What follows belongs to an exercise in optimizing a design on an open flow for small area and a short achievable clock period; a production flow would make more cautious choices.
At most, simulation tests tie the RTL to the original design; equivalence was not proved.
The series may have gaps, and a smaller design here may also do less where the tests do not look.
No functional check of the RTL was part of run 2.

==> design/flow/design.v <==
module debounce (rst, clk, noisy, clean);
   input rst, clk, noisy;
   output clean;
   parameter NDELAY = 650000;
   parameter NBITS = 20;
   reg [NBITS-1:0] count;
   reg xnew, clean;
   always @(posedge clk)
		if(NDELAY != 0)
			if (rst) begin xnew <= noisy; clean <= noisy; count <= 0; end
			else if (noisy != xnew) begin xnew <= noisy; count <= 0; end
			else if (count == NDELAY) clean <= xnew;
			else count <= count+1;
		else
			clean <= noisy;
endmodule
`timescale 1ns / 1ps
module progLogic(clk,rst,switch,enter,dataWr,addrWr,wrEn);
input clk,rst,enter;
input [7:0] switch;
output reg [15:0] dataWr;
output reg [7:0] addrWr;
output reg wrEn;
reg wrEnNext;
reg [7:0] addrWrNext;
reg [15:0] dataWrNext;
reg count,countNext;
reg enterPrev;
wire PosButton;
assign PosButton= enterPrev & ~ enter;
always @(posedge clk)begin
	enterPrev <= enter;
	wrEn <= wrEnNext;
	dataWr <= dataWrNext;
	addrWr <= addrWrNext;
	count <= countNext;
end
always @(*)begin
	addrWrNext=addrWr;
	dataWrNext=dataWr;
	wrEnNext=wrEn;
	countNext=count;
	if(rst)begin
		wrEnNext=0;
		addrWrNext=0;
		dataWrNext=0;
		countNext=0;
	end
	else if(PosButton) begin
		if(count==0)begin
			dataWrNext[15:8]=switch; 
			addrWrNext=addrWr;
			countNext=count+1;
		end
		else if(count==1)begin
			dataWrNext[7:0]=switch; 
			addrWrNext=addrWr;
			wrEnNext=1;
		end
	end
	else if(wrEn)begin
		addrWrNext=addrWr+1;
		wrEnNext=0;
		countNext=0;
	end
end
endmodule
module mem1R1W(
		clk,
		addrRd,
		dataRd,
		addrWr,
		dataWr,
		wrEn
);
input clk;
input [7:0] addrRd;
output reg [15:0] dataRd;
input [7:0] addrWr;
input [15:0] dataWr;
input wrEn;
reg [15:0] array [0:255];
always@(posedge clk) begin
	dataRd <= array[addrRd];
	if(wrEn)
		array[addrWr] <= dataWr;
end
endmodule
`timescale 1ns / 1ps
module LedCPUcore(clk,rst,addrRd,dataRd,outPattern );
input  clk,rst;
output reg [7:0] addrRd;
input [15:0] dataRd;
output reg [7:0] outPattern; 
parameter FREQ = 5;
reg [7:0] addrRdNext;
reg [7:0] outPatternNext;
reg [7:0] count, countNext;
reg [7:0] processTime, processTimeNext;
always@(posedge clk) begin
	addrRd <= addrRdNext;
	outPattern <= outPatternNext;
	count <= countNext;
	processTime <= processTimeNext;
end
always@(*)begin
	outPatternNext = outPattern;
	countNext = count+1;
	processTimeNext = processTime;
	addrRdNext = addrRd;
	if(rst)begin
		addrRdNext = 0;
		outPatternNext = 0;
		countNext = 0;
		processTimeNext = 0;
	end
	else if(dataRd[7:0]!=0)begin
		outPatternNext=dataRd[15:8];	
		if(count==FREQ)begin
			countNext=0;
			processTimeNext=processTime+1;
		end
		if(processTime==dataRd[7:0]) begin
			addrRdNext=addrRd+1;
			processTimeNext=0;
		end
	end
	else if(dataRd[7:0]==0) begin
		addrRdNext=dataRd[15:8];
	end
end
endmodule
module LedCPUwithRAM(
	clk,
	rst,
	switch,
	enter,
	outPattern
);
input clk, rst;
input [7:0] switch;
input enter;
output [7:0] outPattern;
parameter NDELAY = 4;
parameter FREQ = 5;
wire enterDB, wrEn;
wire [7:0] addrWr,  addrRd;
wire [15:0] dataWr, dataRd;
debounce #(NDELAY)debounce_1(.rst(rst), .clk(clk), .noisy(enter), .clean(enterDB));
progLogic progLogic_1(.clk(clk), .rst(rst), .switch(switch), .enter(enterDB), .addrWr(addrWr), .dataWr(dataWr), .wrEn(wrEn));
mem1R1W mem1R1W_1(.clk(clk), .addrRd(addrRd), .dataRd(dataRd), .addrWr(addrWr), .dataWr(dataWr), .wrEn(wrEn));
LedCPUcore #(FREQ)LedCPUcore_1(.clk(clk), .rst(rst), .addrRd(addrRd), .dataRd(dataRd), .outPattern(outPattern));
endmodule
==> design/flow/run.sh <==
#!/bin/bash
# synth_recipe.tcl (not shown) runs the flow's synth.tcl, then flattens the netlist and writes it again
# the make line also repeats each setting of config.mk as NAME=value (left out here)
make -C /OpenROAD-flow-scripts/flow DESIGN_CONFIG=/design/flow/config.mk WORK_HOME=/design/flow/orfs CLKGATE_MAP_FILE= SYNTH_SCRIPT=/design/flow/synth_recipe.tcl finish
==> design/flow/config.mk <==
export PLATFORM = sky130hd
export DESIGN_NAME = LedCPUwithRAM
export DESIGN_NICKNAME = LedCPUwithRAM
export VERILOG_FILES = /design/flow/design.v
export SDC_FILE = /design/flow/constraint.sdc
export NUM_CORES = 4
export LEC_CHECK = 0
export CAP_MARGIN = 20
export CORE_MARGIN = 2
export CORE_UTILIZATION = 40
export SLEW_MARGIN = 20
export SYNTH_MEMORY_MAX_BITS = 8192
==> design/flow/constraint.sdc <==
create_clock -name core_clock -period 5.5 [get_ports {clk}]
set_input_delay 1.1000 -clock core_clock [delete_from_list [all_inputs] [get_ports {clk}]]
set_output_delay 1.1000 -clock core_clock [all_outputs]
set_load 0.01 [all_outputs]
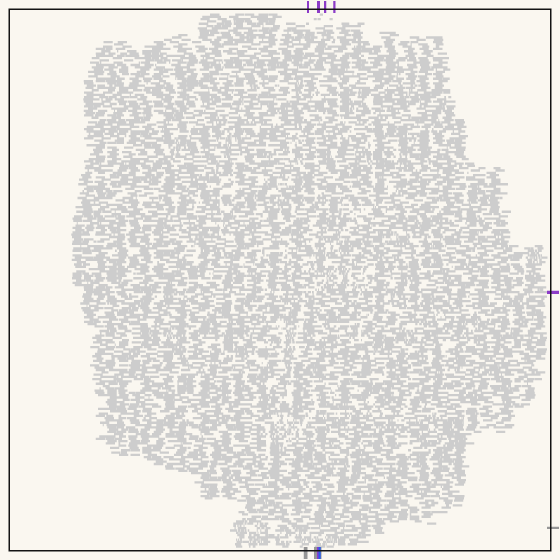
*Ports around the boundary, run 1*
Pins as bars across the die edge, other pins in grey.
port	colour	pins	direction	edge
outPattern	purple	8	output	5 north, 2 east, 1 south
rst	blue	1	input	south

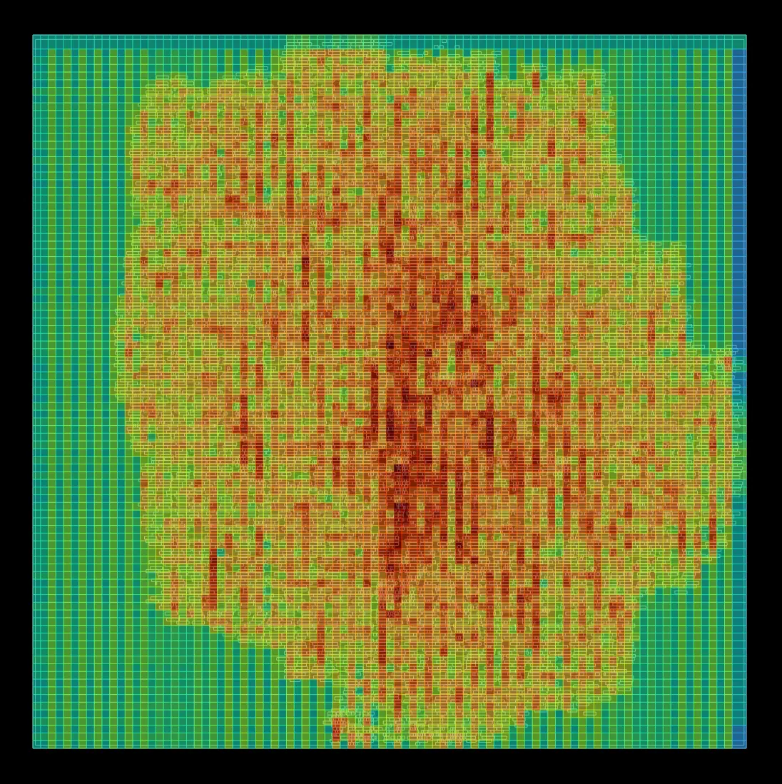
*Track usage over the die, run 1*
Tot GR Track Use: 21.72%
GRT busiest layer: met2

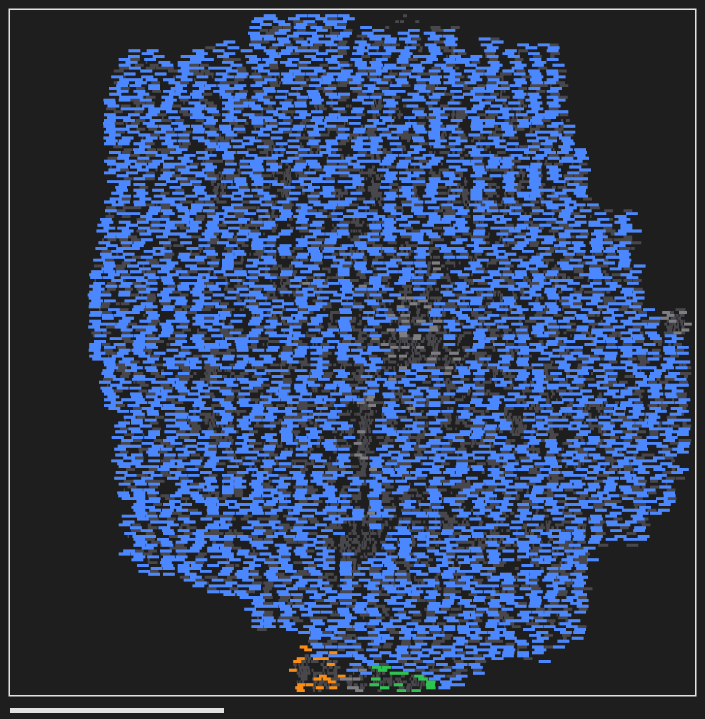
*Sequential cells grouped by signal name, run 1*
The bar under the picture is 200 um long. Other sequential cells in the stronger grey, the rest of the logic in the fainter grey.
name in the netlist	colour	flops	where
mem1R1W_1.array	blue	4096	all over the die
progLogic_1.dataWr	green	16	south
debounce_1.count	orange	20	south
not coloured	61

==> reports/metrics.cfg, run 1 <==
[status]
outcome = complete, no violations

[clocking]
cts_setup_buffers = 0
clock-sinks = 4193
worstSkewPairLatency_ns = 0.97
cts_tree = built
htreeDepth = 5

[sta]
slew_headroom_pct = 8.644
finalHoldViolCount = 0
period_share_pct = 92.31
timing.hold.ws_ns = 0.3867
slew_violations = 0
rsz0062_at_grt = no
worst_pin_slew_ns = 1.370
max_freq_mhz = 197.0

[logic_synthesis]
synth_edf_count = 4098
ys_types = 74
synth_compound_area_share_pct = 2.508
synth_top_cell_by_area = edfxtp_1
async_flop_share_pct = 0
syn_avg_cell_area_um2 = 21.79
synth_fa_ha_area_share_pct = 0.07720
yosysMostFrequentCell = edfxtp_1
yosys.area_share.simple_pct = 1.975
yosys-top-cells-area = edfxtp_1 76%, mux4_2 14%, mux2i_1 2.3%
synth_top_family_by_area = multiplexers
synth_area_mm2 = 0.1621
seq_area_frac_synth_pct = 77.10
syn_nets = 7458
syn_inst = 7437
ys.warnings.count = 4
ys_ff_latch = 4193
synthFlopType = edfxtp_1

[critical_path]
r2r_end = mem1R1W_1.dataRd[10]$_DFF_P_
cp.buffers_inverters = 1
cp-start-kind = flop
cp_top_family = compound AO/OA/AOI/OAI gates
crit_start = LedCPUcore_1.addrRd[1]$_SDFFE_PP0P_
crit_end = mem1R1W_1.dataRd[10]$_DFF_P_
rrSetupSlack_ns = 0.42
worstPathArrival_ns = 5.93
crit-reg2reg-launch = LedCPUcore_1.addrRd[1]$_SDFFE_PP0P_
crit_chain = buf_12, mux4_2, mux4_2, a211oi_1, a22oi_1, o211a_1
path_class = flop to flop
path_depth = 6
worstPathRequired_ns = 6.35
crit_top_cell = mux4_2

[drt]
topRoutingLayerUsed = met5
final_antenna_net_count = 0
via_per_inst = 5.905
dr_wl_met3_um = 43240
drt_wl_total_um = 451500
dr_wl_met2_um = 210700
vias = 80880

[cells_and_area]
num-nets-final = 7949
fin_area_mm2 = 0.1842
layout_commonest_cell = edfxtp_1
drive_gt1_share_pct = 26.92
fillCellCount = 33130
final_util_pct = 45.67
mostFrequentLayoutCells = 4098 x edfxtp_1, 996 x mux4_2, 437 x buf_4
area_growth_pct = 13.63

[floorplanning]
die_height_um = 640.5
core_mm2 = 0.4032
die_width_um = 640.5
ios = 19
start_util_pct = 40.20

[grt]
grtUsageMet1_pct = 30.72
antenna_found_initial = 24
grt_pass1_wl_um = 629200
grt_pass1_vias = 79780

[placed_design]
dp_slack_ns = 0.7640
dp_hpwl_um = 261200
routabilityCongestion = 0.8744
placed_cells = 12910
dpl_cell_area_mm2 = 0.1709

[hold_path]
hold_depth = 0
timing.hold.worst.start = debounce_1.clean$_DFFE_PP_
hold_path.class = flop to flop

## run 1: state kept, by name (all words and copies together), names as in the netlist
signal / count
LedCPUcore_1.addrRd: 8
LedCPUcore_1.count: 8
LedCPUcore_1.outPattern: 8
LedCPUcore_1.processTime: 8
debounce_1.clean: 1
debounce_1.count: 20
debounce_1.xnew: 1
mem1R1W_1.array: 4096
mem1R1W_1.dataRd: 16
progLogic_1.addrWr: 8
progLogic_1.count: 1
progLogic_1.dataWr: 16
progLogic_1.enterPrev: 1
progLogic_1.wrEn: 1
## run 1: area by class of cell
| cell class | instances | area, um^2 | area share [%] |
|---|---|---|---|
| Antenna cell | 8 | 20.02 | 0.01087 |
| Clock buffer | 517 | 11000 | 5.971 |
| Clock inverter | 257 | 2138 | 1.161 |
| Inverter | 11 | 58.81 | 0.03193 |
| Multi-Input combinational cell | 2797 | 34550 | 18.76 |
| Sequential cell | 4193 | 125000 | 67.90 |
| Tap cell | 5405 | 6763 | 3.672 |
| Timing Repair Buffer | 510 | 4587 | 2.491 |
### Nets reached from selected ports, run 1

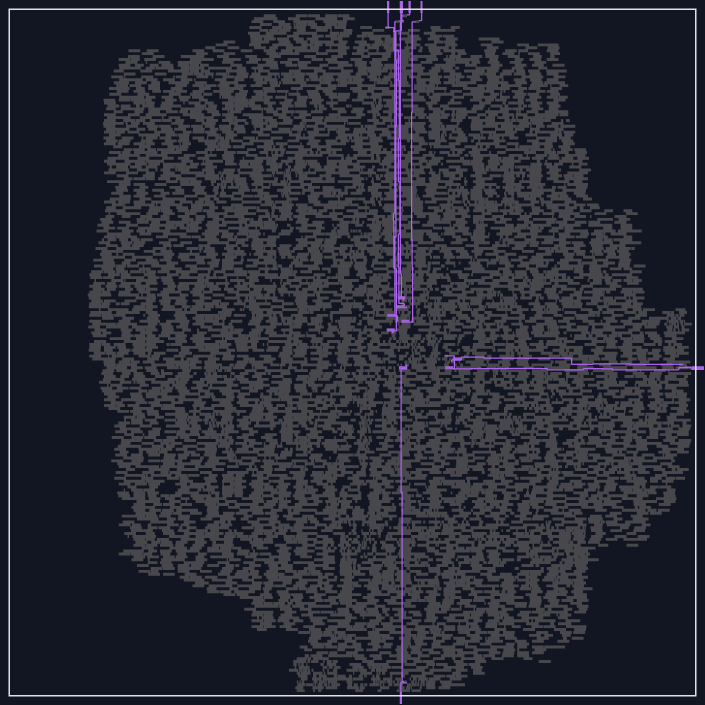

## Run 2: what changed since run 1
==> design/flow/design.v (replaced) <==
module debounce (rst, clk, noisy, clean);
   input rst, clk, noisy;
   output reg clean;
   parameter NDELAY = 4;
   parameter NBITS = 3;
   reg [NBITS-1:0] count;
   reg xnew;
   always @(posedge clk)
      if (rst) begin xnew <= noisy; clean <= noisy; count <= 0; end
      else if (noisy != xnew) begin xnew <= noisy; count <= 0; end
      else if (count == NDELAY) clean <= xnew;
      else count <= count+1;
endmodule
module progLogic(clk,rst,switch,enter,dataWr,addrWr,wrEn);
input clk,rst,enter;
input [7:0] switch;
output reg [15:0] dataWr;
output reg [7:0] addrWr;
output reg wrEn;
reg [7:0] hi;
reg count;
reg enterPrev;
wire press = enterPrev & ~enter;
always @(posedge clk) begin
	enterPrev <= enter;
	if (rst) begin
		wrEn <= 1'b0;
		addrWr <= 8'd0;
		count <= 1'b0;
	end else if (press) begin
		if (!count) begin
			hi <= switch;
			count <= 1'b1;
		end else begin
			dataWr <= {hi, switch};
			wrEn <= 1'b1;
		end
	end else if (wrEn) begin
		addrWr <= addrWr + 8'd1;
		wrEn <= 1'b0;
		count <= 1'b0;
	end
end
endmodule
module mem1R1W(clk, rst, jump, step, target, dataRd, addrWr, dataWr, wrEn);
input clk, rst;
input jump;              
input step;              
input [7:0] target;
output reg [15:0] dataRd;
input [7:0] addrWr;
input [15:0] dataWr;
input wrEn;
localparam NP = 22;
reg [4095:0] ring;
reg [7:0] rot;           
reg [7:0] physRd;        
reg [7:0] pphys;         
reg pv;                  
wire [7:0] nrot = ~rot;   
wire [255:0] sel = 256'd1 << physRd;
reg [63:0] part;
reg byp;
reg [15:0] g;
integer i, k;
always @(posedge clk) begin
	byp <= pv && physRd == pphys;
	for (k = 0; k < 4; k = k + 1) begin
		g = 16'd0;
		for (i = 64*k; i < 64*k + 64; i = i + 1)
			g = g | (ring[i*16 +: 16] & {16{sel[i]}});
		part[k*16 +: 16] <= g;
	end
end
always @(*)
	dataRd = byp ? dataWr : part[15:0] | part[31:16] | part[47:32] | part[63:48];
always @(posedge clk) begin
	rot <= rot + 8'd1;
	if (rst)
		physRd <= nrot;
	else if (jump)
		physRd <= target + nrot;
	else if (!step)
		physRd <= physRd - 8'd1;
end
function [7:0] port(input integer j);
	port = (j * 256) / NP;
endfunction
reg land;
integer j;
always @(*) begin
	land = 1'b0;
	for (j = 0; j < NP; j = j + 1)
		if (pphys == port(j) + 8'd1)
			land = 1'b1;
end
always @(posedge clk) begin
	pv <= wrEn | (pv & ~land);
	pphys <= wrEn ? addrWr + nrot : pphys - 8'd1;
end
always @(posedge clk) begin
	ring <= {ring[15:0], ring[4095:16]};
	for (j = 0; j < NP; j = j + 1)
		if (pv && pphys == port(j) + 8'd1)
			ring[port(j)*16 +: 16] <= dataWr;
end
endmodule
module LedCPUcore(clk,rst,dataRd,jump,step,target,outPattern);
input  clk,rst;
input [15:0] dataRd;
output jump, step;
output [7:0] target;
output reg [7:0] outPattern;
parameter FREQ = 5;
reg [7:0] count;
reg [7:0] processTime;
wire show = dataRd[7:0] != 0;
wire done = processTime == dataRd[7:0];
assign jump = !show;
assign step = show && done;
assign target = dataRd[15:8];
always @(posedge clk) begin
	if (rst) begin
		outPattern <= 0;
		count <= 0;
		processTime <= 0;
	end else if (show) begin
		outPattern <= dataRd[15:8];
		count <= (count == FREQ) ? 8'd0 : count + 8'd1;
		if (done)
			processTime <= 0;
		else if (count == FREQ)
			processTime <= processTime + 8'd1;
	end else
		count <= count + 8'd1;
end
endmodule
module LedCPUwithRAM(
	clk,
	rst,
	switch,
	enter,
	outPattern
);
input clk, rst;
input [7:0] switch;
input enter;
output [7:0] outPattern;
parameter NDELAY = 4;
parameter FREQ = 5;
wire enterDB, wrEn, jump, step;
wire [7:0] addrWr, target;
wire [15:0] dataWr, dataRd;
debounce #(NDELAY) debounce_1(.rst(rst), .clk(clk), .noisy(enter), .clean(enterDB));
progLogic progLogic_1(.clk(clk), .rst(rst), .switch(switch), .enter(enterDB), .addrWr(addrWr), .dataWr(dataWr), .wrEn(wrEn));
mem1R1W mem1R1W_1(.clk(clk), .rst(rst), .jump(jump), .step(step), .target(target), .dataRd(dataRd), .addrWr(addrWr), .dataWr(dataWr), .wrEn(wrEn));
LedCPUcore #(FREQ) LedCPUcore_1(.clk(clk), .rst(rst), .dataRd(dataRd), .jump(jump), .step(step), .target(target), .outPattern(outPattern));
endmodule
--- a/design/flow/config.mk
+++ b/design/flow/config.mk
@@ -7,6 +7,9 @@
 export LEC_CHECK = 0
 export CAP_MARGIN = 20
 export CORE_MARGIN = 2
-export CORE_UTILIZATION = 40
+export CORE_UTILIZATION = 55
+export CTS_BUF_LIST = sky130_fd_sc_hd__clkbuf_8
+export CTS_CLUSTER_SIZE = 30
+export SETUP_SLACK_MARGIN = 2.5
 export SLEW_MARGIN = 20
 export SYNTH_MEMORY_MAX_BITS = 8192
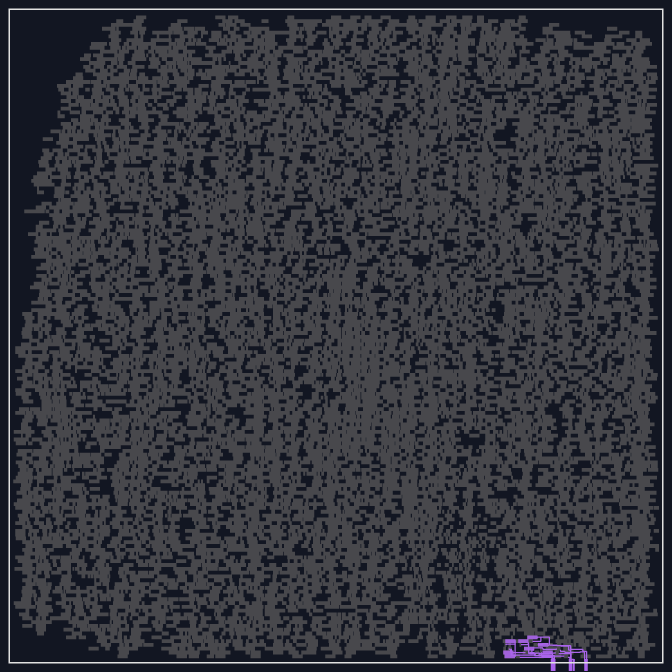
*Nets reached from selected ports, run 2*
port	colour	bits	direction	end cells	buffers	wire
outPattern	purple	8	output	8	8	339 um

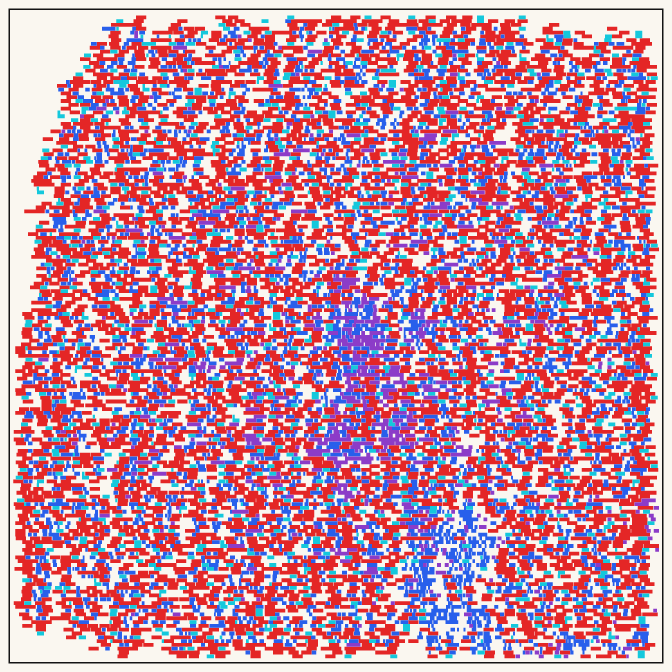
*Cells coloured by class, run 2*
class	colour	cells	share of their area
clock drivers and dummy loads	cyan	1106	9.1%
other buffers and delay cells	purple	684	6.4%
all other logic	blue	4007	23%
flip-flops	red	4250	61%

==> run 2 against run 1 <==
Now fails the layout checks on capacitance limit, slew limit. Critical path depth grew 2. Sequential share of layout area fell by 8.0 points. Non-clock buffer count increased by 174. Core utilization up 22 points. Worst setup slack better by 1.1 ns. Highest routed layer unchanged. Synthesized area shrank 27%. Clock skew grew 0.0052 ns.
==> reports/metrics.cfg, run 2 <==
[cells_and_area]
layout_commonest_cell = dfxtp_1
fillCellCount = 15480
area_growth_pct = 21.40
num-nets-final = 9631
mostFrequentLayoutCells = 4212 x dfxtp_1, 949 x a22oi_1, 818 x clkbuf_8
drive_gt1_share_pct = 23.27
reg_top3 = mem1R1W_1.ring (4096), mem1R1W_1.part (64), progLogic_1.dataWr (16)
regMostFlops = mem1R1W_1.ring
largest_register_ffs = 4096

[logic_synthesis]
synth_compound_area_share_pct = 15.93
seq_area_frac_synth_pct = 72.67
synthTopCellsByCount = 4216 x dfxtp_1, 999 x a22oi_1, 374 x a221oi_1
synth_area_mm2 = 0.1175
async_flop_share_pct = 0
yosys-top-cells-area = dfxtp_1 72%, a22oi_1 6.4%, mux2_2 3.3%
synth_fa_ha_area_share_pct = 0.3534
yosys.area_share.simple_pct = 4.828
syn_nets = 8876
syn_avg_cell_area_um2 = 13.31
synth.mux.area_fraction_pct = 3.487
synth_top_family_by_area = compound AO/OA/AOI/OAI gates
yosysMostFrequentCell = dfxtp_1
synth_edf_count = 34
syn_inst = 8833
ys_types = 82
synthFlopType = dfxtp_1
synth_top_cell_by_area = dfxtp_1
yosys.area.top_type_share_pct = 71.80
ys.warnings.count = 4
ys_ff_latch = 4250

[critical_path]
crit_top_cell = buf_12
crit-reg2reg-launch = mem1R1W_1.physRd[0]$_DFFE_PP_
cp.buffers_inverters = 2
cp-start-kind = flop
worstPathRequired_ns = 6.00
cp_top_family = simple AND/OR/NAND/NOR gates
path_class = flop to flop
crit_chain = ha_4, buf_12, nor4bb_4, buf_12, a22oi_2, a41oi_1, nor3_2, nand4_1
rrSetupSlack_ns = 1.56
slowest_stage = nand4_1
crit_start = mem1R1W_1.physRd[0]$_DFFE_PP_
worstPathArrival_ns = 4.45

[sta]
timing.hold.ws_ns = 0.2366
tns_ns = 0
finalSetupViolCount = 0
rsz0062_at_grt = yes
period_share_pct = 71.70
finalHoldViolCount = 0
slew_headroom_pct = -1.640
slew_violations = 9
max_freq_mhz = 253.6
worst_pin_slew_ns = 1.520

[hold_path]
timing.hold.worst.start = rst
hold_path.class = primary input to flop

[floorplanning]
die_height_um = 466.3
start_util_pct = 55.37
core_mm2 = 0.2123
die_width_um = 466.3
ios = 19

[drt]
vias = 88200
via_per_inst = 6.833
dr_wl_met2_um = 206700
topRoutingLayerUsed = met5
final_antenna_net_count = 0

[clocking]
cts_setup_buffers = 269
clock-sinks = 4250
clk_pin_slew_ns = 0.07
worstSkewPairLatency_ns = 1.13
cts_tree = built
numCtsBuffers = 645
htreeDepth = 6

[grt]
antenna_found_initial = 62
grt_pass1_wl_um = 689800
grtUsageMet1_pct = 58.12
grt.busiest_layer = met2
grtUsageTotal_pct = 45.60
grt_pass1_vias = 85650

[placed_design]
routabilityCongestion = 0.9259
placed_cells = 11360
dp_hpwl_um = 267600
dp_slack_ns = 0.8581

[status]
violations = capacitance limit, slew limit
outcome = finished with violations

[flow_run]
maxCapViolCount = 1

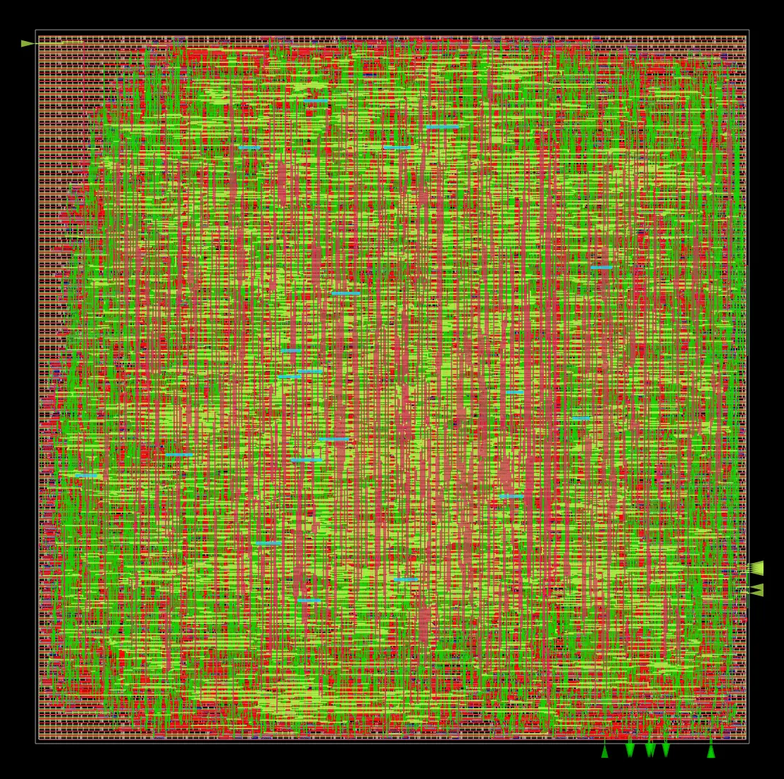
*Signal routing as the flow saved it, run 2*
met3 WL: 74330 um
post-DR wirelength/cell: 39.77 um
wl on met1: 186000 um
routed wire length: 513400 um

[run 2: final timing paths]
path | cells past startpoint | end
setup / recovery | 8 | mem1R1W_1.part[41]$_DFF_P_
hold / removal | 3 | progLogic_1.wrEn$_SDFFE_PP0P_
setup reg to reg | 8 | mem1R1W_1.part[41]$_DFF_P_
hold reg to reg | 0 | mem1R1W_1.ring[704]$_DFF_P_
[run 2: area by class of cell]
type | count | area (um^2) | area share, %
diodes | 40 | 100.1 | 0.07014
clock buffers | 817 | 11240 | 7.880
clock inverters | 289 | 1365 | 0.9566
inverters | 28 | 115.1 | 0.08066
multi-input cells | 3979 | 31980 | 22.41
flip-flops and latches | 4250 | 85430 | 59.86
well taps | 2821 | 3530 | 2.473
repair buffers | 684 | 8937 | 6.263
[run 2: metrics by stage]
step	instance area, um^2	utilization, %
after detailed placement	121900	57.43
after floorplan	117500	-
after global placement	121900	57.40
after CTS	140600	66.24
final	142700	67.22
after global routing	142600	67.18
### Sequential cells grouped by signal name, run 2

The bar under the picture is 100 um long. Other sequential cells in the stronger grey, the rest of the logic in the fainter grey.
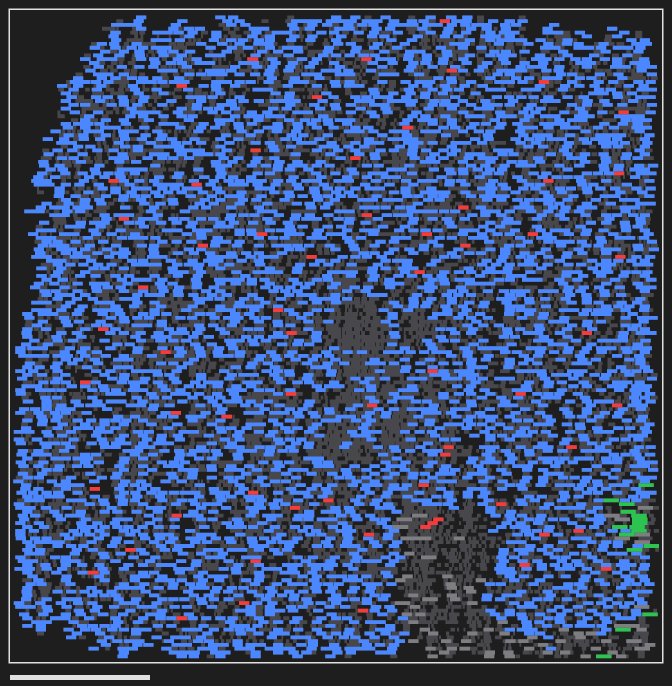

## Run 3: what changed since run 2
--- a/design/flow/design.v
+++ b/design/flow/design.v
@@ -51,29 +51,15 @@
 input [7:0] addrWr;
 input [15:0] dataWr;
 input wrEn;
-localparam NP = 22;
+localparam K = 8;
 reg [4095:0] ring;
 reg [7:0] rot;           
 reg [7:0] physRd;        
 reg [7:0] pphys;         
 reg pv;                  
 wire [7:0] nrot = ~rot;   
-wire [255:0] sel = 256'd1 << physRd;
-reg [63:0] part;
-reg byp;
-reg [15:0] g;
-integer i, k;
-always @(posedge clk) begin
-	byp <= pv && physRd == pphys;
-	for (k = 0; k < 4; k = k + 1) begin
-		g = 16'd0;
-		for (i = 64*k; i < 64*k + 64; i = i + 1)
-			g = g | (ring[i*16 +: 16] & {16{sel[i]}});
-		part[k*16 +: 16] <= g;
-	end
-end
-always @(*)
-	dataRd = byp ? dataWr : part[15:0] | part[31:16] | part[47:32] | part[63:48];
+always @(posedge clk)
+	dataRd <= (pv && physRd == pphys) ? dataWr : ring[physRd*16 +: 16];
 always @(posedge clk) begin
 	rot <= rot + 8'd1;
 	if (rst)
@@ -83,26 +69,17 @@
 	else if (!step)
 		physRd <= physRd - 8'd1;
 end
-function [7:0] port(input integer j);
-	port = (j * 256) / NP;
-endfunction
-reg land;
-integer j;
-always @(*) begin
-	land = 1'b0;
-	for (j = 0; j < NP; j = j + 1)
-		if (pphys == port(j) + 8'd1)
-			land = 1'b1;
-end
+wire land = pphys[2:0] == 3'd1;
 always @(posedge clk) begin
 	pv <= wrEn | (pv & ~land);
 	pphys <= wrEn ? addrWr + nrot : pphys - 8'd1;
 end
+integer j;
 always @(posedge clk) begin
 	ring <= {ring[15:0], ring[4095:16]};
-	for (j = 0; j < NP; j = j + 1)
-		if (pv && pphys == port(j) + 8'd1)
-			ring[port(j)*16 +: 16] <= dataWr;
+	for (j = 0; j < 256; j = j + K)
+		if (pv && land && pphys[7:3] == j/K)
+			ring[j*16 +: 16] <= dataWr;
 end
 endmodule
 module LedCPUcore(clk,rst,dataRd,jump,step,target,outPattern);
==> design/flow/config.mk (replaced) <==
export PLATFORM = sky130hd
export DESIGN_NAME = LedCPUwithRAM
export DESIGN_NICKNAME = LedCPUwithRAM
export VERILOG_FILES = /design/flow/design.v
export SDC_FILE = /design/flow/constraint.sdc
export NUM_CORES = 4
export LEC_CHECK = 0
export CAP_MARGIN = 20
export CORE_MARGIN = 2
export CORE_UTILIZATION = 40
export SLEW_MARGIN = 20
export SYNTH_MEMORY_MAX_BITS = 8192
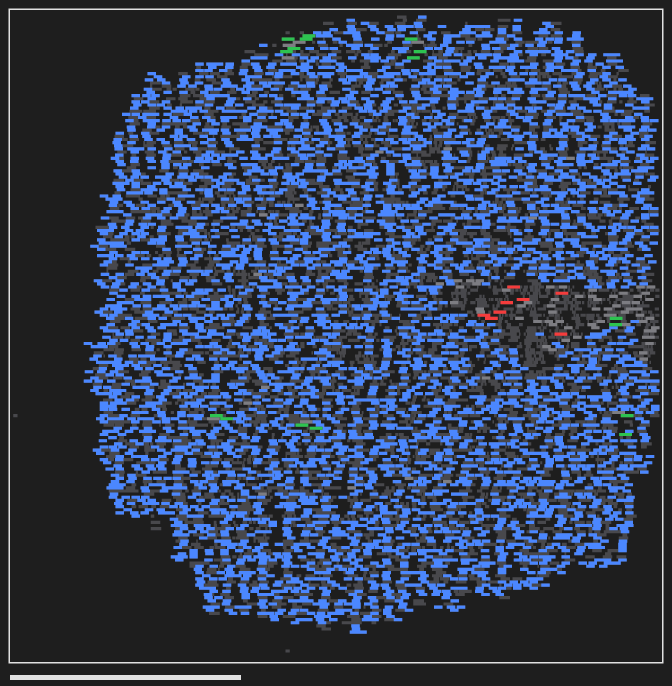
*Sequential cells grouped by signal name, run 3*
The bar under the picture is 200 um long. Other sequential cells in the stronger grey, the rest of the logic in the fainter grey.
name in the netlist	colour	flops
progLogic_1.dataWr	green	16
mem1R1W_1.physRd	red	8
mem1R1W_1.ring	blue	4096

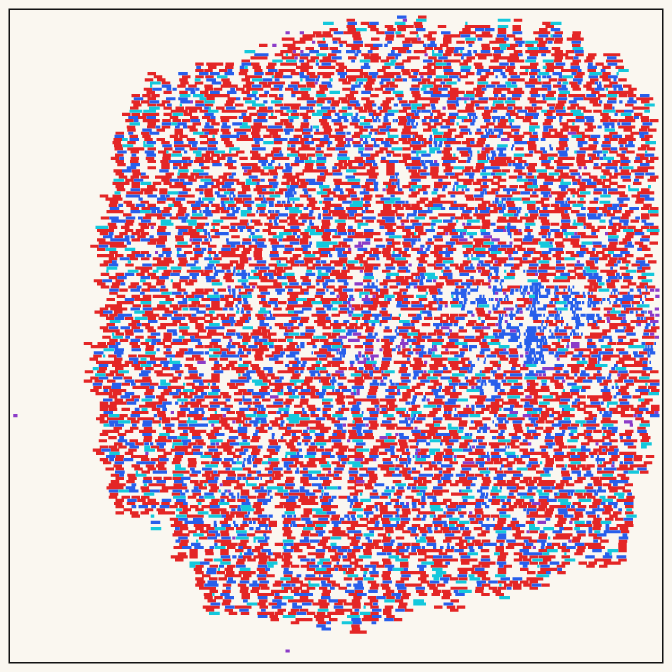
*Cells coloured by class, run 3*
Rows: 206
Seq area share: 58.12%
Core ar.: 0.3142 mm^2
final core utilization: 46.24%
Design Area, Final: 0.1453 mm^2

==> run 3 against run 2 <==
Now clean on timing, DRC and antenna. Non-clock buffer count fell by 468. Maximum frequency fell by 11%. Global-route usage fell by 25 points. Worst setup slack got worse by 0.51 ns. Register-to-register slack got worse by 0.51 ns. Via count fell by 25%. Synthesized cell count fell by 13%. Synthesized area rose by 7.1%. Critical endpoint is now mem1R1W_1.dataRd[15]$_DFF_P_. Largest cell class unchanged. Highest routed layer is now met4.
==> reports/metrics.cfg, run 3 <==
[cells_and_area]
reg_top3 = mem1R1W_1.ring (4096), mem1R1W_1.dataRd (16), progLogic_1.dataWr (16)
n_antenna_cell = 11
area_growth_pct = 15.35
inverters = 26
buffers = 216
clkbuf_count = 604
fillCellCount = 26690
multi_input_area_mm2 = 0.03908
drive_gt1_share_pct = 29.73
clockNetworkAreaShare_pct = 9.827
regArea_mm2 = 0.08444
multi_input_area_share_pct = 26.90
nMultiInputCombCells = 2994
largest_class = sequential cells
seq_cells = 4201
mostFrequentLayoutCells = 4167 x dfxtp_1, 974 x mux4_2, 531 x mux2_2
layout_commonest_cell = dfxtp_1

[drt]
avgRoutedWirePerCell_um = 26.59
vias = 65770
dr_wl_met3_um = 18100
wl_met1_um = 150300
dr_wl_met2_um = 151700
via_per_inst = 5.320
drt_wl_total_um = 328700
final_antenna_net_count = 0

[logic_synthesis]
yosys.area.top_type_share_pct = 66.23
async_flop_share_pct = 0
seq_area_frac_synth_pct = 67.05
synth_top_family_by_area = multiplexers
synthTopCellsByCount = 4167 x dfxtp_1, 974 x mux4_2, 531 x mux2_2
ys_types = 69
yosysMostFrequentCell = dfxtp_1
synth_compound_area_share_pct = 3.588
synth_top_cell_by_area = dfxtp_1
yosys.area_share.simple_pct = 1.566
yosys-top-cells-area = dfxtp_1 66%, mux4_2 17%, mux2_2 4.7%
synth_edf_count = 34

[status]
outcome = complete, no violations

[sta]
tns_ns = 0
period_share_pct = 81.00
finalHoldViolCount = 0
timing.hold.ws_ns = 0.3145
slew_violations = 0
slew_headroom_pct = 25.71
worst_pin_slew_ns = 1.114
finalSetupViolCount = 0

[grt]
grtUsageTotal_pct = 20.48
grt_pass1_wl_um = 481800
antenna_found_initial = 23
grt.busiest_layer = met2
grtUsageMet1_pct = 29.01
grt_pass1_vias = 69760

[floorplanning]
die_width_um = 565.1
die_height_um = 565.1
ios = 19
tap-cell-count = 4160

[critical_path]
r2r_end = mem1R1W_1.dataRd[15]$_DFF_P_
crit-reg2reg-launch = mem1R1W_1.physRd[1]$_DFFE_PP_
cp-start-kind = flop
path_class = flop to flop
reg2reg_depth = 10

[hold_path]
hold-path-endpoint = mem1R1W_1.ring[4053]$_DFF_P_
hold_depth = 0
hold_path.class = flop to flop

[clocking]
cts_setup_buffers = 0
htreeDepth = 5
clk_pin_slew_ns = 0.06
worstSkewPairLatency_ns = 0.92
clock-sinks = 4201
numCtsBuffers = 410

[placed_design]
dp_slack_ns = 1.153
routabilityCongestion = 0.8258
dpl_cell_area_mm2 = 0.1310

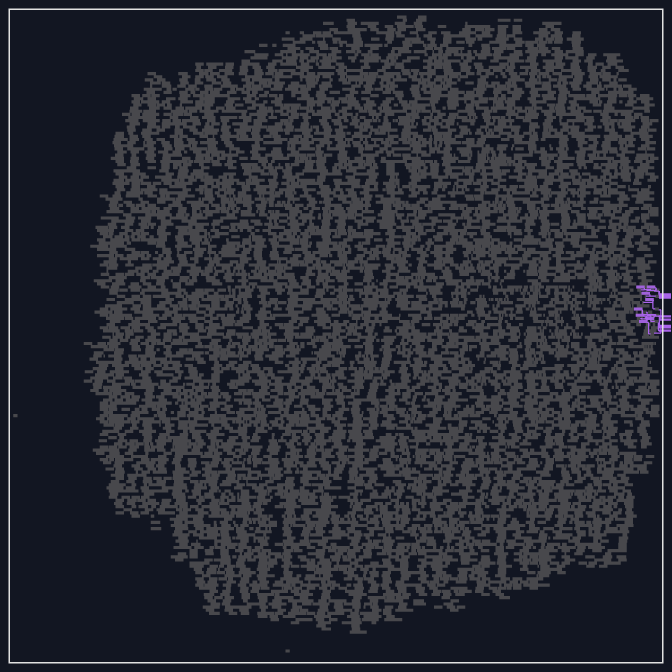
*Nets reached from selected ports, run 3*
port	colour	bits	direction	end cells	buffers	wire
outPattern	purple	8	output	8	8	181 um

[run 3: worst max path at each step]
stage                             startpoint                      endpoint  slack (ns)  depth (start not counted)
6_report       mem1R1W_1.physRd[1]$_DFFE_PP_  mem1R1W_1.dataRd[15]$_DFF_P_        1.04                         10
5_1_grt        mem1R1W_1.physRd[1]$_DFFE_PP_  mem1R1W_1.dataRd[15]$_DFF_P_        1.10                         10
4_1_cts        mem1R1W_1.physRd[1]$_DFFE_PP_  mem1R1W_1.dataRd[15]$_DFF_P_        1.10                         10
3_5_place_dp   mem1R1W_1.physRd[1]$_DFFE_PP_  mem1R1W_1.dataRd[15]$_DFF_P_        1.15                         10
3_3_place_gp   mem1R1W_1.physRd[1]$_DFFE_PP_  mem1R1W_1.dataRd[15]$_DFF_P_        1.18                         10
2_1_floorplan  mem1R1W_1.physRd[0]$_DFFE_PP_   mem1R1W_1.dataRd[8]$_DFF_P_        2.87                         10
[run 3: critical path: stages (launching register included)]
cell       delay [ns]
edfxtp_1         1.05
buf_12           0.29
buf_12           0.20
buf_12           0.29
mux4_2           0.55
mux2i_1          0.26
o22ai_1          0.14
a2111oi_0        0.83
nand3_1          0.39
nand3_1          0.18
nand3_1          0.09
### Signal routing as the flow saved it, run 3

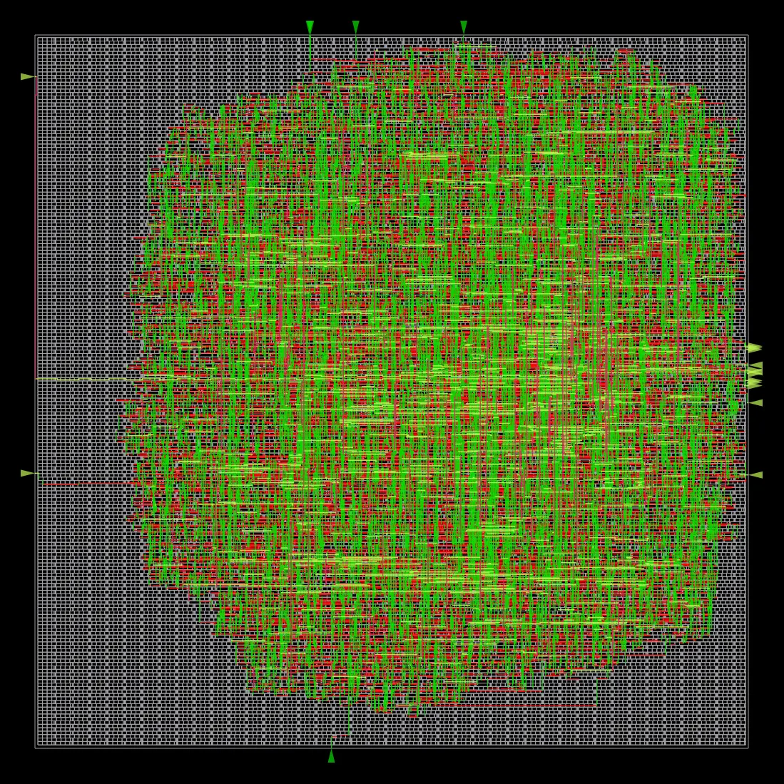

## Run 4: what changed since run 3
--- a/design/flow/design.v
+++ b/design/flow/design.v
@@ -47,39 +47,68 @@
 input jump;              
 input step;              
 input [7:0] target;
-output reg [15:0] dataRd;
+output [15:0] dataRd;
 input [7:0] addrWr;
 input [15:0] dataWr;
 input wrEn;
-localparam K = 8;
+localparam NP = 22;
 reg [4095:0] ring;
 reg [7:0] rot;           
-reg [7:0] physRd;        
+reg [15:0] selLo;        
+reg [15:0] selHi;        
 reg [7:0] pphys;         
 reg pv;                  
 wire [7:0] nrot = ~rot;   
-always @(posedge clk)
-	dataRd <= (pv && physRd == pphys) ? dataWr : ring[physRd*16 +: 16];
+wire [7:0] jt = target + nrot;
 always @(posedge clk) begin
 	rot <= rot + 8'd1;
-	if (rst)
-		physRd <= nrot;
-	else if (jump)
-		physRd <= target + nrot;
-	else if (!step)
-		physRd <= physRd - 8'd1;
+	if (rst) begin
+		selLo <= 16'd1 << nrot[3:0];
+		selHi <= 16'd1 << nrot[7:4];
+	end else if (jump) begin
+		selLo <= 16'd1 << jt[3:0];
+		selHi <= 16'd1 << jt[7:4];
+	end else if (!step) begin
+		selLo <= {selLo[0], selLo[15:1]};
+		if (selLo[0])
+			selHi <= {selHi[0], selHi[15:1]};
+	end
 end
-wire land = pphys[2:0] == 3'd1;
+reg [63:0] part;
+reg byp;
+reg [15:0] g;
+integer i, k;
+wire [15:0] pLo = 16'd1 << pphys[3:0];
+wire [15:0] pHi = 16'd1 << pphys[7:4];
 always @(posedge clk) begin
-	pv <= wrEn | (pv & ~land);
-	pphys <= wrEn ? addrWr + nrot : pphys - 8'd1;
+	byp <= pv && (selLo & pLo) != 0 && (selHi & pHi) != 0;
+	for (k = 0; k < 4; k = k + 1) begin
+		g = 16'd0;
+		for (i = 64*k; i < 64*k + 64; i = i + 1)
+			g = g | (ring[i*16 +: 16] & {16{selLo[i%16] & selHi[i/16]}});
+		part[k*16 +: 16] <= g;
+	end
 end
+assign dataRd = byp ? dataWr : part[15:0] | part[31:16] | part[47:32] | part[63:48];
+function [7:0] port(input integer j);
+	port = (j * 256) / NP;
+endfunction
+wire [7:0] pphysNext = wrEn ? addrWr + nrot : pphys - 8'd1;
+wire land = en != 0;
+wire pvNext = wrEn | (pv & ~land);
+reg [NP-1:0] en;
 integer j;
 always @(posedge clk) begin
+	pv <= pvNext;
+	pphys <= pphysNext;
+	for (j = 0; j < NP; j = j + 1)
+		en[j] <= pvNext && pphysNext == port(j) + 8'd1;
+end
+always @(posedge clk) begin
 	ring <= {ring[15:0], ring[4095:16]};
-	for (j = 0; j < 256; j = j + K)
-		if (pv && land && pphys[7:3] == j/K)
-			ring[j*16 +: 16] <= dataWr;
+	for (j = 0; j < NP; j = j + 1)
+		if (en[j])
+			ring[port(j)*16 +: 16] <= dataWr;
 end
 endmodule
 module LedCPUcore(clk,rst,dataRd,jump,step,target,outPattern);
--- a/design/flow/config.mk
+++ b/design/flow/config.mk
@@ -7,6 +7,9 @@
 export LEC_CHECK = 0
 export CAP_MARGIN = 20
 export CORE_MARGIN = 2
-export CORE_UTILIZATION = 40
+export CORE_UTILIZATION = 60
+export CTS_CLUSTER_DIAMETER = 80
+export CTS_CLUSTER_SIZE = 24
+export SETUP_SLACK_MARGIN = 3.0
 export SLEW_MARGIN = 20
 export SYNTH_MEMORY_MAX_BITS = 8192
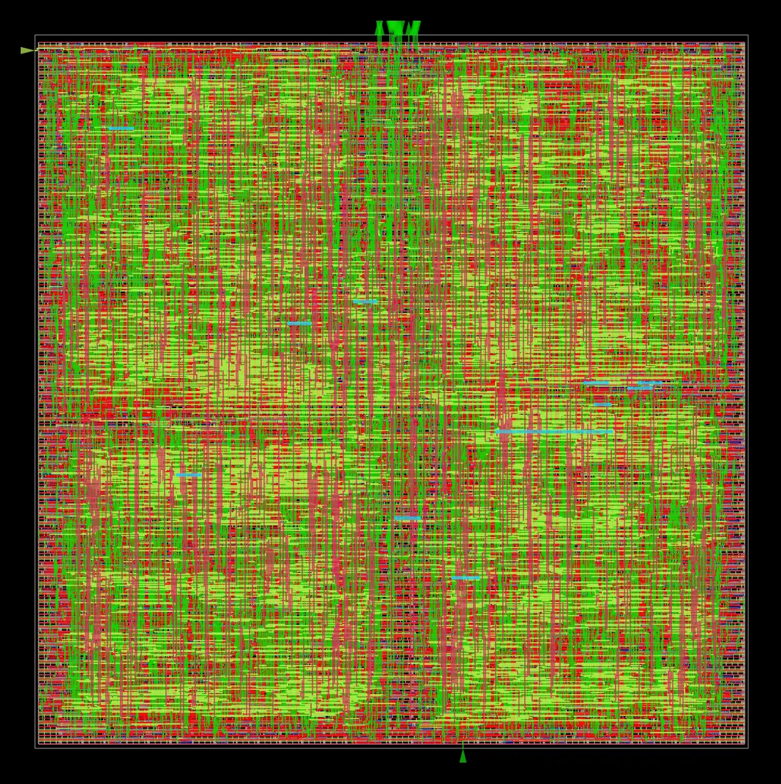
*Signal routing as the flow saved it, run 4*
vias: 80910
post-DR wirelength/cell: 42.40 um
met2 routed WL: 191600 um
Tot GR Track Use: 45.69%

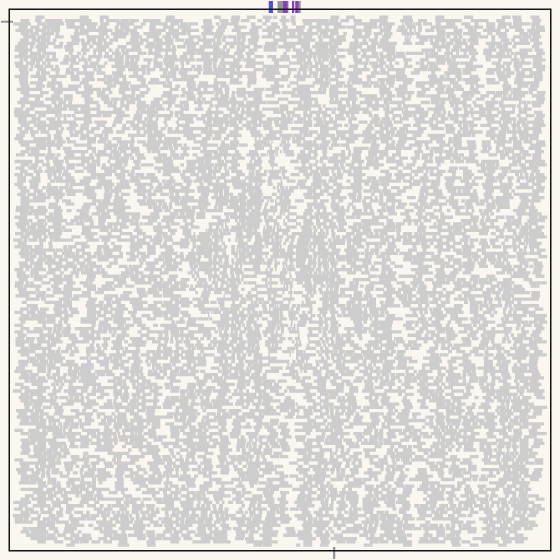
*Ports around the boundary, run 4*
Pins as bars across the die edge, other pins in grey.
port	colour	pins	direction	edge
rst	blue	1	input	north
outPattern	purple	8	output	north

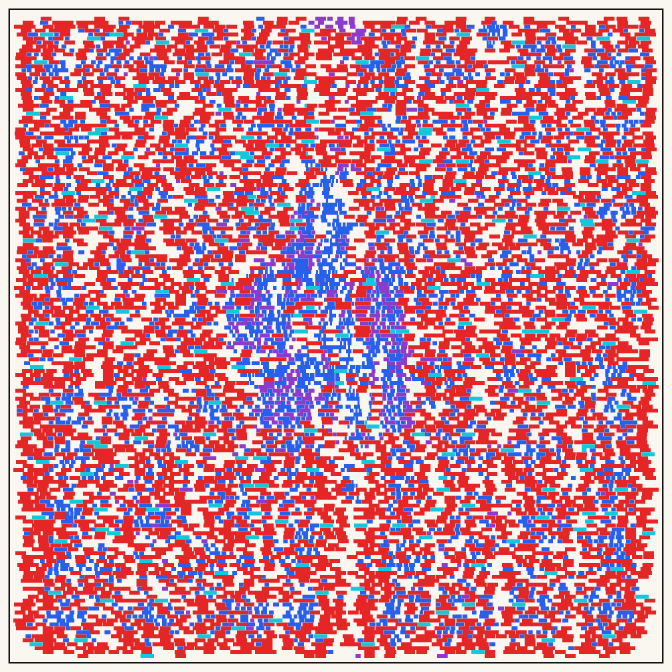
*Cells coloured by class, run 4*
class	colour	cells	share of their area
clock drivers and dummy loads	cyan	227	4.2%
all other logic	blue	3559	24%
other buffers and delay cells	purple	459	3.7%
flip-flops	red	4296	68%

==> run 4 against run 3 <==
Still clean on timing, DRC and antenna. Final area shrank 9.4%. Via count grew 23%. Maximum frequency grew 55%. Clock-buffer cell count shrank 390. Flip-flop and latch count grew 95. Critical path depth grew 9. First-iteration DRC count grew 150%. Critical path type unchanged. Largest cell class unchanged.
==> reports/metrics.cfg, run 4 <==
[status]
outcome = complete, no violations

[logic_synthesis]
seq_area_frac_synth_pct = 73.19
synth_area_mm2 = 0.1183
syn_nets = 8537
syn_avg_cell_area_um2 = 13.93
async_flop_share_pct = 0
synth_top_family_by_area = compound AO/OA/AOI/OAI gates

[critical_path]
r2r_end = LedCPUcore_1.outPattern[0]$_SDFFE_PP0N_
crit_chain = nor4_4, o21ai_2, buf_4, buf_4, buf_4, buf_4, buf_4, buf_4, buf_4, buf_4, buf_4, buf_4, buf_4, buf_6, buf_4, buf_4, buf_4, nand2_4, a21oi_2
path_depth = 19
slowest_stage = dfxtp_4
reg2reg_depth = 19
cp.buffers_inverters = 15
worstPathRequired_ns = 6.29
cp-start-kind = flop
crit_start = mem1R1W_1.part[56]$_DFF_P_

[floorplanning]
start_util_pct = 60.54
die_width_um = 448.0
die_height_um = 448.0
fp-row-count = 162

[clocking]
clock-sinks = 4296
numCtsBuffers = 199

[hold_path]
hold_depth = 0
hold-path-endpoint = mem1R1W_1.ring[2630]$_DFF_P_
hold_path.class = flop to flop

[cells_and_area]
layout_commonest_cell = dfxtp_1
fin_area_mm2 = 0.1316
final_util_pct = 67.33
area_growth_pct = 11.22
num-nets-final = 8559
mostFrequentLayoutCells = 4199 x dfxtp_1, 1029 x a22o_1, 876 x a221oi_1

[drt]
final_antenna_net_count = 0

[sta]
period_share_pct = 52.35
worst_pin_slew_ns = 0.9747
slew_headroom_pct = 34.93
max_freq_mhz = 347.3

[placed_design]
placed_cells = 10690
dp_slack_ns = 2.112
dpl_cell_area_mm2 = 0.1210

[grt]
grt_pass1_wl_um = 629100

[flow_run]
maxCapViolCount = 0

-- run 4: area by class of cell --
cell class | instances | area [um^2] | share of cell area (%)
antenna | 28 | 70.07 | 0.05326
tap | 2624 | 3283 | 2.496
multi-input combinational | 3530 | 31240 | 23.74
clock inverter | 13 | 185.2 | 0.1408
clock buffer | 214 | 5206 | 3.957
timing repair buffer | 459 | 4782 | 3.635
inverter | 29 | 122.6 | 0.09320
sequential | 4296 | 86680 | 65.88
-- run 4: logic make-up (layout without fill, tap and decap cells) --
kind of cell | after synthesis | after routing
other | 0 | 28
muxes | 368 | 368
AOI/OAI and AO/OA | 2195 | 2195
and+or+nand+nor | 886 | 891
xor gates and xnor gates | 43 | 43
adders and majority gates | 33 | 33
DFF | 4296 | 4296
buffers and inverters | 672 | 715
-- run 4: routing by layer --
metal  routed length [um]  global-route usage, %  up-vias
met5                  206                 0.1203        -
met4                39060                  28.60       22
met3                70630                  16.02     2064
met2               191600                  65.13     6970
met1               173100                  59.30    39920
li1                     -                      -    31930
-- run 4: what timing repair did --
item / CTS / global route
gates cloned: 4 / 8
buffers inserted: 151 / 88
pin swaps: 33 / 58
endpoints found under the hold margin: 0 / 0
setup endpoints to repair: 176 / 138
gates resized for setup: 457 / 364
### Sequential cells grouped by signal name, run 4

The bar under the picture is 100 um long. Other sequential cells in the stronger grey, the rest of the logic in the fainter grey.
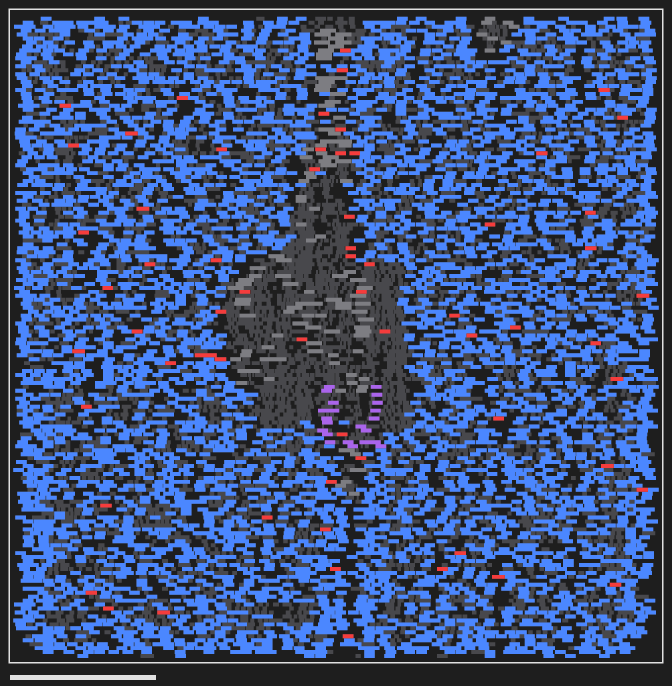

## Run 5: what changed since run 4
--- a/design/flow/design.v
+++ b/design/flow/design.v
@@ -11,10 +11,11 @@
       else if (count == NDELAY) clean <= xnew;
       else count <= count+1;
 endmodule
-module progLogic(clk,rst,switch,enter,dataWr,addrWr,wrEn);
+module progLogic(clk,rst,switch,enter,dataWr,nDataWr,addrWr,wrEn);
 input clk,rst,enter;
 input [7:0] switch;
 output reg [15:0] dataWr;
+output reg [15:0] nDataWr;    
 output reg [7:0] addrWr;
 output reg wrEn;
 reg [7:0] hi;
@@ -33,6 +34,7 @@
 			count <= 1'b1;
 		end else begin
 			dataWr <= {hi, switch};
+			nDataWr <= ~{hi, switch};
 			wrEn <= 1'b1;
 		end
 	end else if (wrEn) begin
@@ -42,7 +44,7 @@
 	end
 end
 endmodule
-module mem1R1W(clk, rst, jump, step, target, dataRd, addrWr, dataWr, wrEn);
+module mem1R1W(clk, rst, jump, step, target, dataRd, addrWr, dataWr, nDataWr, wrEn);
 input clk, rst;
 input jump;              
 input step;              
@@ -50,6 +52,7 @@
 output [15:0] dataRd;
 input [7:0] addrWr;
 input [15:0] dataWr;
+input [15:0] nDataWr;     
 input wrEn;
 localparam NP = 22;
 reg [4095:0] ring;
@@ -59,22 +62,28 @@
 reg [7:0] pphys;         
 reg pv;                  
 wire [7:0] nrot = ~rot;   
-wire [7:0] jt = target + nrot;
+wire [3:0] jtLo = target[3:0] + nrot[3:0];
+wire [3:0] jtHi = target[7:4] + nrot[7:4];
+wire [15:0] tLo = 16'd1 << target[3:0];
+wire [15:0] leLo = ~(16'hfffe << rot[3:0]);    
+wire carry = (tLo & ~leLo) != 16'd0;
+wire [15:0] jHi0 = 16'd1 << jtHi;
+wire [15:0] jHi = carry ? {jHi0[14:0], jHi0[15]} : jHi0;
 always @(posedge clk) begin
 	rot <= rot + 8'd1;
 	if (rst) begin
 		selLo <= 16'd1 << nrot[3:0];
 		selHi <= 16'd1 << nrot[7:4];
 	end else if (jump) begin
-		selLo <= 16'd1 << jt[3:0];
-		selHi <= 16'd1 << jt[7:4];
+		selLo <= 16'd1 << jtLo;
+		selHi <= jHi;
 	end else if (!step) begin
 		selLo <= {selLo[0], selLo[15:1]};
 		if (selLo[0])
 			selHi <= {selHi[0], selHi[15:1]};
 	end
 end
-reg [63:0] part;
+reg [63:0] nPart;
 reg byp;
 reg [15:0] g;
 integer i, k;
@@ -86,10 +95,10 @@
 		g = 16'd0;
 		for (i = 64*k; i < 64*k + 64; i = i + 1)
 			g = g | (ring[i*16 +: 16] & {16{selLo[i%16] & selHi[i/16]}});
-		part[k*16 +: 16] <= g;
+		nPart[k*16 +: 16] <= ~g;
 	end
 end
-assign dataRd = byp ? dataWr : part[15:0] | part[31:16] | part[47:32] | part[63:48];
+assign dataRd = byp ? ~nDataWr : ~(nPart[15:0] & nPart[31:16] & nPart[47:32] & nPart[63:48]);
 function [7:0] port(input integer j);
 	port = (j * 256) / NP;
 endfunction
@@ -156,9 +165,9 @@
 parameter FREQ = 5;
 wire enterDB, wrEn, jump, step;
 wire [7:0] addrWr, target;
-wire [15:0] dataWr, dataRd;
+wire [15:0] dataWr, nDataWr, dataRd;
 debounce #(NDELAY) debounce_1(.rst(rst), .clk(clk), .noisy(enter), .clean(enterDB));
-progLogic progLogic_1(.clk(clk), .rst(rst), .switch(switch), .enter(enterDB), .addrWr(addrWr), .dataWr(dataWr), .wrEn(wrEn));
-mem1R1W mem1R1W_1(.clk(clk), .rst(rst), .jump(jump), .step(step), .target(target), .dataRd(dataRd), .addrWr(addrWr), .dataWr(dataWr), .wrEn(wrEn));
+progLogic progLogic_1(.clk(clk), .rst(rst), .switch(switch), .enter(enterDB), .addrWr(addrWr), .dataWr(dataWr), .nDataWr(nDataWr), .wrEn(wrEn));
+mem1R1W mem1R1W_1(.clk(clk), .rst(rst), .jump(jump), .step(step), .target(target), .dataRd(dataRd), .addrWr(addrWr), .dataWr(dataWr), .nDataWr(nDataWr), .wrEn(wrEn));
 LedCPUcore #(FREQ) LedCPUcore_1(.clk(clk), .rst(rst), .dataRd(dataRd), .jump(jump), .step(step), .target(target), .outPattern(outPattern));
 endmodule
--- a/design/flow/config.mk
+++ b/design/flow/config.mk
@@ -13,3 +13,4 @@
 export SETUP_SLACK_MARGIN = 3.0
 export SLEW_MARGIN = 20
 export SYNTH_MEMORY_MAX_BITS = 8192
+export TNS_END_PERCENT = 10
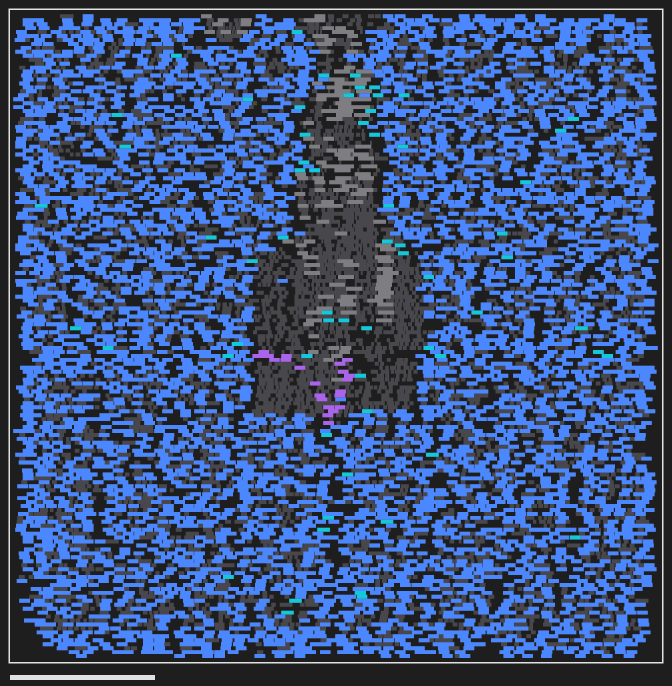
*Sequential cells grouped by signal name, run 5*
The bar under the picture is 100 um long. Other sequential cells in the stronger grey, the rest of the logic in the fainter grey.
name in the netlist	colour	flops
mem1R1W_1.nPart	cyan	64
mem1R1W_1.ring	blue	4096
mem1R1W_1.en	purple	22

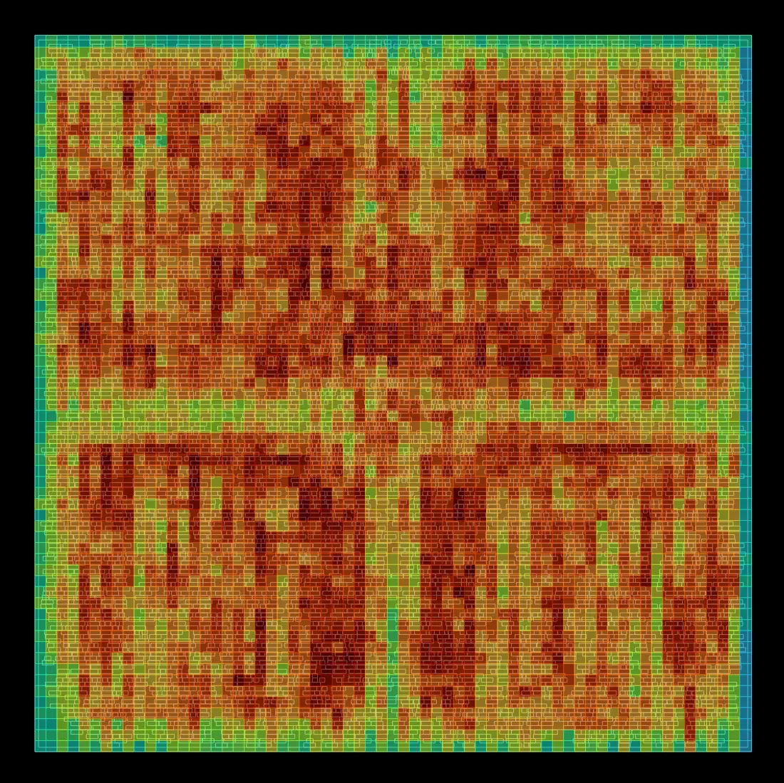
*Track usage over the die, run 5*
final core utilization: 66.18%
GR Util met1: 57.10%

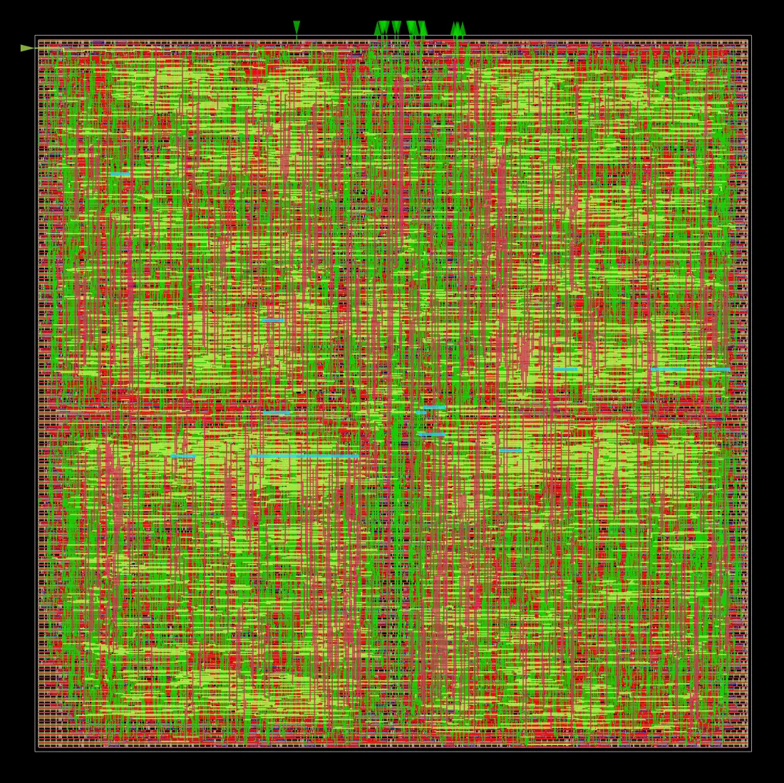
*Signal routing as the flow saved it, run 5*
vias: 80130
routed wire length: 456500 um
met3 WL: 63490 um

==> run 5 against run 4 <==
Flip-flop and latch count grew 16. Highest routed layer unchanged. Worst setup slack gained 0.19 ns. Critical path depth shrank 13. Critical endpoint is now mem1R1W_1.nPart[27]$_DFF_P_. Critical path type unchanged. Still clean.
==> reports/metrics.cfg, run 5 <==
[logic_synthesis]
synth.mux.area_fraction_pct = 3.441
synth_top_cell_by_area = dfxtp_1
seq_area_frac_synth_pct = 73.26
yosys-top-cells-area = dfxtp_1 71%, a221oi_1 7.5%, a22o_1 7.5%
ys_types = 78
ys_ff_latch = 4312
yosys.area.top_type_share_pct = 71.39
synthTopCellsByCount = 4238 x dfxtp_1, 1024 x a221oi_1, 1024 x a22o_1
synth_top_family_by_area = compound AO/OA/AOI/OAI gates
syn_avg_cell_area_um2 = 13.95
syn_inst = 8522

[floorplanning]
tap-cell-count = 2640
core_mm2 = 0.1970
fp-row-count = 163
ios = 19
die_width_um = 449.1

[cells_and_area]
multi_input_area_mm2 = 0.03025
reg_top3 = mem1R1W_1.ring (4096), mem1R1W_1.nPart (64), mem1R1W_1.en (22)
mostFrequentLayoutCells = 4200 x dfxtp_1, 1024 x a22o_1, 998 x a221oi_1
nMultiInputCombCells = 3516
clockNetworkAreaShare_pct = 4.134
largest_register_ffs = 4096
layout_commonest_cell = dfxtp_1
seq_share_pct = 66.84
buffers = 453
drive_gt1_share_pct = 14.89

[placed_design]
placed_cells = 10830
dp_hpwl_um = 262100
dpl_cell_area_mm2 = 0.1222

[sta]
max_freq_mhz = 372.2
slew_violations = 0
tns_ns = 0
rsz0062_at_grt = yes

[drt]
dr_wl_met2_um = 188600
topRoutingLayerUsed = met5

[clocking]
htreeDepth = 4
clk_pin_slew_ns = 0.10
cts_tree = built
clock-sinks = 4312

[critical_path]
worstPathArrival_ns = 3.45
cp_top_family = simple AND/OR/NAND/NOR gates
slowest_stage = edfxtp_1
path_class = flop to flop

[status]
outcome = complete, no violations

[grt]
antenna_found_initial = 31
grtUsageTotal_pct = 43.84
grt_pass1_wl_um = 617500
grt.busiest_layer = met2

[run 5: cell types whose count changed after synthesis, moves of 10 or more]
cell / delta
nor2b_1: -10
xnor2_1: -10
o31ai_1: +11
edfxtp_1: +16
or4_1: -69
nor2_1: -35
nand4_1: +17
clkbuf_1: -15
buf_1: +12
a22oi_1: +24
inv_1: +14
nor4_1: +57
[run 5: worst paths after layout]
| check | startpoint | end | slack, ns | cells past startpoint |
|---|---|---|---|---|
| worst max-delay path | mem1R1W_1.selHi[4]$_DFFE_PP_ | mem1R1W_1.nPart[27]$_DFF_P_ | 2.81 | 6 |
| worst max register to register | mem1R1W_1.selHi[4]$_DFFE_PP_ | mem1R1W_1.nPart[27]$_DFF_P_ | 2.81 | 6 |
| worst min register to register | mem1R1W_1.ring[2180]$_DFF_P_ | mem1R1W_1.ring[2164]$_DFF_P_ | 0.34 | 0 |
| worst min-delay path | mem1R1W_1.ring[2180]$_DFF_P_ | mem1R1W_1.ring[2164]$_DFF_P_ | 0.34 | 0 |
[run 5: repair_timing]
action	CTS	global route
resized for setup	218	172
pin swaps	35	54
cloned	1	0
endpoints found under the setup margin	214	160
buffers inserted	100	41
### Ports around the boundary, run 5

Pins as bars across the die edge, other pins in grey.
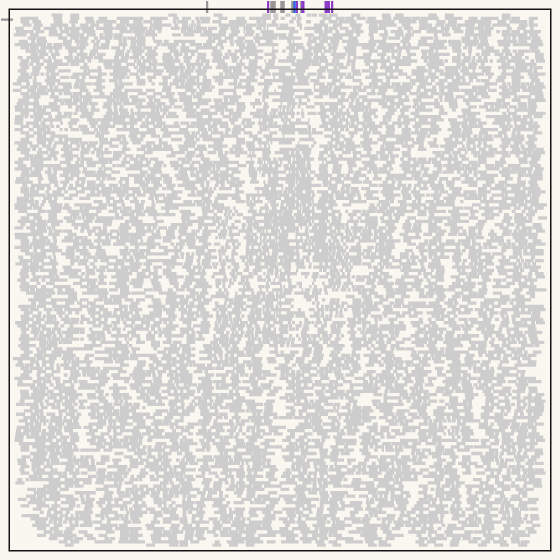

## Run 6: what changed since run 5
--- a/design/flow/config.mk
+++ b/design/flow/config.mk
@@ -7,7 +7,7 @@
 export LEC_CHECK = 0
 export CAP_MARGIN = 20
 export CORE_MARGIN = 2
-export CORE_UTILIZATION = 60
+export CORE_UTILIZATION = 66
 export CTS_CLUSTER_DIAMETER = 80
 export CTS_CLUSTER_SIZE = 24
 export SETUP_SLACK_MARGIN = 3.0
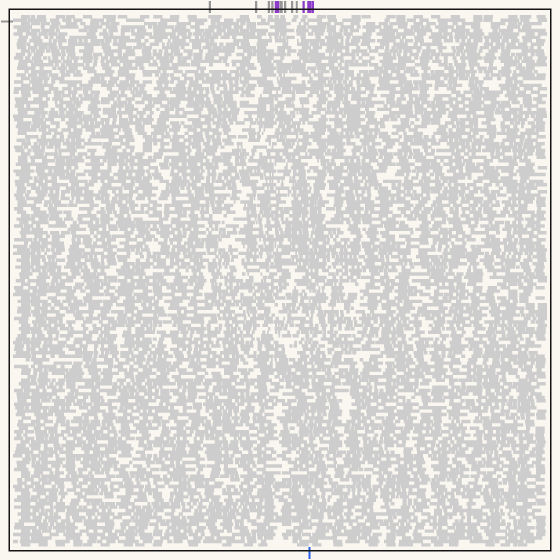
*Ports around the boundary, run 6*
Pins as bars across the die edge, other pins in grey.
port	colour	pins	direction	edge
outPattern	purple	8	output	north
rst	blue	1	input	south
all pins by edge	17 north, 1 west, 1 south

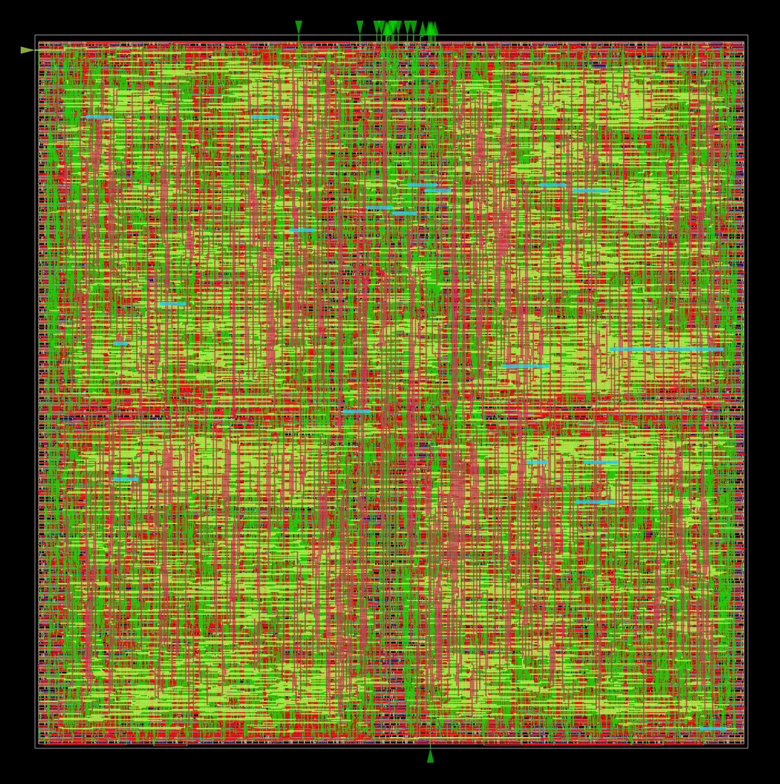
*Signal routing as the flow saved it, run 6*
vias: 80950
met2 routed WL: 180500 um
wl on met1: 160600 um

==> run 6 against run 5 <==
Clock-buffer cell count is 1 lower. Critical path depth is 1 higher. Die area is 9.0% lower. Global-route usage is 3.7 points higher. Synthesized cell count stayed put. Final area is 0.69% lower. Worst setup slack worse by 0.17 ns.
==> reports/metrics.cfg, run 6 <==
[cells_and_area]
num-nets-final = 8555
regArea_mm2 = 0.08715
largest_register_ffs = 4096
reg_top3 = mem1R1W_1.ring (4096), mem1R1W_1.nPart (64), mem1R1W_1.en (22)
area_growth_pct = 8.947
drive_gt1_share_pct = 15.05
multi_input_area_mm2 = 0.03013

[critical_path]
crit_start = mem1R1W_1.selLo[9]$_DFFE_PP_
cp.buffers_inverters = 2
crit_end = mem1R1W_1.nPart[18]$_DFF_P_
path_depth = 7
r2r_end = mem1R1W_1.nPart[18]$_DFF_P_
worstPathRequired_ns = 6.25
crit_chain = buf_4, and2_2, buf_4, a22o_1, a221oi_1, nand4_1, nor4_4
reg2reg_depth = 7
worstPathArrival_ns = 3.61
cp_top_family = simple AND/OR/NAND/NOR gates

[sta]
finalHoldViolCount = 0
tns_ns = 0
worst_pin_slew_ns = 1.051
period_share_pct = 51.98
finalSetupViolCount = 0

[logic_synthesis]
syn_inst = 8522
async_flop_share_pct = 0
synth_top_cell_by_area = dfxtp_1
syn_avg_cell_area_um2 = 13.95
yosys-top-cells-area = dfxtp_1 71%, a221oi_1 7.5%, a22o_1 7.5%
ys.warnings.count = 4
syn_nets = 8568

[grt]
grtUsageMet2_pct = 67.00
grt_pass1_vias = 78260

[drt]
drt_wl_total_um = 449800
final_antenna_net_count = 0

[floorplanning]
core_mm2 = 0.1786
ios = 19
die_width_um = 428.3

[placed_design]
dp_slack_ns = 1.910
routabilityCongestion = 0.9981

[status]
outcome = complete, no violations

[clocking]
clk_pin_slew_ns = 0.10

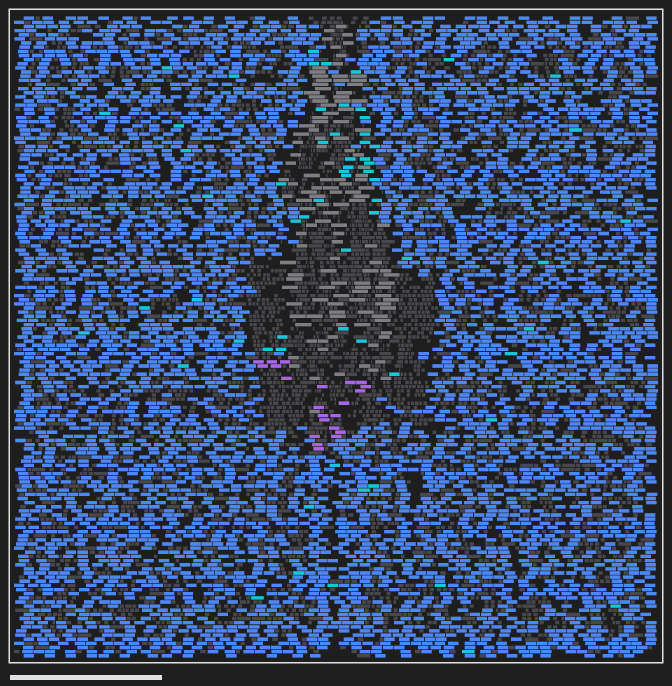
*Sequential cells grouped by signal name, run 6*
The bar under the picture is 100 um long. Other sequential cells in the stronger grey, the rest of the logic in the fainter grey.
name in the netlist	colour	flops
mem1R1W_1.nPart	cyan	64
mem1R1W_1.ring	blue	4096
mem1R1W_1.en	purple	22
not coloured	130

-- run 6: logic make-up after synthesis --
group	Yosys count	share of synthesized area, %
adder cells (fa/ha/maj)	35	0.3874
AO/OA/AOI/OAI	2224	16.10
XOR/XNOR	42	0.3253
multiplexers	363	3.441
flip-flops	4312	73.26
buffers and inverters	695	2.260
AND/OR/NAND/NOR	851	4.228
-- run 6: through the flow --
step | hold slack, ns | cell area, um^2 | utilization [%]
after floorplan | 0.3308 | 118900 | -
after global placement | 0.3324 | 121800 | 68.20
after detailed placement | 0.3356 | 122000 | 68.32
after CTS | 0.3337 | 128700 | 72.04
after global routing | 0.3442 | 129400 | 72.47
final | 0.3289 | 129500 | 72.49
-- run 6: timing repair --
item,4_1_cts,5_1_grt
endpoints found under the hold margin,0,0
setup buffers,85,27
setup endpoints to repair,185,155
resized for setup,199,114
pin swaps,26,44
-- run 6: final cells by class --
cell class / instances / area share [%]
sequential: 4312 / 67.31
multi-input combinational: 3515 / 23.27
clock buffer: 216 / 4.010
timing repair buffer: 435 / 2.830
tap: 2355 / 2.276
inverter: 46 / 0.1488
clock inverter: 13 / 0.1314
antenna: 16 / 0.03092
### Track usage over the die, run 6

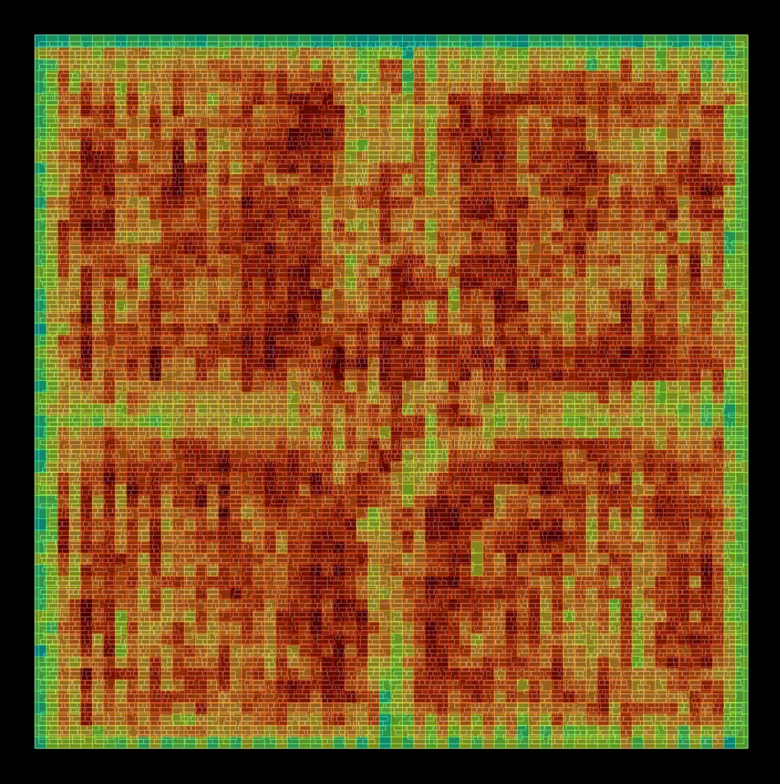

## Run 7: what changed since run 6
--- a/design/flow/design.v
+++ b/design/flow/design.v
@@ -11,17 +11,19 @@
       else if (count == NDELAY) clean <= xnew;
       else count <= count+1;
 endmodule
-module progLogic(clk,rst,switch,enter,dataWr,nDataWr,addrWr,wrEn);
+module progLogic(clk,rst,switch,enter,dataWr,nDataWr,addrWrNext,wrEn);
 input clk,rst,enter;
 input [7:0] switch;
 output reg [15:0] dataWr;
 output reg [15:0] nDataWr;    
-output reg [7:0] addrWr;
+output [7:0] addrWrNext;
+reg [7:0] addrWr;
 output reg wrEn;
 reg [7:0] hi;
 reg count;
 reg enterPrev;
 wire press = enterPrev & ~enter;
+assign addrWrNext = rst ? 8'd0 : (!press && wrEn) ? addrWr + 8'd1 : addrWr;
 always @(posedge clk) begin
 	enterPrev <= enter;
 	if (rst) begin
@@ -44,13 +46,13 @@
 	end
 end
 endmodule
-module mem1R1W(clk, rst, jump, step, target, dataRd, addrWr, dataWr, nDataWr, wrEn);
+module mem1R1W(clk, rst, jump, step, target, dataRd, addrWrNext, dataWr, nDataWr, wrEn);
 input clk, rst;
 input jump;              
 input step;              
 input [7:0] target;
 output [15:0] dataRd;
-input [7:0] addrWr;
+input [7:0] addrWrNext;  
 input [15:0] dataWr;
 input [15:0] nDataWr;     
 input wrEn;
@@ -102,16 +104,18 @@
 function [7:0] port(input integer j);
 	port = (j * 256) / NP;
 endfunction
-wire [7:0] pphysNext = wrEn ? addrWr + nrot : pphys - 8'd1;
+reg [7:0] wpos;
+always @(posedge clk)
+	wpos <= addrWrNext + ~(rot + 8'd1);
 wire land = en != 0;
 wire pvNext = wrEn | (pv & ~land);
 reg [NP-1:0] en;
 integer j;
 always @(posedge clk) begin
 	pv <= pvNext;
-	pphys <= pphysNext;
+	pphys <= wrEn ? wpos : pphys - 8'd1;
 	for (j = 0; j < NP; j = j + 1)
-		en[j] <= pvNext && pphysNext == port(j) + 8'd1;
+		en[j] <= wrEn ? wpos == port(j) + 8'd1 : pv && !land && pphys == port(j) + 8'd2;
 end
 always @(posedge clk) begin
 	ring <= {ring[15:0], ring[4095:16]};
@@ -164,10 +168,10 @@
 parameter NDELAY = 4;
 parameter FREQ = 5;
 wire enterDB, wrEn, jump, step;
-wire [7:0] addrWr, target;
+wire [7:0] addrWrNext, target;
 wire [15:0] dataWr, nDataWr, dataRd;
 debounce #(NDELAY) debounce_1(.rst(rst), .clk(clk), .noisy(enter), .clean(enterDB));
-progLogic progLogic_1(.clk(clk), .rst(rst), .switch(switch), .enter(enterDB), .addrWr(addrWr), .dataWr(dataWr), .nDataWr(nDataWr), .wrEn(wrEn));
-mem1R1W mem1R1W_1(.clk(clk), .rst(rst), .jump(jump), .step(step), .target(target), .dataRd(dataRd), .addrWr(addrWr), .dataWr(dataWr), .nDataWr(nDataWr), .wrEn(wrEn));
+progLogic progLogic_1(.clk(clk), .rst(rst), .switch(switch), .enter(enterDB), .addrWrNext(addrWrNext), .dataWr(dataWr), .nDataWr(nDataWr), .wrEn(wrEn));
+mem1R1W mem1R1W_1(.clk(clk), .rst(rst), .jump(jump), .step(step), .target(target), .dataRd(dataRd), .addrWrNext(addrWrNext), .dataWr(dataWr), .nDataWr(nDataWr), .wrEn(wrEn));
 LedCPUcore #(FREQ) LedCPUcore_1(.clk(clk), .rst(rst), .dataRd(dataRd), .jump(jump), .step(step), .target(target), .outPattern(outPattern));
 endmodule
--- a/design/flow/config.mk
+++ b/design/flow/config.mk
@@ -7,7 +7,7 @@
 export LEC_CHECK = 0
 export CAP_MARGIN = 20
 export CORE_MARGIN = 2
-export CORE_UTILIZATION = 66
+export CORE_UTILIZATION = 60
 export CTS_CLUSTER_DIAMETER = 80
 export CTS_CLUSTER_SIZE = 24
 export SETUP_SLACK_MARGIN = 3.0
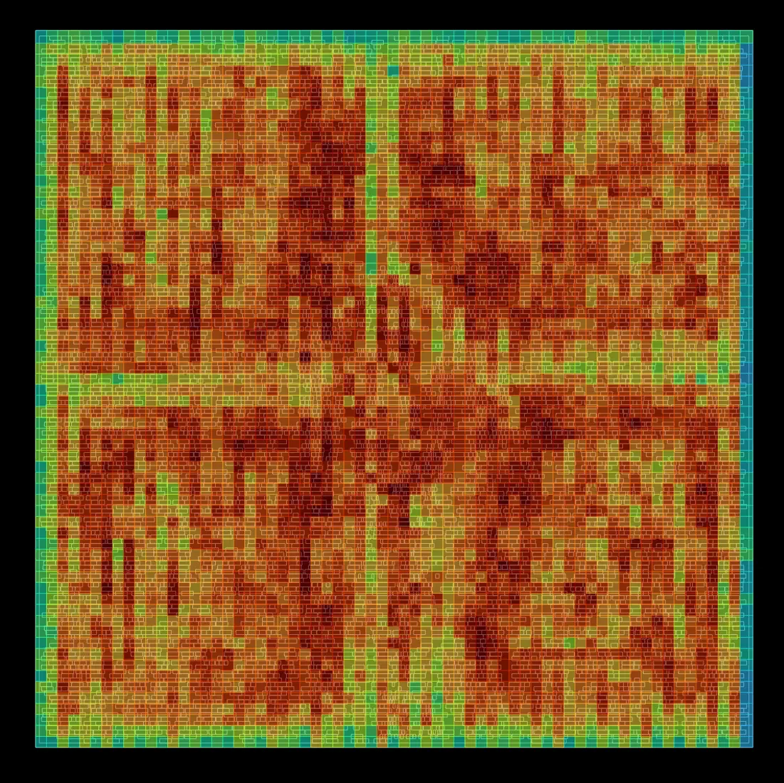
*Track usage over the die, run 7*
final core utilization: 66.65%
post-DR wirelength/cell: 41.51 um
Tot GR Track Use: 44.92%

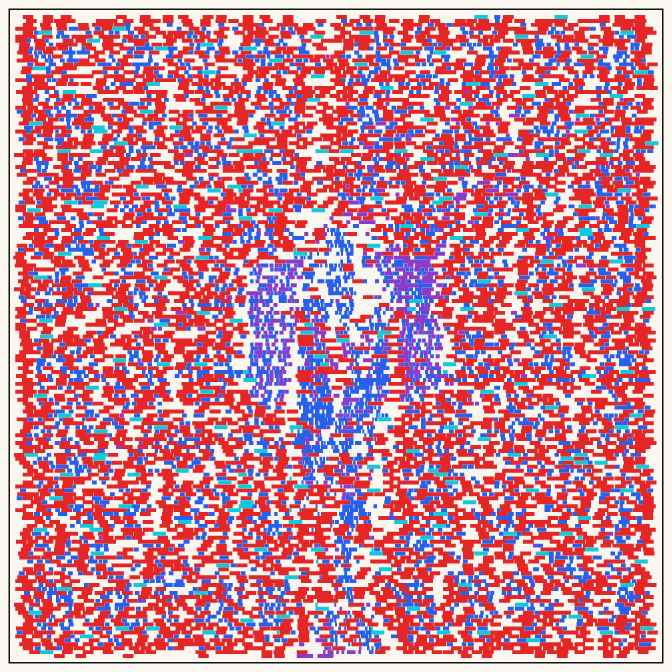
*Cells coloured by class, run 7*
class	colour	cells	share of their area
other buffers and delay cells	purple	511	3.7%
all other logic	blue	3606	24%
clock drivers and dummy loads	cyan	233	4.3%
flip-flops	red	4320	68%

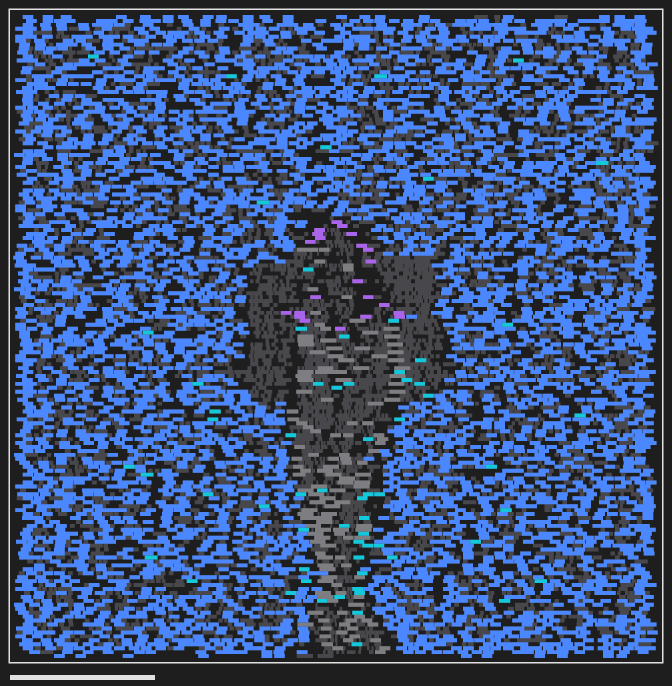
*Sequential cells grouped by signal name, run 7*
The bar under the picture is 100 um long. Other sequential cells in the stronger grey, the rest of the logic in the fainter grey.
name in the netlist	colour	flops
mem1R1W_1.en	purple	22
mem1R1W_1.nPart	cyan	64
mem1R1W_1.ring	blue	4096
not coloured	138

==> run 7 against run 6 <==
Final area is 1.5% higher. Die area is 10% higher. Core utilization is 5.8 points lower. Synthesized cell count is 0.70% higher. Still clean on timing, DRC and antenna. Hold slack better by 0.011 ns. Wire length is 4.6% higher. Highest routed layer unchanged. Critical endpoint is now mem1R1W_1.nPart[44]$_DFF_P_. Global-route usage is 2.6 points lower. Flip-flop and latch count is 8 higher.
==> reports/metrics.cfg, run 7 <==
[critical_path]
crit_top_cell = buf_4
worstPathArrival_ns = 3.51
crit_start = mem1R1W_1.selLo[12]$_DFFE_PP_
reg2reg_depth = 8
cp_top_family = simple AND/OR/NAND/NOR gates
crit_end = mem1R1W_1.nPart[44]$_DFF_P_
rrSetupSlack_ns = 2.83
worstPathRequired_ns = 6.34
crit_chain = buf_4, buf_4, and2_2, a22o_1, a221oi_1, nand4_1, nor4_1, buf_4
cp.buffers_inverters = 3
cpPeakStageDelay_ns = 0.44
cp-start-kind = flop
r2r_end = mem1R1W_1.nPart[44]$_DFF_P_
worstSetupEndpointType = flop
path_class = flop to flop
crit-reg2reg-launch = mem1R1W_1.selLo[12]$_DFFE_PP_
slowest_stage = and2_2
path_depth = 8

[placed_design]
dp_hpwl_um = 274100
dp_slack_ns = 1.979
dpl_cell_area_mm2 = 0.1228
routabilityCongestion = 0.9795

[cells_and_area]
buf_share_pct = 3.605
largest_class = sequential cells
regArea_mm2 = 0.08728
inverters = 53
seq_share_pct = 66.40
area_growth_pct = 10.35
buffers = 511
num-nets-final = 8685
n_antenna_cell = 26
clkbuf_count = 221
multi_input_area_mm2 = 0.03038
fin_area_mm2 = 0.1314
drive_gt1_share_pct = 15.71
mostFrequentLayoutCells = 4215 x dfxtp_1, 1004 x a22o_1, 959 x a221oi_1
reg_top3 = mem1R1W_1.ring (4096), mem1R1W_1.nPart (64), mem1R1W_1.en (22)
layout_commonest_cell = dfxtp_1
largest_register_ffs = 4096
fillCellCount = 14370
clockNetworkAreaShare_pct = 4.165
nMultiInputCombCells = 3553
seq_cells = 4320
regMostFlops = mem1R1W_1.ring

[logic_synthesis]
yosysMostFrequentCell = dfxtp_1
async_flop_share_pct = 0
yosys-top-cells-area = dfxtp_1 71%, a221oi_1 7.4%, a22o_1 7.4%
synth_edf_count = 74
ys.warnings.count = 4
synth_area_mm2 = 0.1191
ys_types = 67
seq_area_frac_synth_pct = 73.23
synthTopCellsByCount = 4246 x dfxtp_1, 1005 x a221oi_1, 1005 x a22o_1
synth_top_cell_by_area = dfxtp_1
synthFlopType = dfxtp_1
ys_ff_latch = 4320
syn_inst = 8582
yosys.area.top_type_share_pct = 71.36
syn_avg_cell_area_um2 = 13.88
syn_nets = 8628

[floorplanning]
core_mm2 = 0.1972
die_width_um = 449.6
start_util_pct = 60.40
tap-cell-count = 2640
fp-row-count = 163
ios = 19
die_height_um = 449.6

[sta]
max_freq_mhz = 374.7
slew_headroom_pct = 26.63
finalSetupViolCount = 0
period_share_pct = 48.52
worst_pin_slew_ns = 1.101
tns_ns = 0
rsz0062_at_grt = yes
slew_violations = 0
finalHoldViolCount = 0
skew_ns = 0.02975

[hold_path]
hold-path-endpoint = mem1R1W_1.ring[2766]$_DFF_P_
hold_path.class = flop to flop
hold_depth = 0
timing.hold.worst.start = mem1R1W_1.ring[2782]$_DFF_P_

[drt]
drt_wl_total_um = 470500
via_per_inst = 7.123
final_antenna_net_count = 0

[clocking]
numCtsBuffers = 200
clock-sinks = 4320
clock_tree.root_cell = clkbuf_16
worstSkewPairLatency_ns = 0.91
htreeDepth = 4
clk_pin_slew_ns = 0.10

[grt]
grt_pass1_wl_um = 630300
grt_pass1_vias = 77900
antenna_found_initial = 37

[flow_run]
maxCapViolCount = 0

[status]
outcome = complete, no violations

run 7: through the flow:
stage               std cells  hold slack, ns
global route            11310          0.3463
floorplan                8582          0.3308
global placement        10880          0.3323
finish                  11340          0.3395
CTS                     11220          0.3427
detailed placement      10900          0.3355
run 7: timing repair:
| action | CTS | global route |
|---|---|---|
| endpoints found under the setup margin | 186 | 157 |
| pin swaps | 28 | 51 |
| gates resized for setup | 185 | 248 |
| setup buffers | 87 | 89 |
| gates cloned | 2 | 4 |
run 7: cell families after synthesis:
| logic type | after synthesis | share of synthesized area, % |
|---|---|---|
| AND/OR/NAND/NOR | 889 | 4.343 |
| AO/OA/AOI/OAI | 2211 | 15.93 |
| buffers and inverters | 709 | 2.253 |
| XOR/XNOR | 49 | 0.3666 |
| flip-flops | 4320 | 73.23 |
| multiplexers | 367 | 3.476 |
| adder cells (fa/ha/maj) | 37 | 0.4044 |
run 7: per-layer routing:
layer	share of wire, %	GRT usage [%]
met1	36	57.71
met2	42	65.65
met3	14	13.58
met4	8.3	29.70
met5	0.051	0
### Signal routing as the flow saved it, run 7

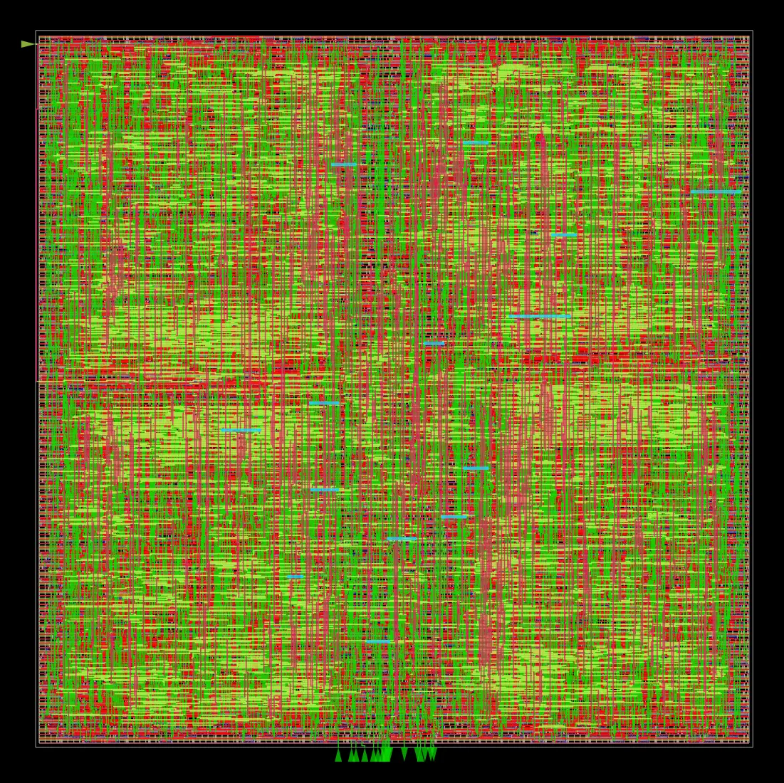

## Run 8: what changed since run 7
--- a/design/flow/config.mk
+++ b/design/flow/config.mk
@@ -9,7 +9,7 @@
 export CORE_MARGIN = 2
 export CORE_UTILIZATION = 60
 export CTS_CLUSTER_DIAMETER = 80
-export CTS_CLUSTER_SIZE = 24
+export CTS_CLUSTER_SIZE = 28
 export SETUP_SLACK_MARGIN = 3.0
 export SLEW_MARGIN = 20
 export SYNTH_MEMORY_MAX_BITS = 8192
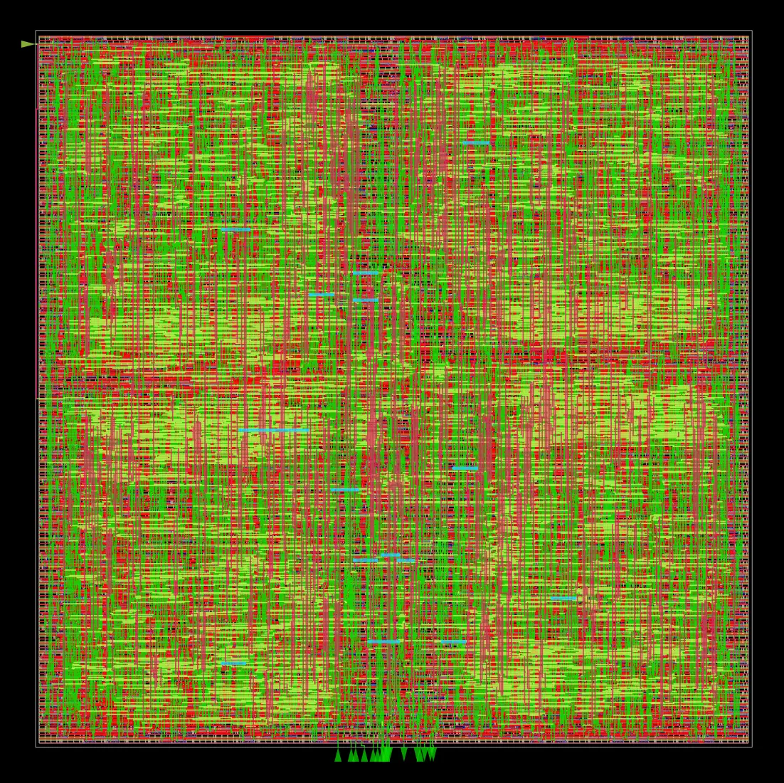
*Signal routing as the flow saved it, run 8*
routed wire length: 466800 um
Tot GR Track Use: 44.85%
met3 WL: 62800 um

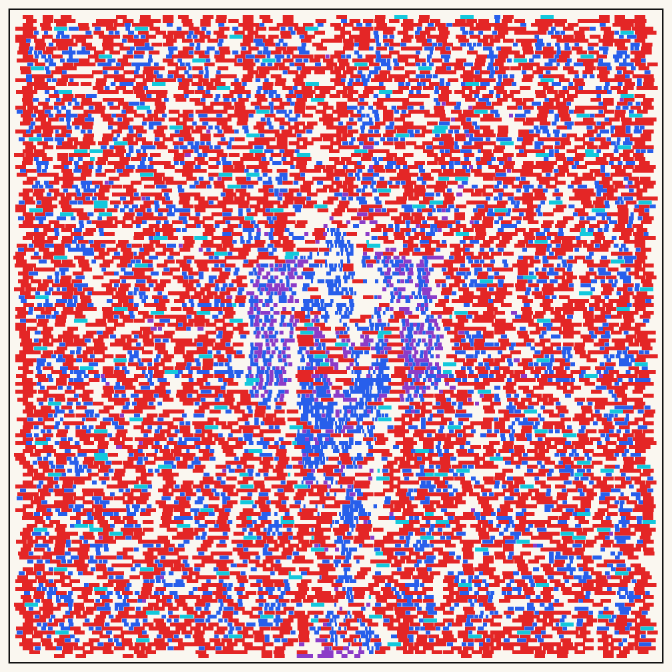
*Cells coloured by class, run 8*
class	colour	cells	share of their area
flip-flops	red	4320	69%
other buffers and delay cells	purple	430	2.9%
all other logic	blue	3606	24%
clock drivers and dummy loads	cyan	209	3.8%

==> run 8 against run 7 <==
Still clean. Via count decreased by 0.59%. Register-to-register slack worse by 0.06 ns.
==> reports/metrics.cfg, run 8 <==
[logic_synthesis]
ys.warnings.count = 4
async_flop_share_pct = 0
ys_ff_latch = 4320
synth_top_family_by_area = compound AO/OA/AOI/OAI gates
syn_nets = 8628
yosysMostFrequentCell = dfxtp_1
syn_avg_cell_area_um2 = 13.88
syn_inst = 8582
synth_area_mm2 = 0.1191
synth_compound_area_share_pct = 15.93
synthTopCellsByCount = 4246 x dfxtp_1, 1005 x a221oi_1, 1005 x a22o_1
synth.mux.area_fraction_pct = 3.476
synth_edf_count = 74
synthFlopType = dfxtp_1
yosys.area_share.simple_pct = 4.343
yosys-top-cells-area = dfxtp_1 71%, a221oi_1 7.4%, a22o_1 7.4%
ys_types = 67

[grt]
grt_pass1_vias = 77490
grt.busiest_layer = met2
antenna_found_initial = 40
grtUsageMet1_pct = 57.85
grtUsageMet2_pct = 65.76
grt_use_met3_pct = 13.28

[drt]
topRoutingLayerUsed = met5
final_antenna_net_count = 0
via_per_inst = 7.153
avgRoutedWirePerCell_um = 41.59
vias = 80270
wl_met1_um = 170300

[critical_path]
crit_start = mem1R1W_1.selLo[3]$_DFFE_PP_
worstPathArrival_ns = 3.54
cp-start-kind = flop
worstPathRequired_ns = 6.31
worstSetupEndpointType = flop
crit-reg2reg-launch = mem1R1W_1.selLo[3]$_DFFE_PP_
path_class = flop to flop

[cells_and_area]
mostFrequentLayoutCells = 4213 x dfxtp_1, 1005 x a22o_1, 987 x a221oi_1
final_util_pct = 65.67
fin_area_mm2 = 0.1295
largest_register_ffs = 4096
area_growth_pct = 8.733
fillCellCount = 14510
regMostFlops = mem1R1W_1.ring
reg_top3 = mem1R1W_1.ring (4096), mem1R1W_1.nPart (64), mem1R1W_1.en (22)
multi_input_area_mm2 = 0.03022
regArea_mm2 = 0.08730
final-instance-count-excl-fill = 11220

[floorplanning]
ios = 19
die_height_um = 449.6
die_width_um = 449.6
fp-row-count = 163
start_util_pct = 60.40
core_mm2 = 0.1972

[placed_design]
dpl_cell_area_mm2 = 0.1228
placed_cells = 10900
routabilityCongestion = 0.9795
dp_hpwl_um = 274100
dp_slack_ns = 1.979

[sta]
worst_pin_slew_ns = 1.136
tns_ns = 0
max_freq_mhz = 366.8
slew_violations = 0
layout_min_cycle_time_ns = 2.726
rsz0062_at_grt = yes
timing.hold.ws_ns = 0.3231
skew_ns = 0.03596
finalSetupViolCount = 0
period_share_pct = 49.57

[clocking]
clock_tree.root_cell = clkbuf_16
worstSkewPairLatency_ns = 0.91
cts_resized = 168
numCtsBuffers = 175
clk_pin_slew_ns = 0.10
cts_setup_buffers = 77
clock-sinks = 4320
htreeDepth = 4
cts_tree = built

[status]
outcome = complete, no violations

[hold_path]
timing.hold.worst.start = mem1R1W_1.ring[2978]$_DFF_P_

[flow_run]
maxCapViolCount = 0

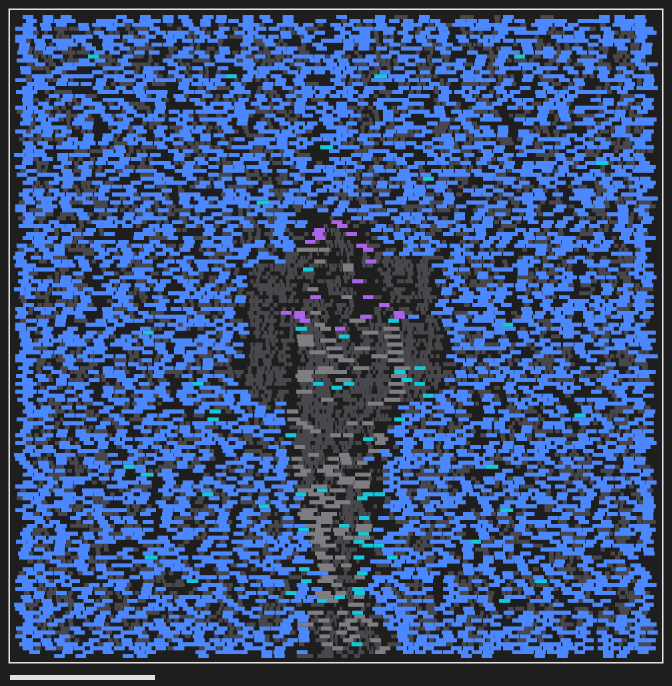
*Sequential cells grouped by signal name, run 8*
The bar under the picture is 100 um long. Other sequential cells in the stronger grey, the rest of the logic in the fainter grey.
name in the netlist	colour	flops
mem1R1W_1.en	purple	22
mem1R1W_1.nPart	cyan	64
mem1R1W_1.ring	blue	4096

==> run 8: worst max-delay path, stage by stage, from the launching register on <==
cell,delay [ns]
edfxtp_1,0.45
buf_4,0.22
and2_2,0.33
buf_4,0.29
a22o_1,0.25
a221oi_1,0.30
nand4_1,0.22
nor4_4,0.35
buf_6,0.22
==> run 8: cell type report <==
| cell class | count | area share (%) |
|---|---|---|
| Multi-Input combinational cell | 3553 | 23.34 |
| Clock buffer | 189 | 3.519 |
| Tap cell | 2640 | 2.550 |
| Sequential cell | 4320 | 67.40 |
| Inverter | 53 | 0.1536 |
| Timing Repair Buffer | 430 | 2.801 |
| Antenna cell | 17 | 0.03285 |
| Clock inverter | 20 | 0.2058 |
==> run 8: worst paths after layout <==
check | endpoint | slack, ns | cells after the start
setup / recovery | mem1R1W_1.nPart[22]$_DFF_P_ | 2.77 | 8
hold / removal | mem1R1W_1.ring[2962]$_DFF_P_ | 0.32 | 0
setup reg to reg | mem1R1W_1.nPart[22]$_DFF_P_ | 2.77 | 8
hold reg to reg | mem1R1W_1.ring[2962]$_DFF_P_ | 0.32 | 0
### Ports around the boundary, run 8

Pins as bars across the die edge, other pins in grey.
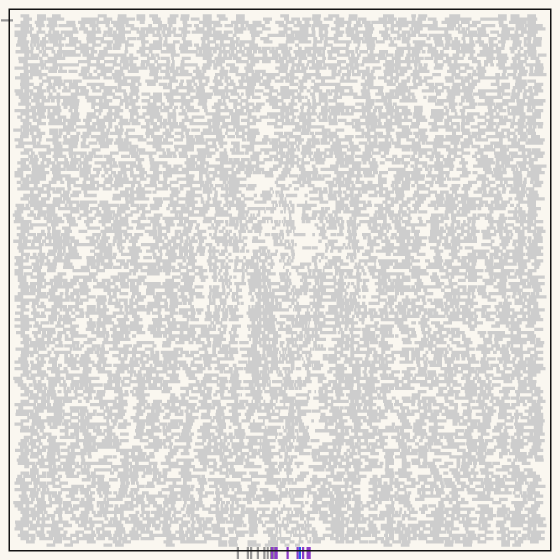

## Run 9: what changed since run 8
--- a/design/flow/config.mk
+++ b/design/flow/config.mk
@@ -10,7 +10,7 @@
 export CORE_UTILIZATION = 60
 export CTS_CLUSTER_DIAMETER = 80
 export CTS_CLUSTER_SIZE = 28
-export SETUP_SLACK_MARGIN = 3.0
+export SETUP_SLACK_MARGIN = 3.3
 export SLEW_MARGIN = 20
 export SYNTH_MEMORY_MAX_BITS = 8192
 export TNS_END_PERCENT = 10
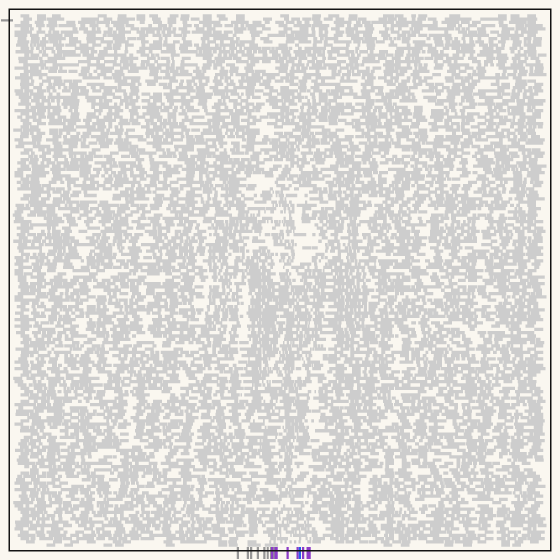
*Ports around the boundary, run 9*
Pins as bars across the die edge, other pins in grey.
die width: 449.6 um
port bufs: 18

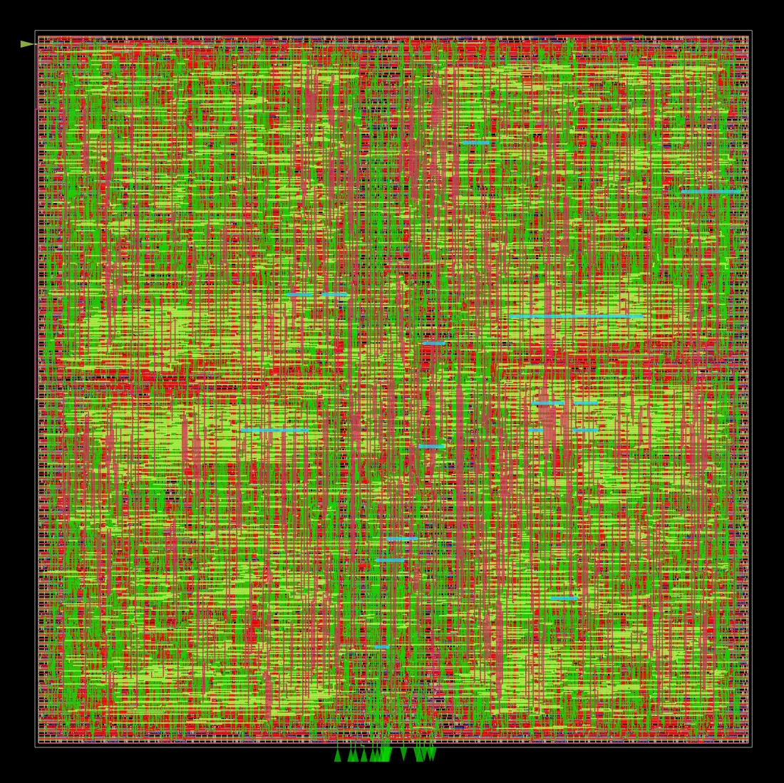
*Signal routing as the flow saved it, run 9*
DR top layer: met5
met3 WL: 63110 um

==> run 9 against run 8 <==
Still clean. Global-route usage increased by 0.050 points. Register-to-register slack about the same. Synthesized area unchanged. Critical path type unchanged.
==> reports/metrics.cfg, run 9 <==
[status]
outcome = complete, no violations

[clocking]
cts_setup_buffers = 89
clock-sinks = 4320
numCtsBuffers = 175
htreeDepth = 4
cts_resized = 222
clk_pin_slew_ns = 0.11
clock_tree.root_cell = clkbuf_16

[drt]
avgRoutedWirePerCell_um = 41.59
drt_wl_total_um = 470300
final_antenna_net_count = 0
vias = 80900

[placed_design]
routabilityCongestion = 0.9795
dp_hpwl_um = 274100

[critical_path]
cp_top_family = simple AND/OR/NAND/NOR gates
path_depth = 7
cp-start-kind = flop
rrSetupSlack_ns = 2.78
worstSetupEndpointType = flop
path_class = flop to flop
crit_end = mem1R1W_1.nPart[45]$_DFF_P_
worstPathArrival_ns = 3.45
worstPathRequired_ns = 6.23
slowest_stage = nor4_4
reg2reg_depth = 7
crit-reg2reg-launch = mem1R1W_1.selHi[10]$_DFFE_PP_
cp.buffers_inverters = 2

[sta]
worst_pin_slew_ns = 1.092
period_share_pct = 49.51
slew_violations = 0
timing.hold.ws_ns = 0.3219
layout_min_cycle_time_ns = 2.723
tns_ns = 0
finalHoldViolCount = 0
slew_headroom_pct = 27.23
max_freq_mhz = 367.2
skew_ns = 0.04324

[cells_and_area]
regMostFlops = mem1R1W_1.ring
drive_gt1_share_pct = 15.84
area_growth_pct = 10.19
largest_register_ffs = 4096
layout_commonest_cell = dfxtp_1
reg_top3 = mem1R1W_1.ring (4096), mem1R1W_1.nPart (64), mem1R1W_1.en (22)
num-nets-final = 8662

[logic_synthesis]
syn_inst = 8582
synthFlopType = dfxtp_1
synth_top_cell_by_area = dfxtp_1
synth_compound_area_share_pct = 15.93
yosys.area.top_type_share_pct = 71.36
async_flop_share_pct = 0
synth_fa_ha_area_share_pct = 0.4044
syn_avg_cell_area_um2 = 13.88
ys_ff_latch = 4320
yosys.area_share.simple_pct = 4.343
yosysMostFrequentCell = dfxtp_1
yosys-top-cells-area = dfxtp_1 71%, a221oi_1 7.4%, a22o_1 7.4%
synth_area_mm2 = 0.1191
seq_area_frac_synth_pct = 73.23
synth_xor_area_share_pct = 0.3666

[hold_path]
hold-path-endpoint = mem1R1W_1.ring[506]$_DFF_P_
hold_path.class = flop to flop
hold_depth = 0
timing.hold.worst.start = mem1R1W_1.ring[522]$_DFF_P_

[floorplanning]
start_util_pct = 60.40
fp-row-count = 163
ios = 19

[flow_run]
maxCapViolCount = 0

[grt]
grt_pass1_vias = 77740

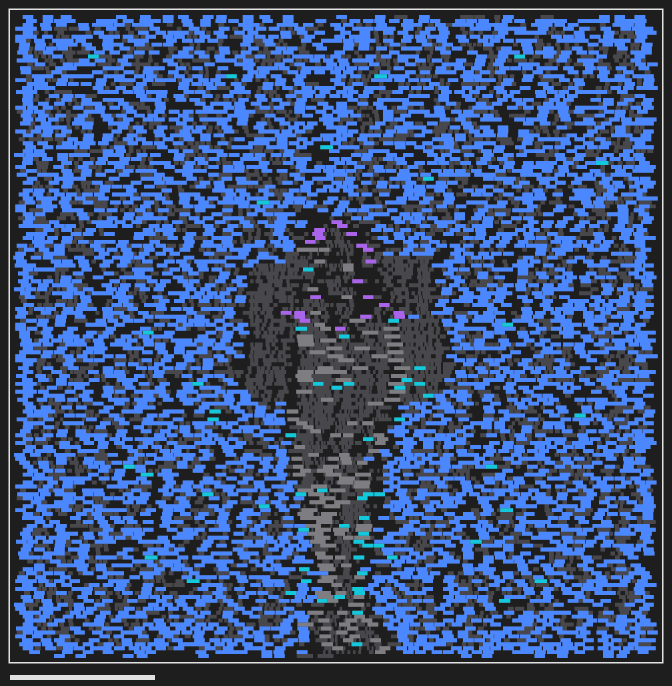
*Sequential cells grouped by signal name, run 9*
The bar under the picture is 100 um long. Other sequential cells in the stronger grey, the rest of the logic in the fainter grey.
name in the netlist	colour	flops
mem1R1W_1.en	purple	22
mem1R1W_1.nPart	cyan	64
mem1R1W_1.ring	blue	4096

run 9: cell counts after synthesis:
Identical to the previous run, type by type.
run 9: per-stage QoR:
step / cell area (um^2) / utilization, % / worst slack, ns
floorplan: 119200 / - / 2.712
global placement: 122500 / 62.10 / 0.5448
detailed placement: 122800 / 62.25 / 1.979
CTS: 129100 / 65.45 / 2.937
global route: 131200 / 66.53 / 2.807
finish: 131200 / 66.55 / 2.777
run 9: metal layers:
metal / up-vias / global-route usage (%) / share of wire [%]
met2: 6684 / 65.86 / 42
met5: - / 0.2604 / 0.071
met4: 32 / 28.70 / 8.3
met1: 40030 / 57.97 / 37
li1: 32240 / - / -
met3: 1921 / 13.39 / 13
run 9: cell type report:
class,instances,area [um^2]
tap,2640,3303
sequential,4320,87300
clock buffer,189,4558
clock inverter,20,266.5
inverter,53,198.9
timing repair buffer,511,5040
antenna,19,47.55
multi-input combinational,3555,30540
fill,14340,65970

[afterwards: timing with drivers on the ports]
The results above use ideal ports. As a check the final layouts listed here were re-extracted and re-timed, cells and wires unchanged.
Step 1 sets driving cells, clkbuf_16 on the clock port and buf_2 on the other inputs (assumed; they add their load-dependent delay and slew).
Step 2, shift: input delay + t, output delay - t, t = (earliest + latest rising clock arrival at the registers) / 2. This alone moves slack from input paths to output paths.
a / b / c = ideal ports / drivers / drivers and shift; a / b = the first two.
run | t (ns) | setup slack, ns | hold WS [ns] | cell pins on the clock port's net
run 1 | 1.070 | 0.423 / 0.423 / 0.423 | 0.387 / 0.387 / 0.387 | 1
run 2 | 1.206 | 1.556 / 1.556 / 1.556 | 0.237 / 0.155 / 0.304 | 1
run 3 | 0.992 | 1.045 / 1.045 / 1.045 | 0.315 / 0.315 / 0.315 | 1
run 4 | 0.987 | 2.621 / 2.621 / 2.503 | 0.326 / 0.326 / 0.326 | 1
run 5 | 1.002 | 2.813 / 2.813 / 2.129 | 0.338 / 0.338 / 0.338 | 1
run 6 | 0.994 | 2.641 / 2.641 / 2.044 | 0.329 / 0.329 / 0.329 | 1
run 7 | 0.976 | 2.831 / 2.831 / 2.231 | 0.339 / 0.339 / 0.339 | 1
run 8 | 0.974 | 2.774 / 2.774 / 2.244 | 0.323 / 0.323 / 0.323 | 1
run 9 | 0.978 | 2.777 / 2.777 / 2.190 | 0.322 / 0.322 / 0.322 | 1
The setup slack of run 5, which loses most, moves by 0.000 ns with the drivers and by -0.684 ns with both steps.
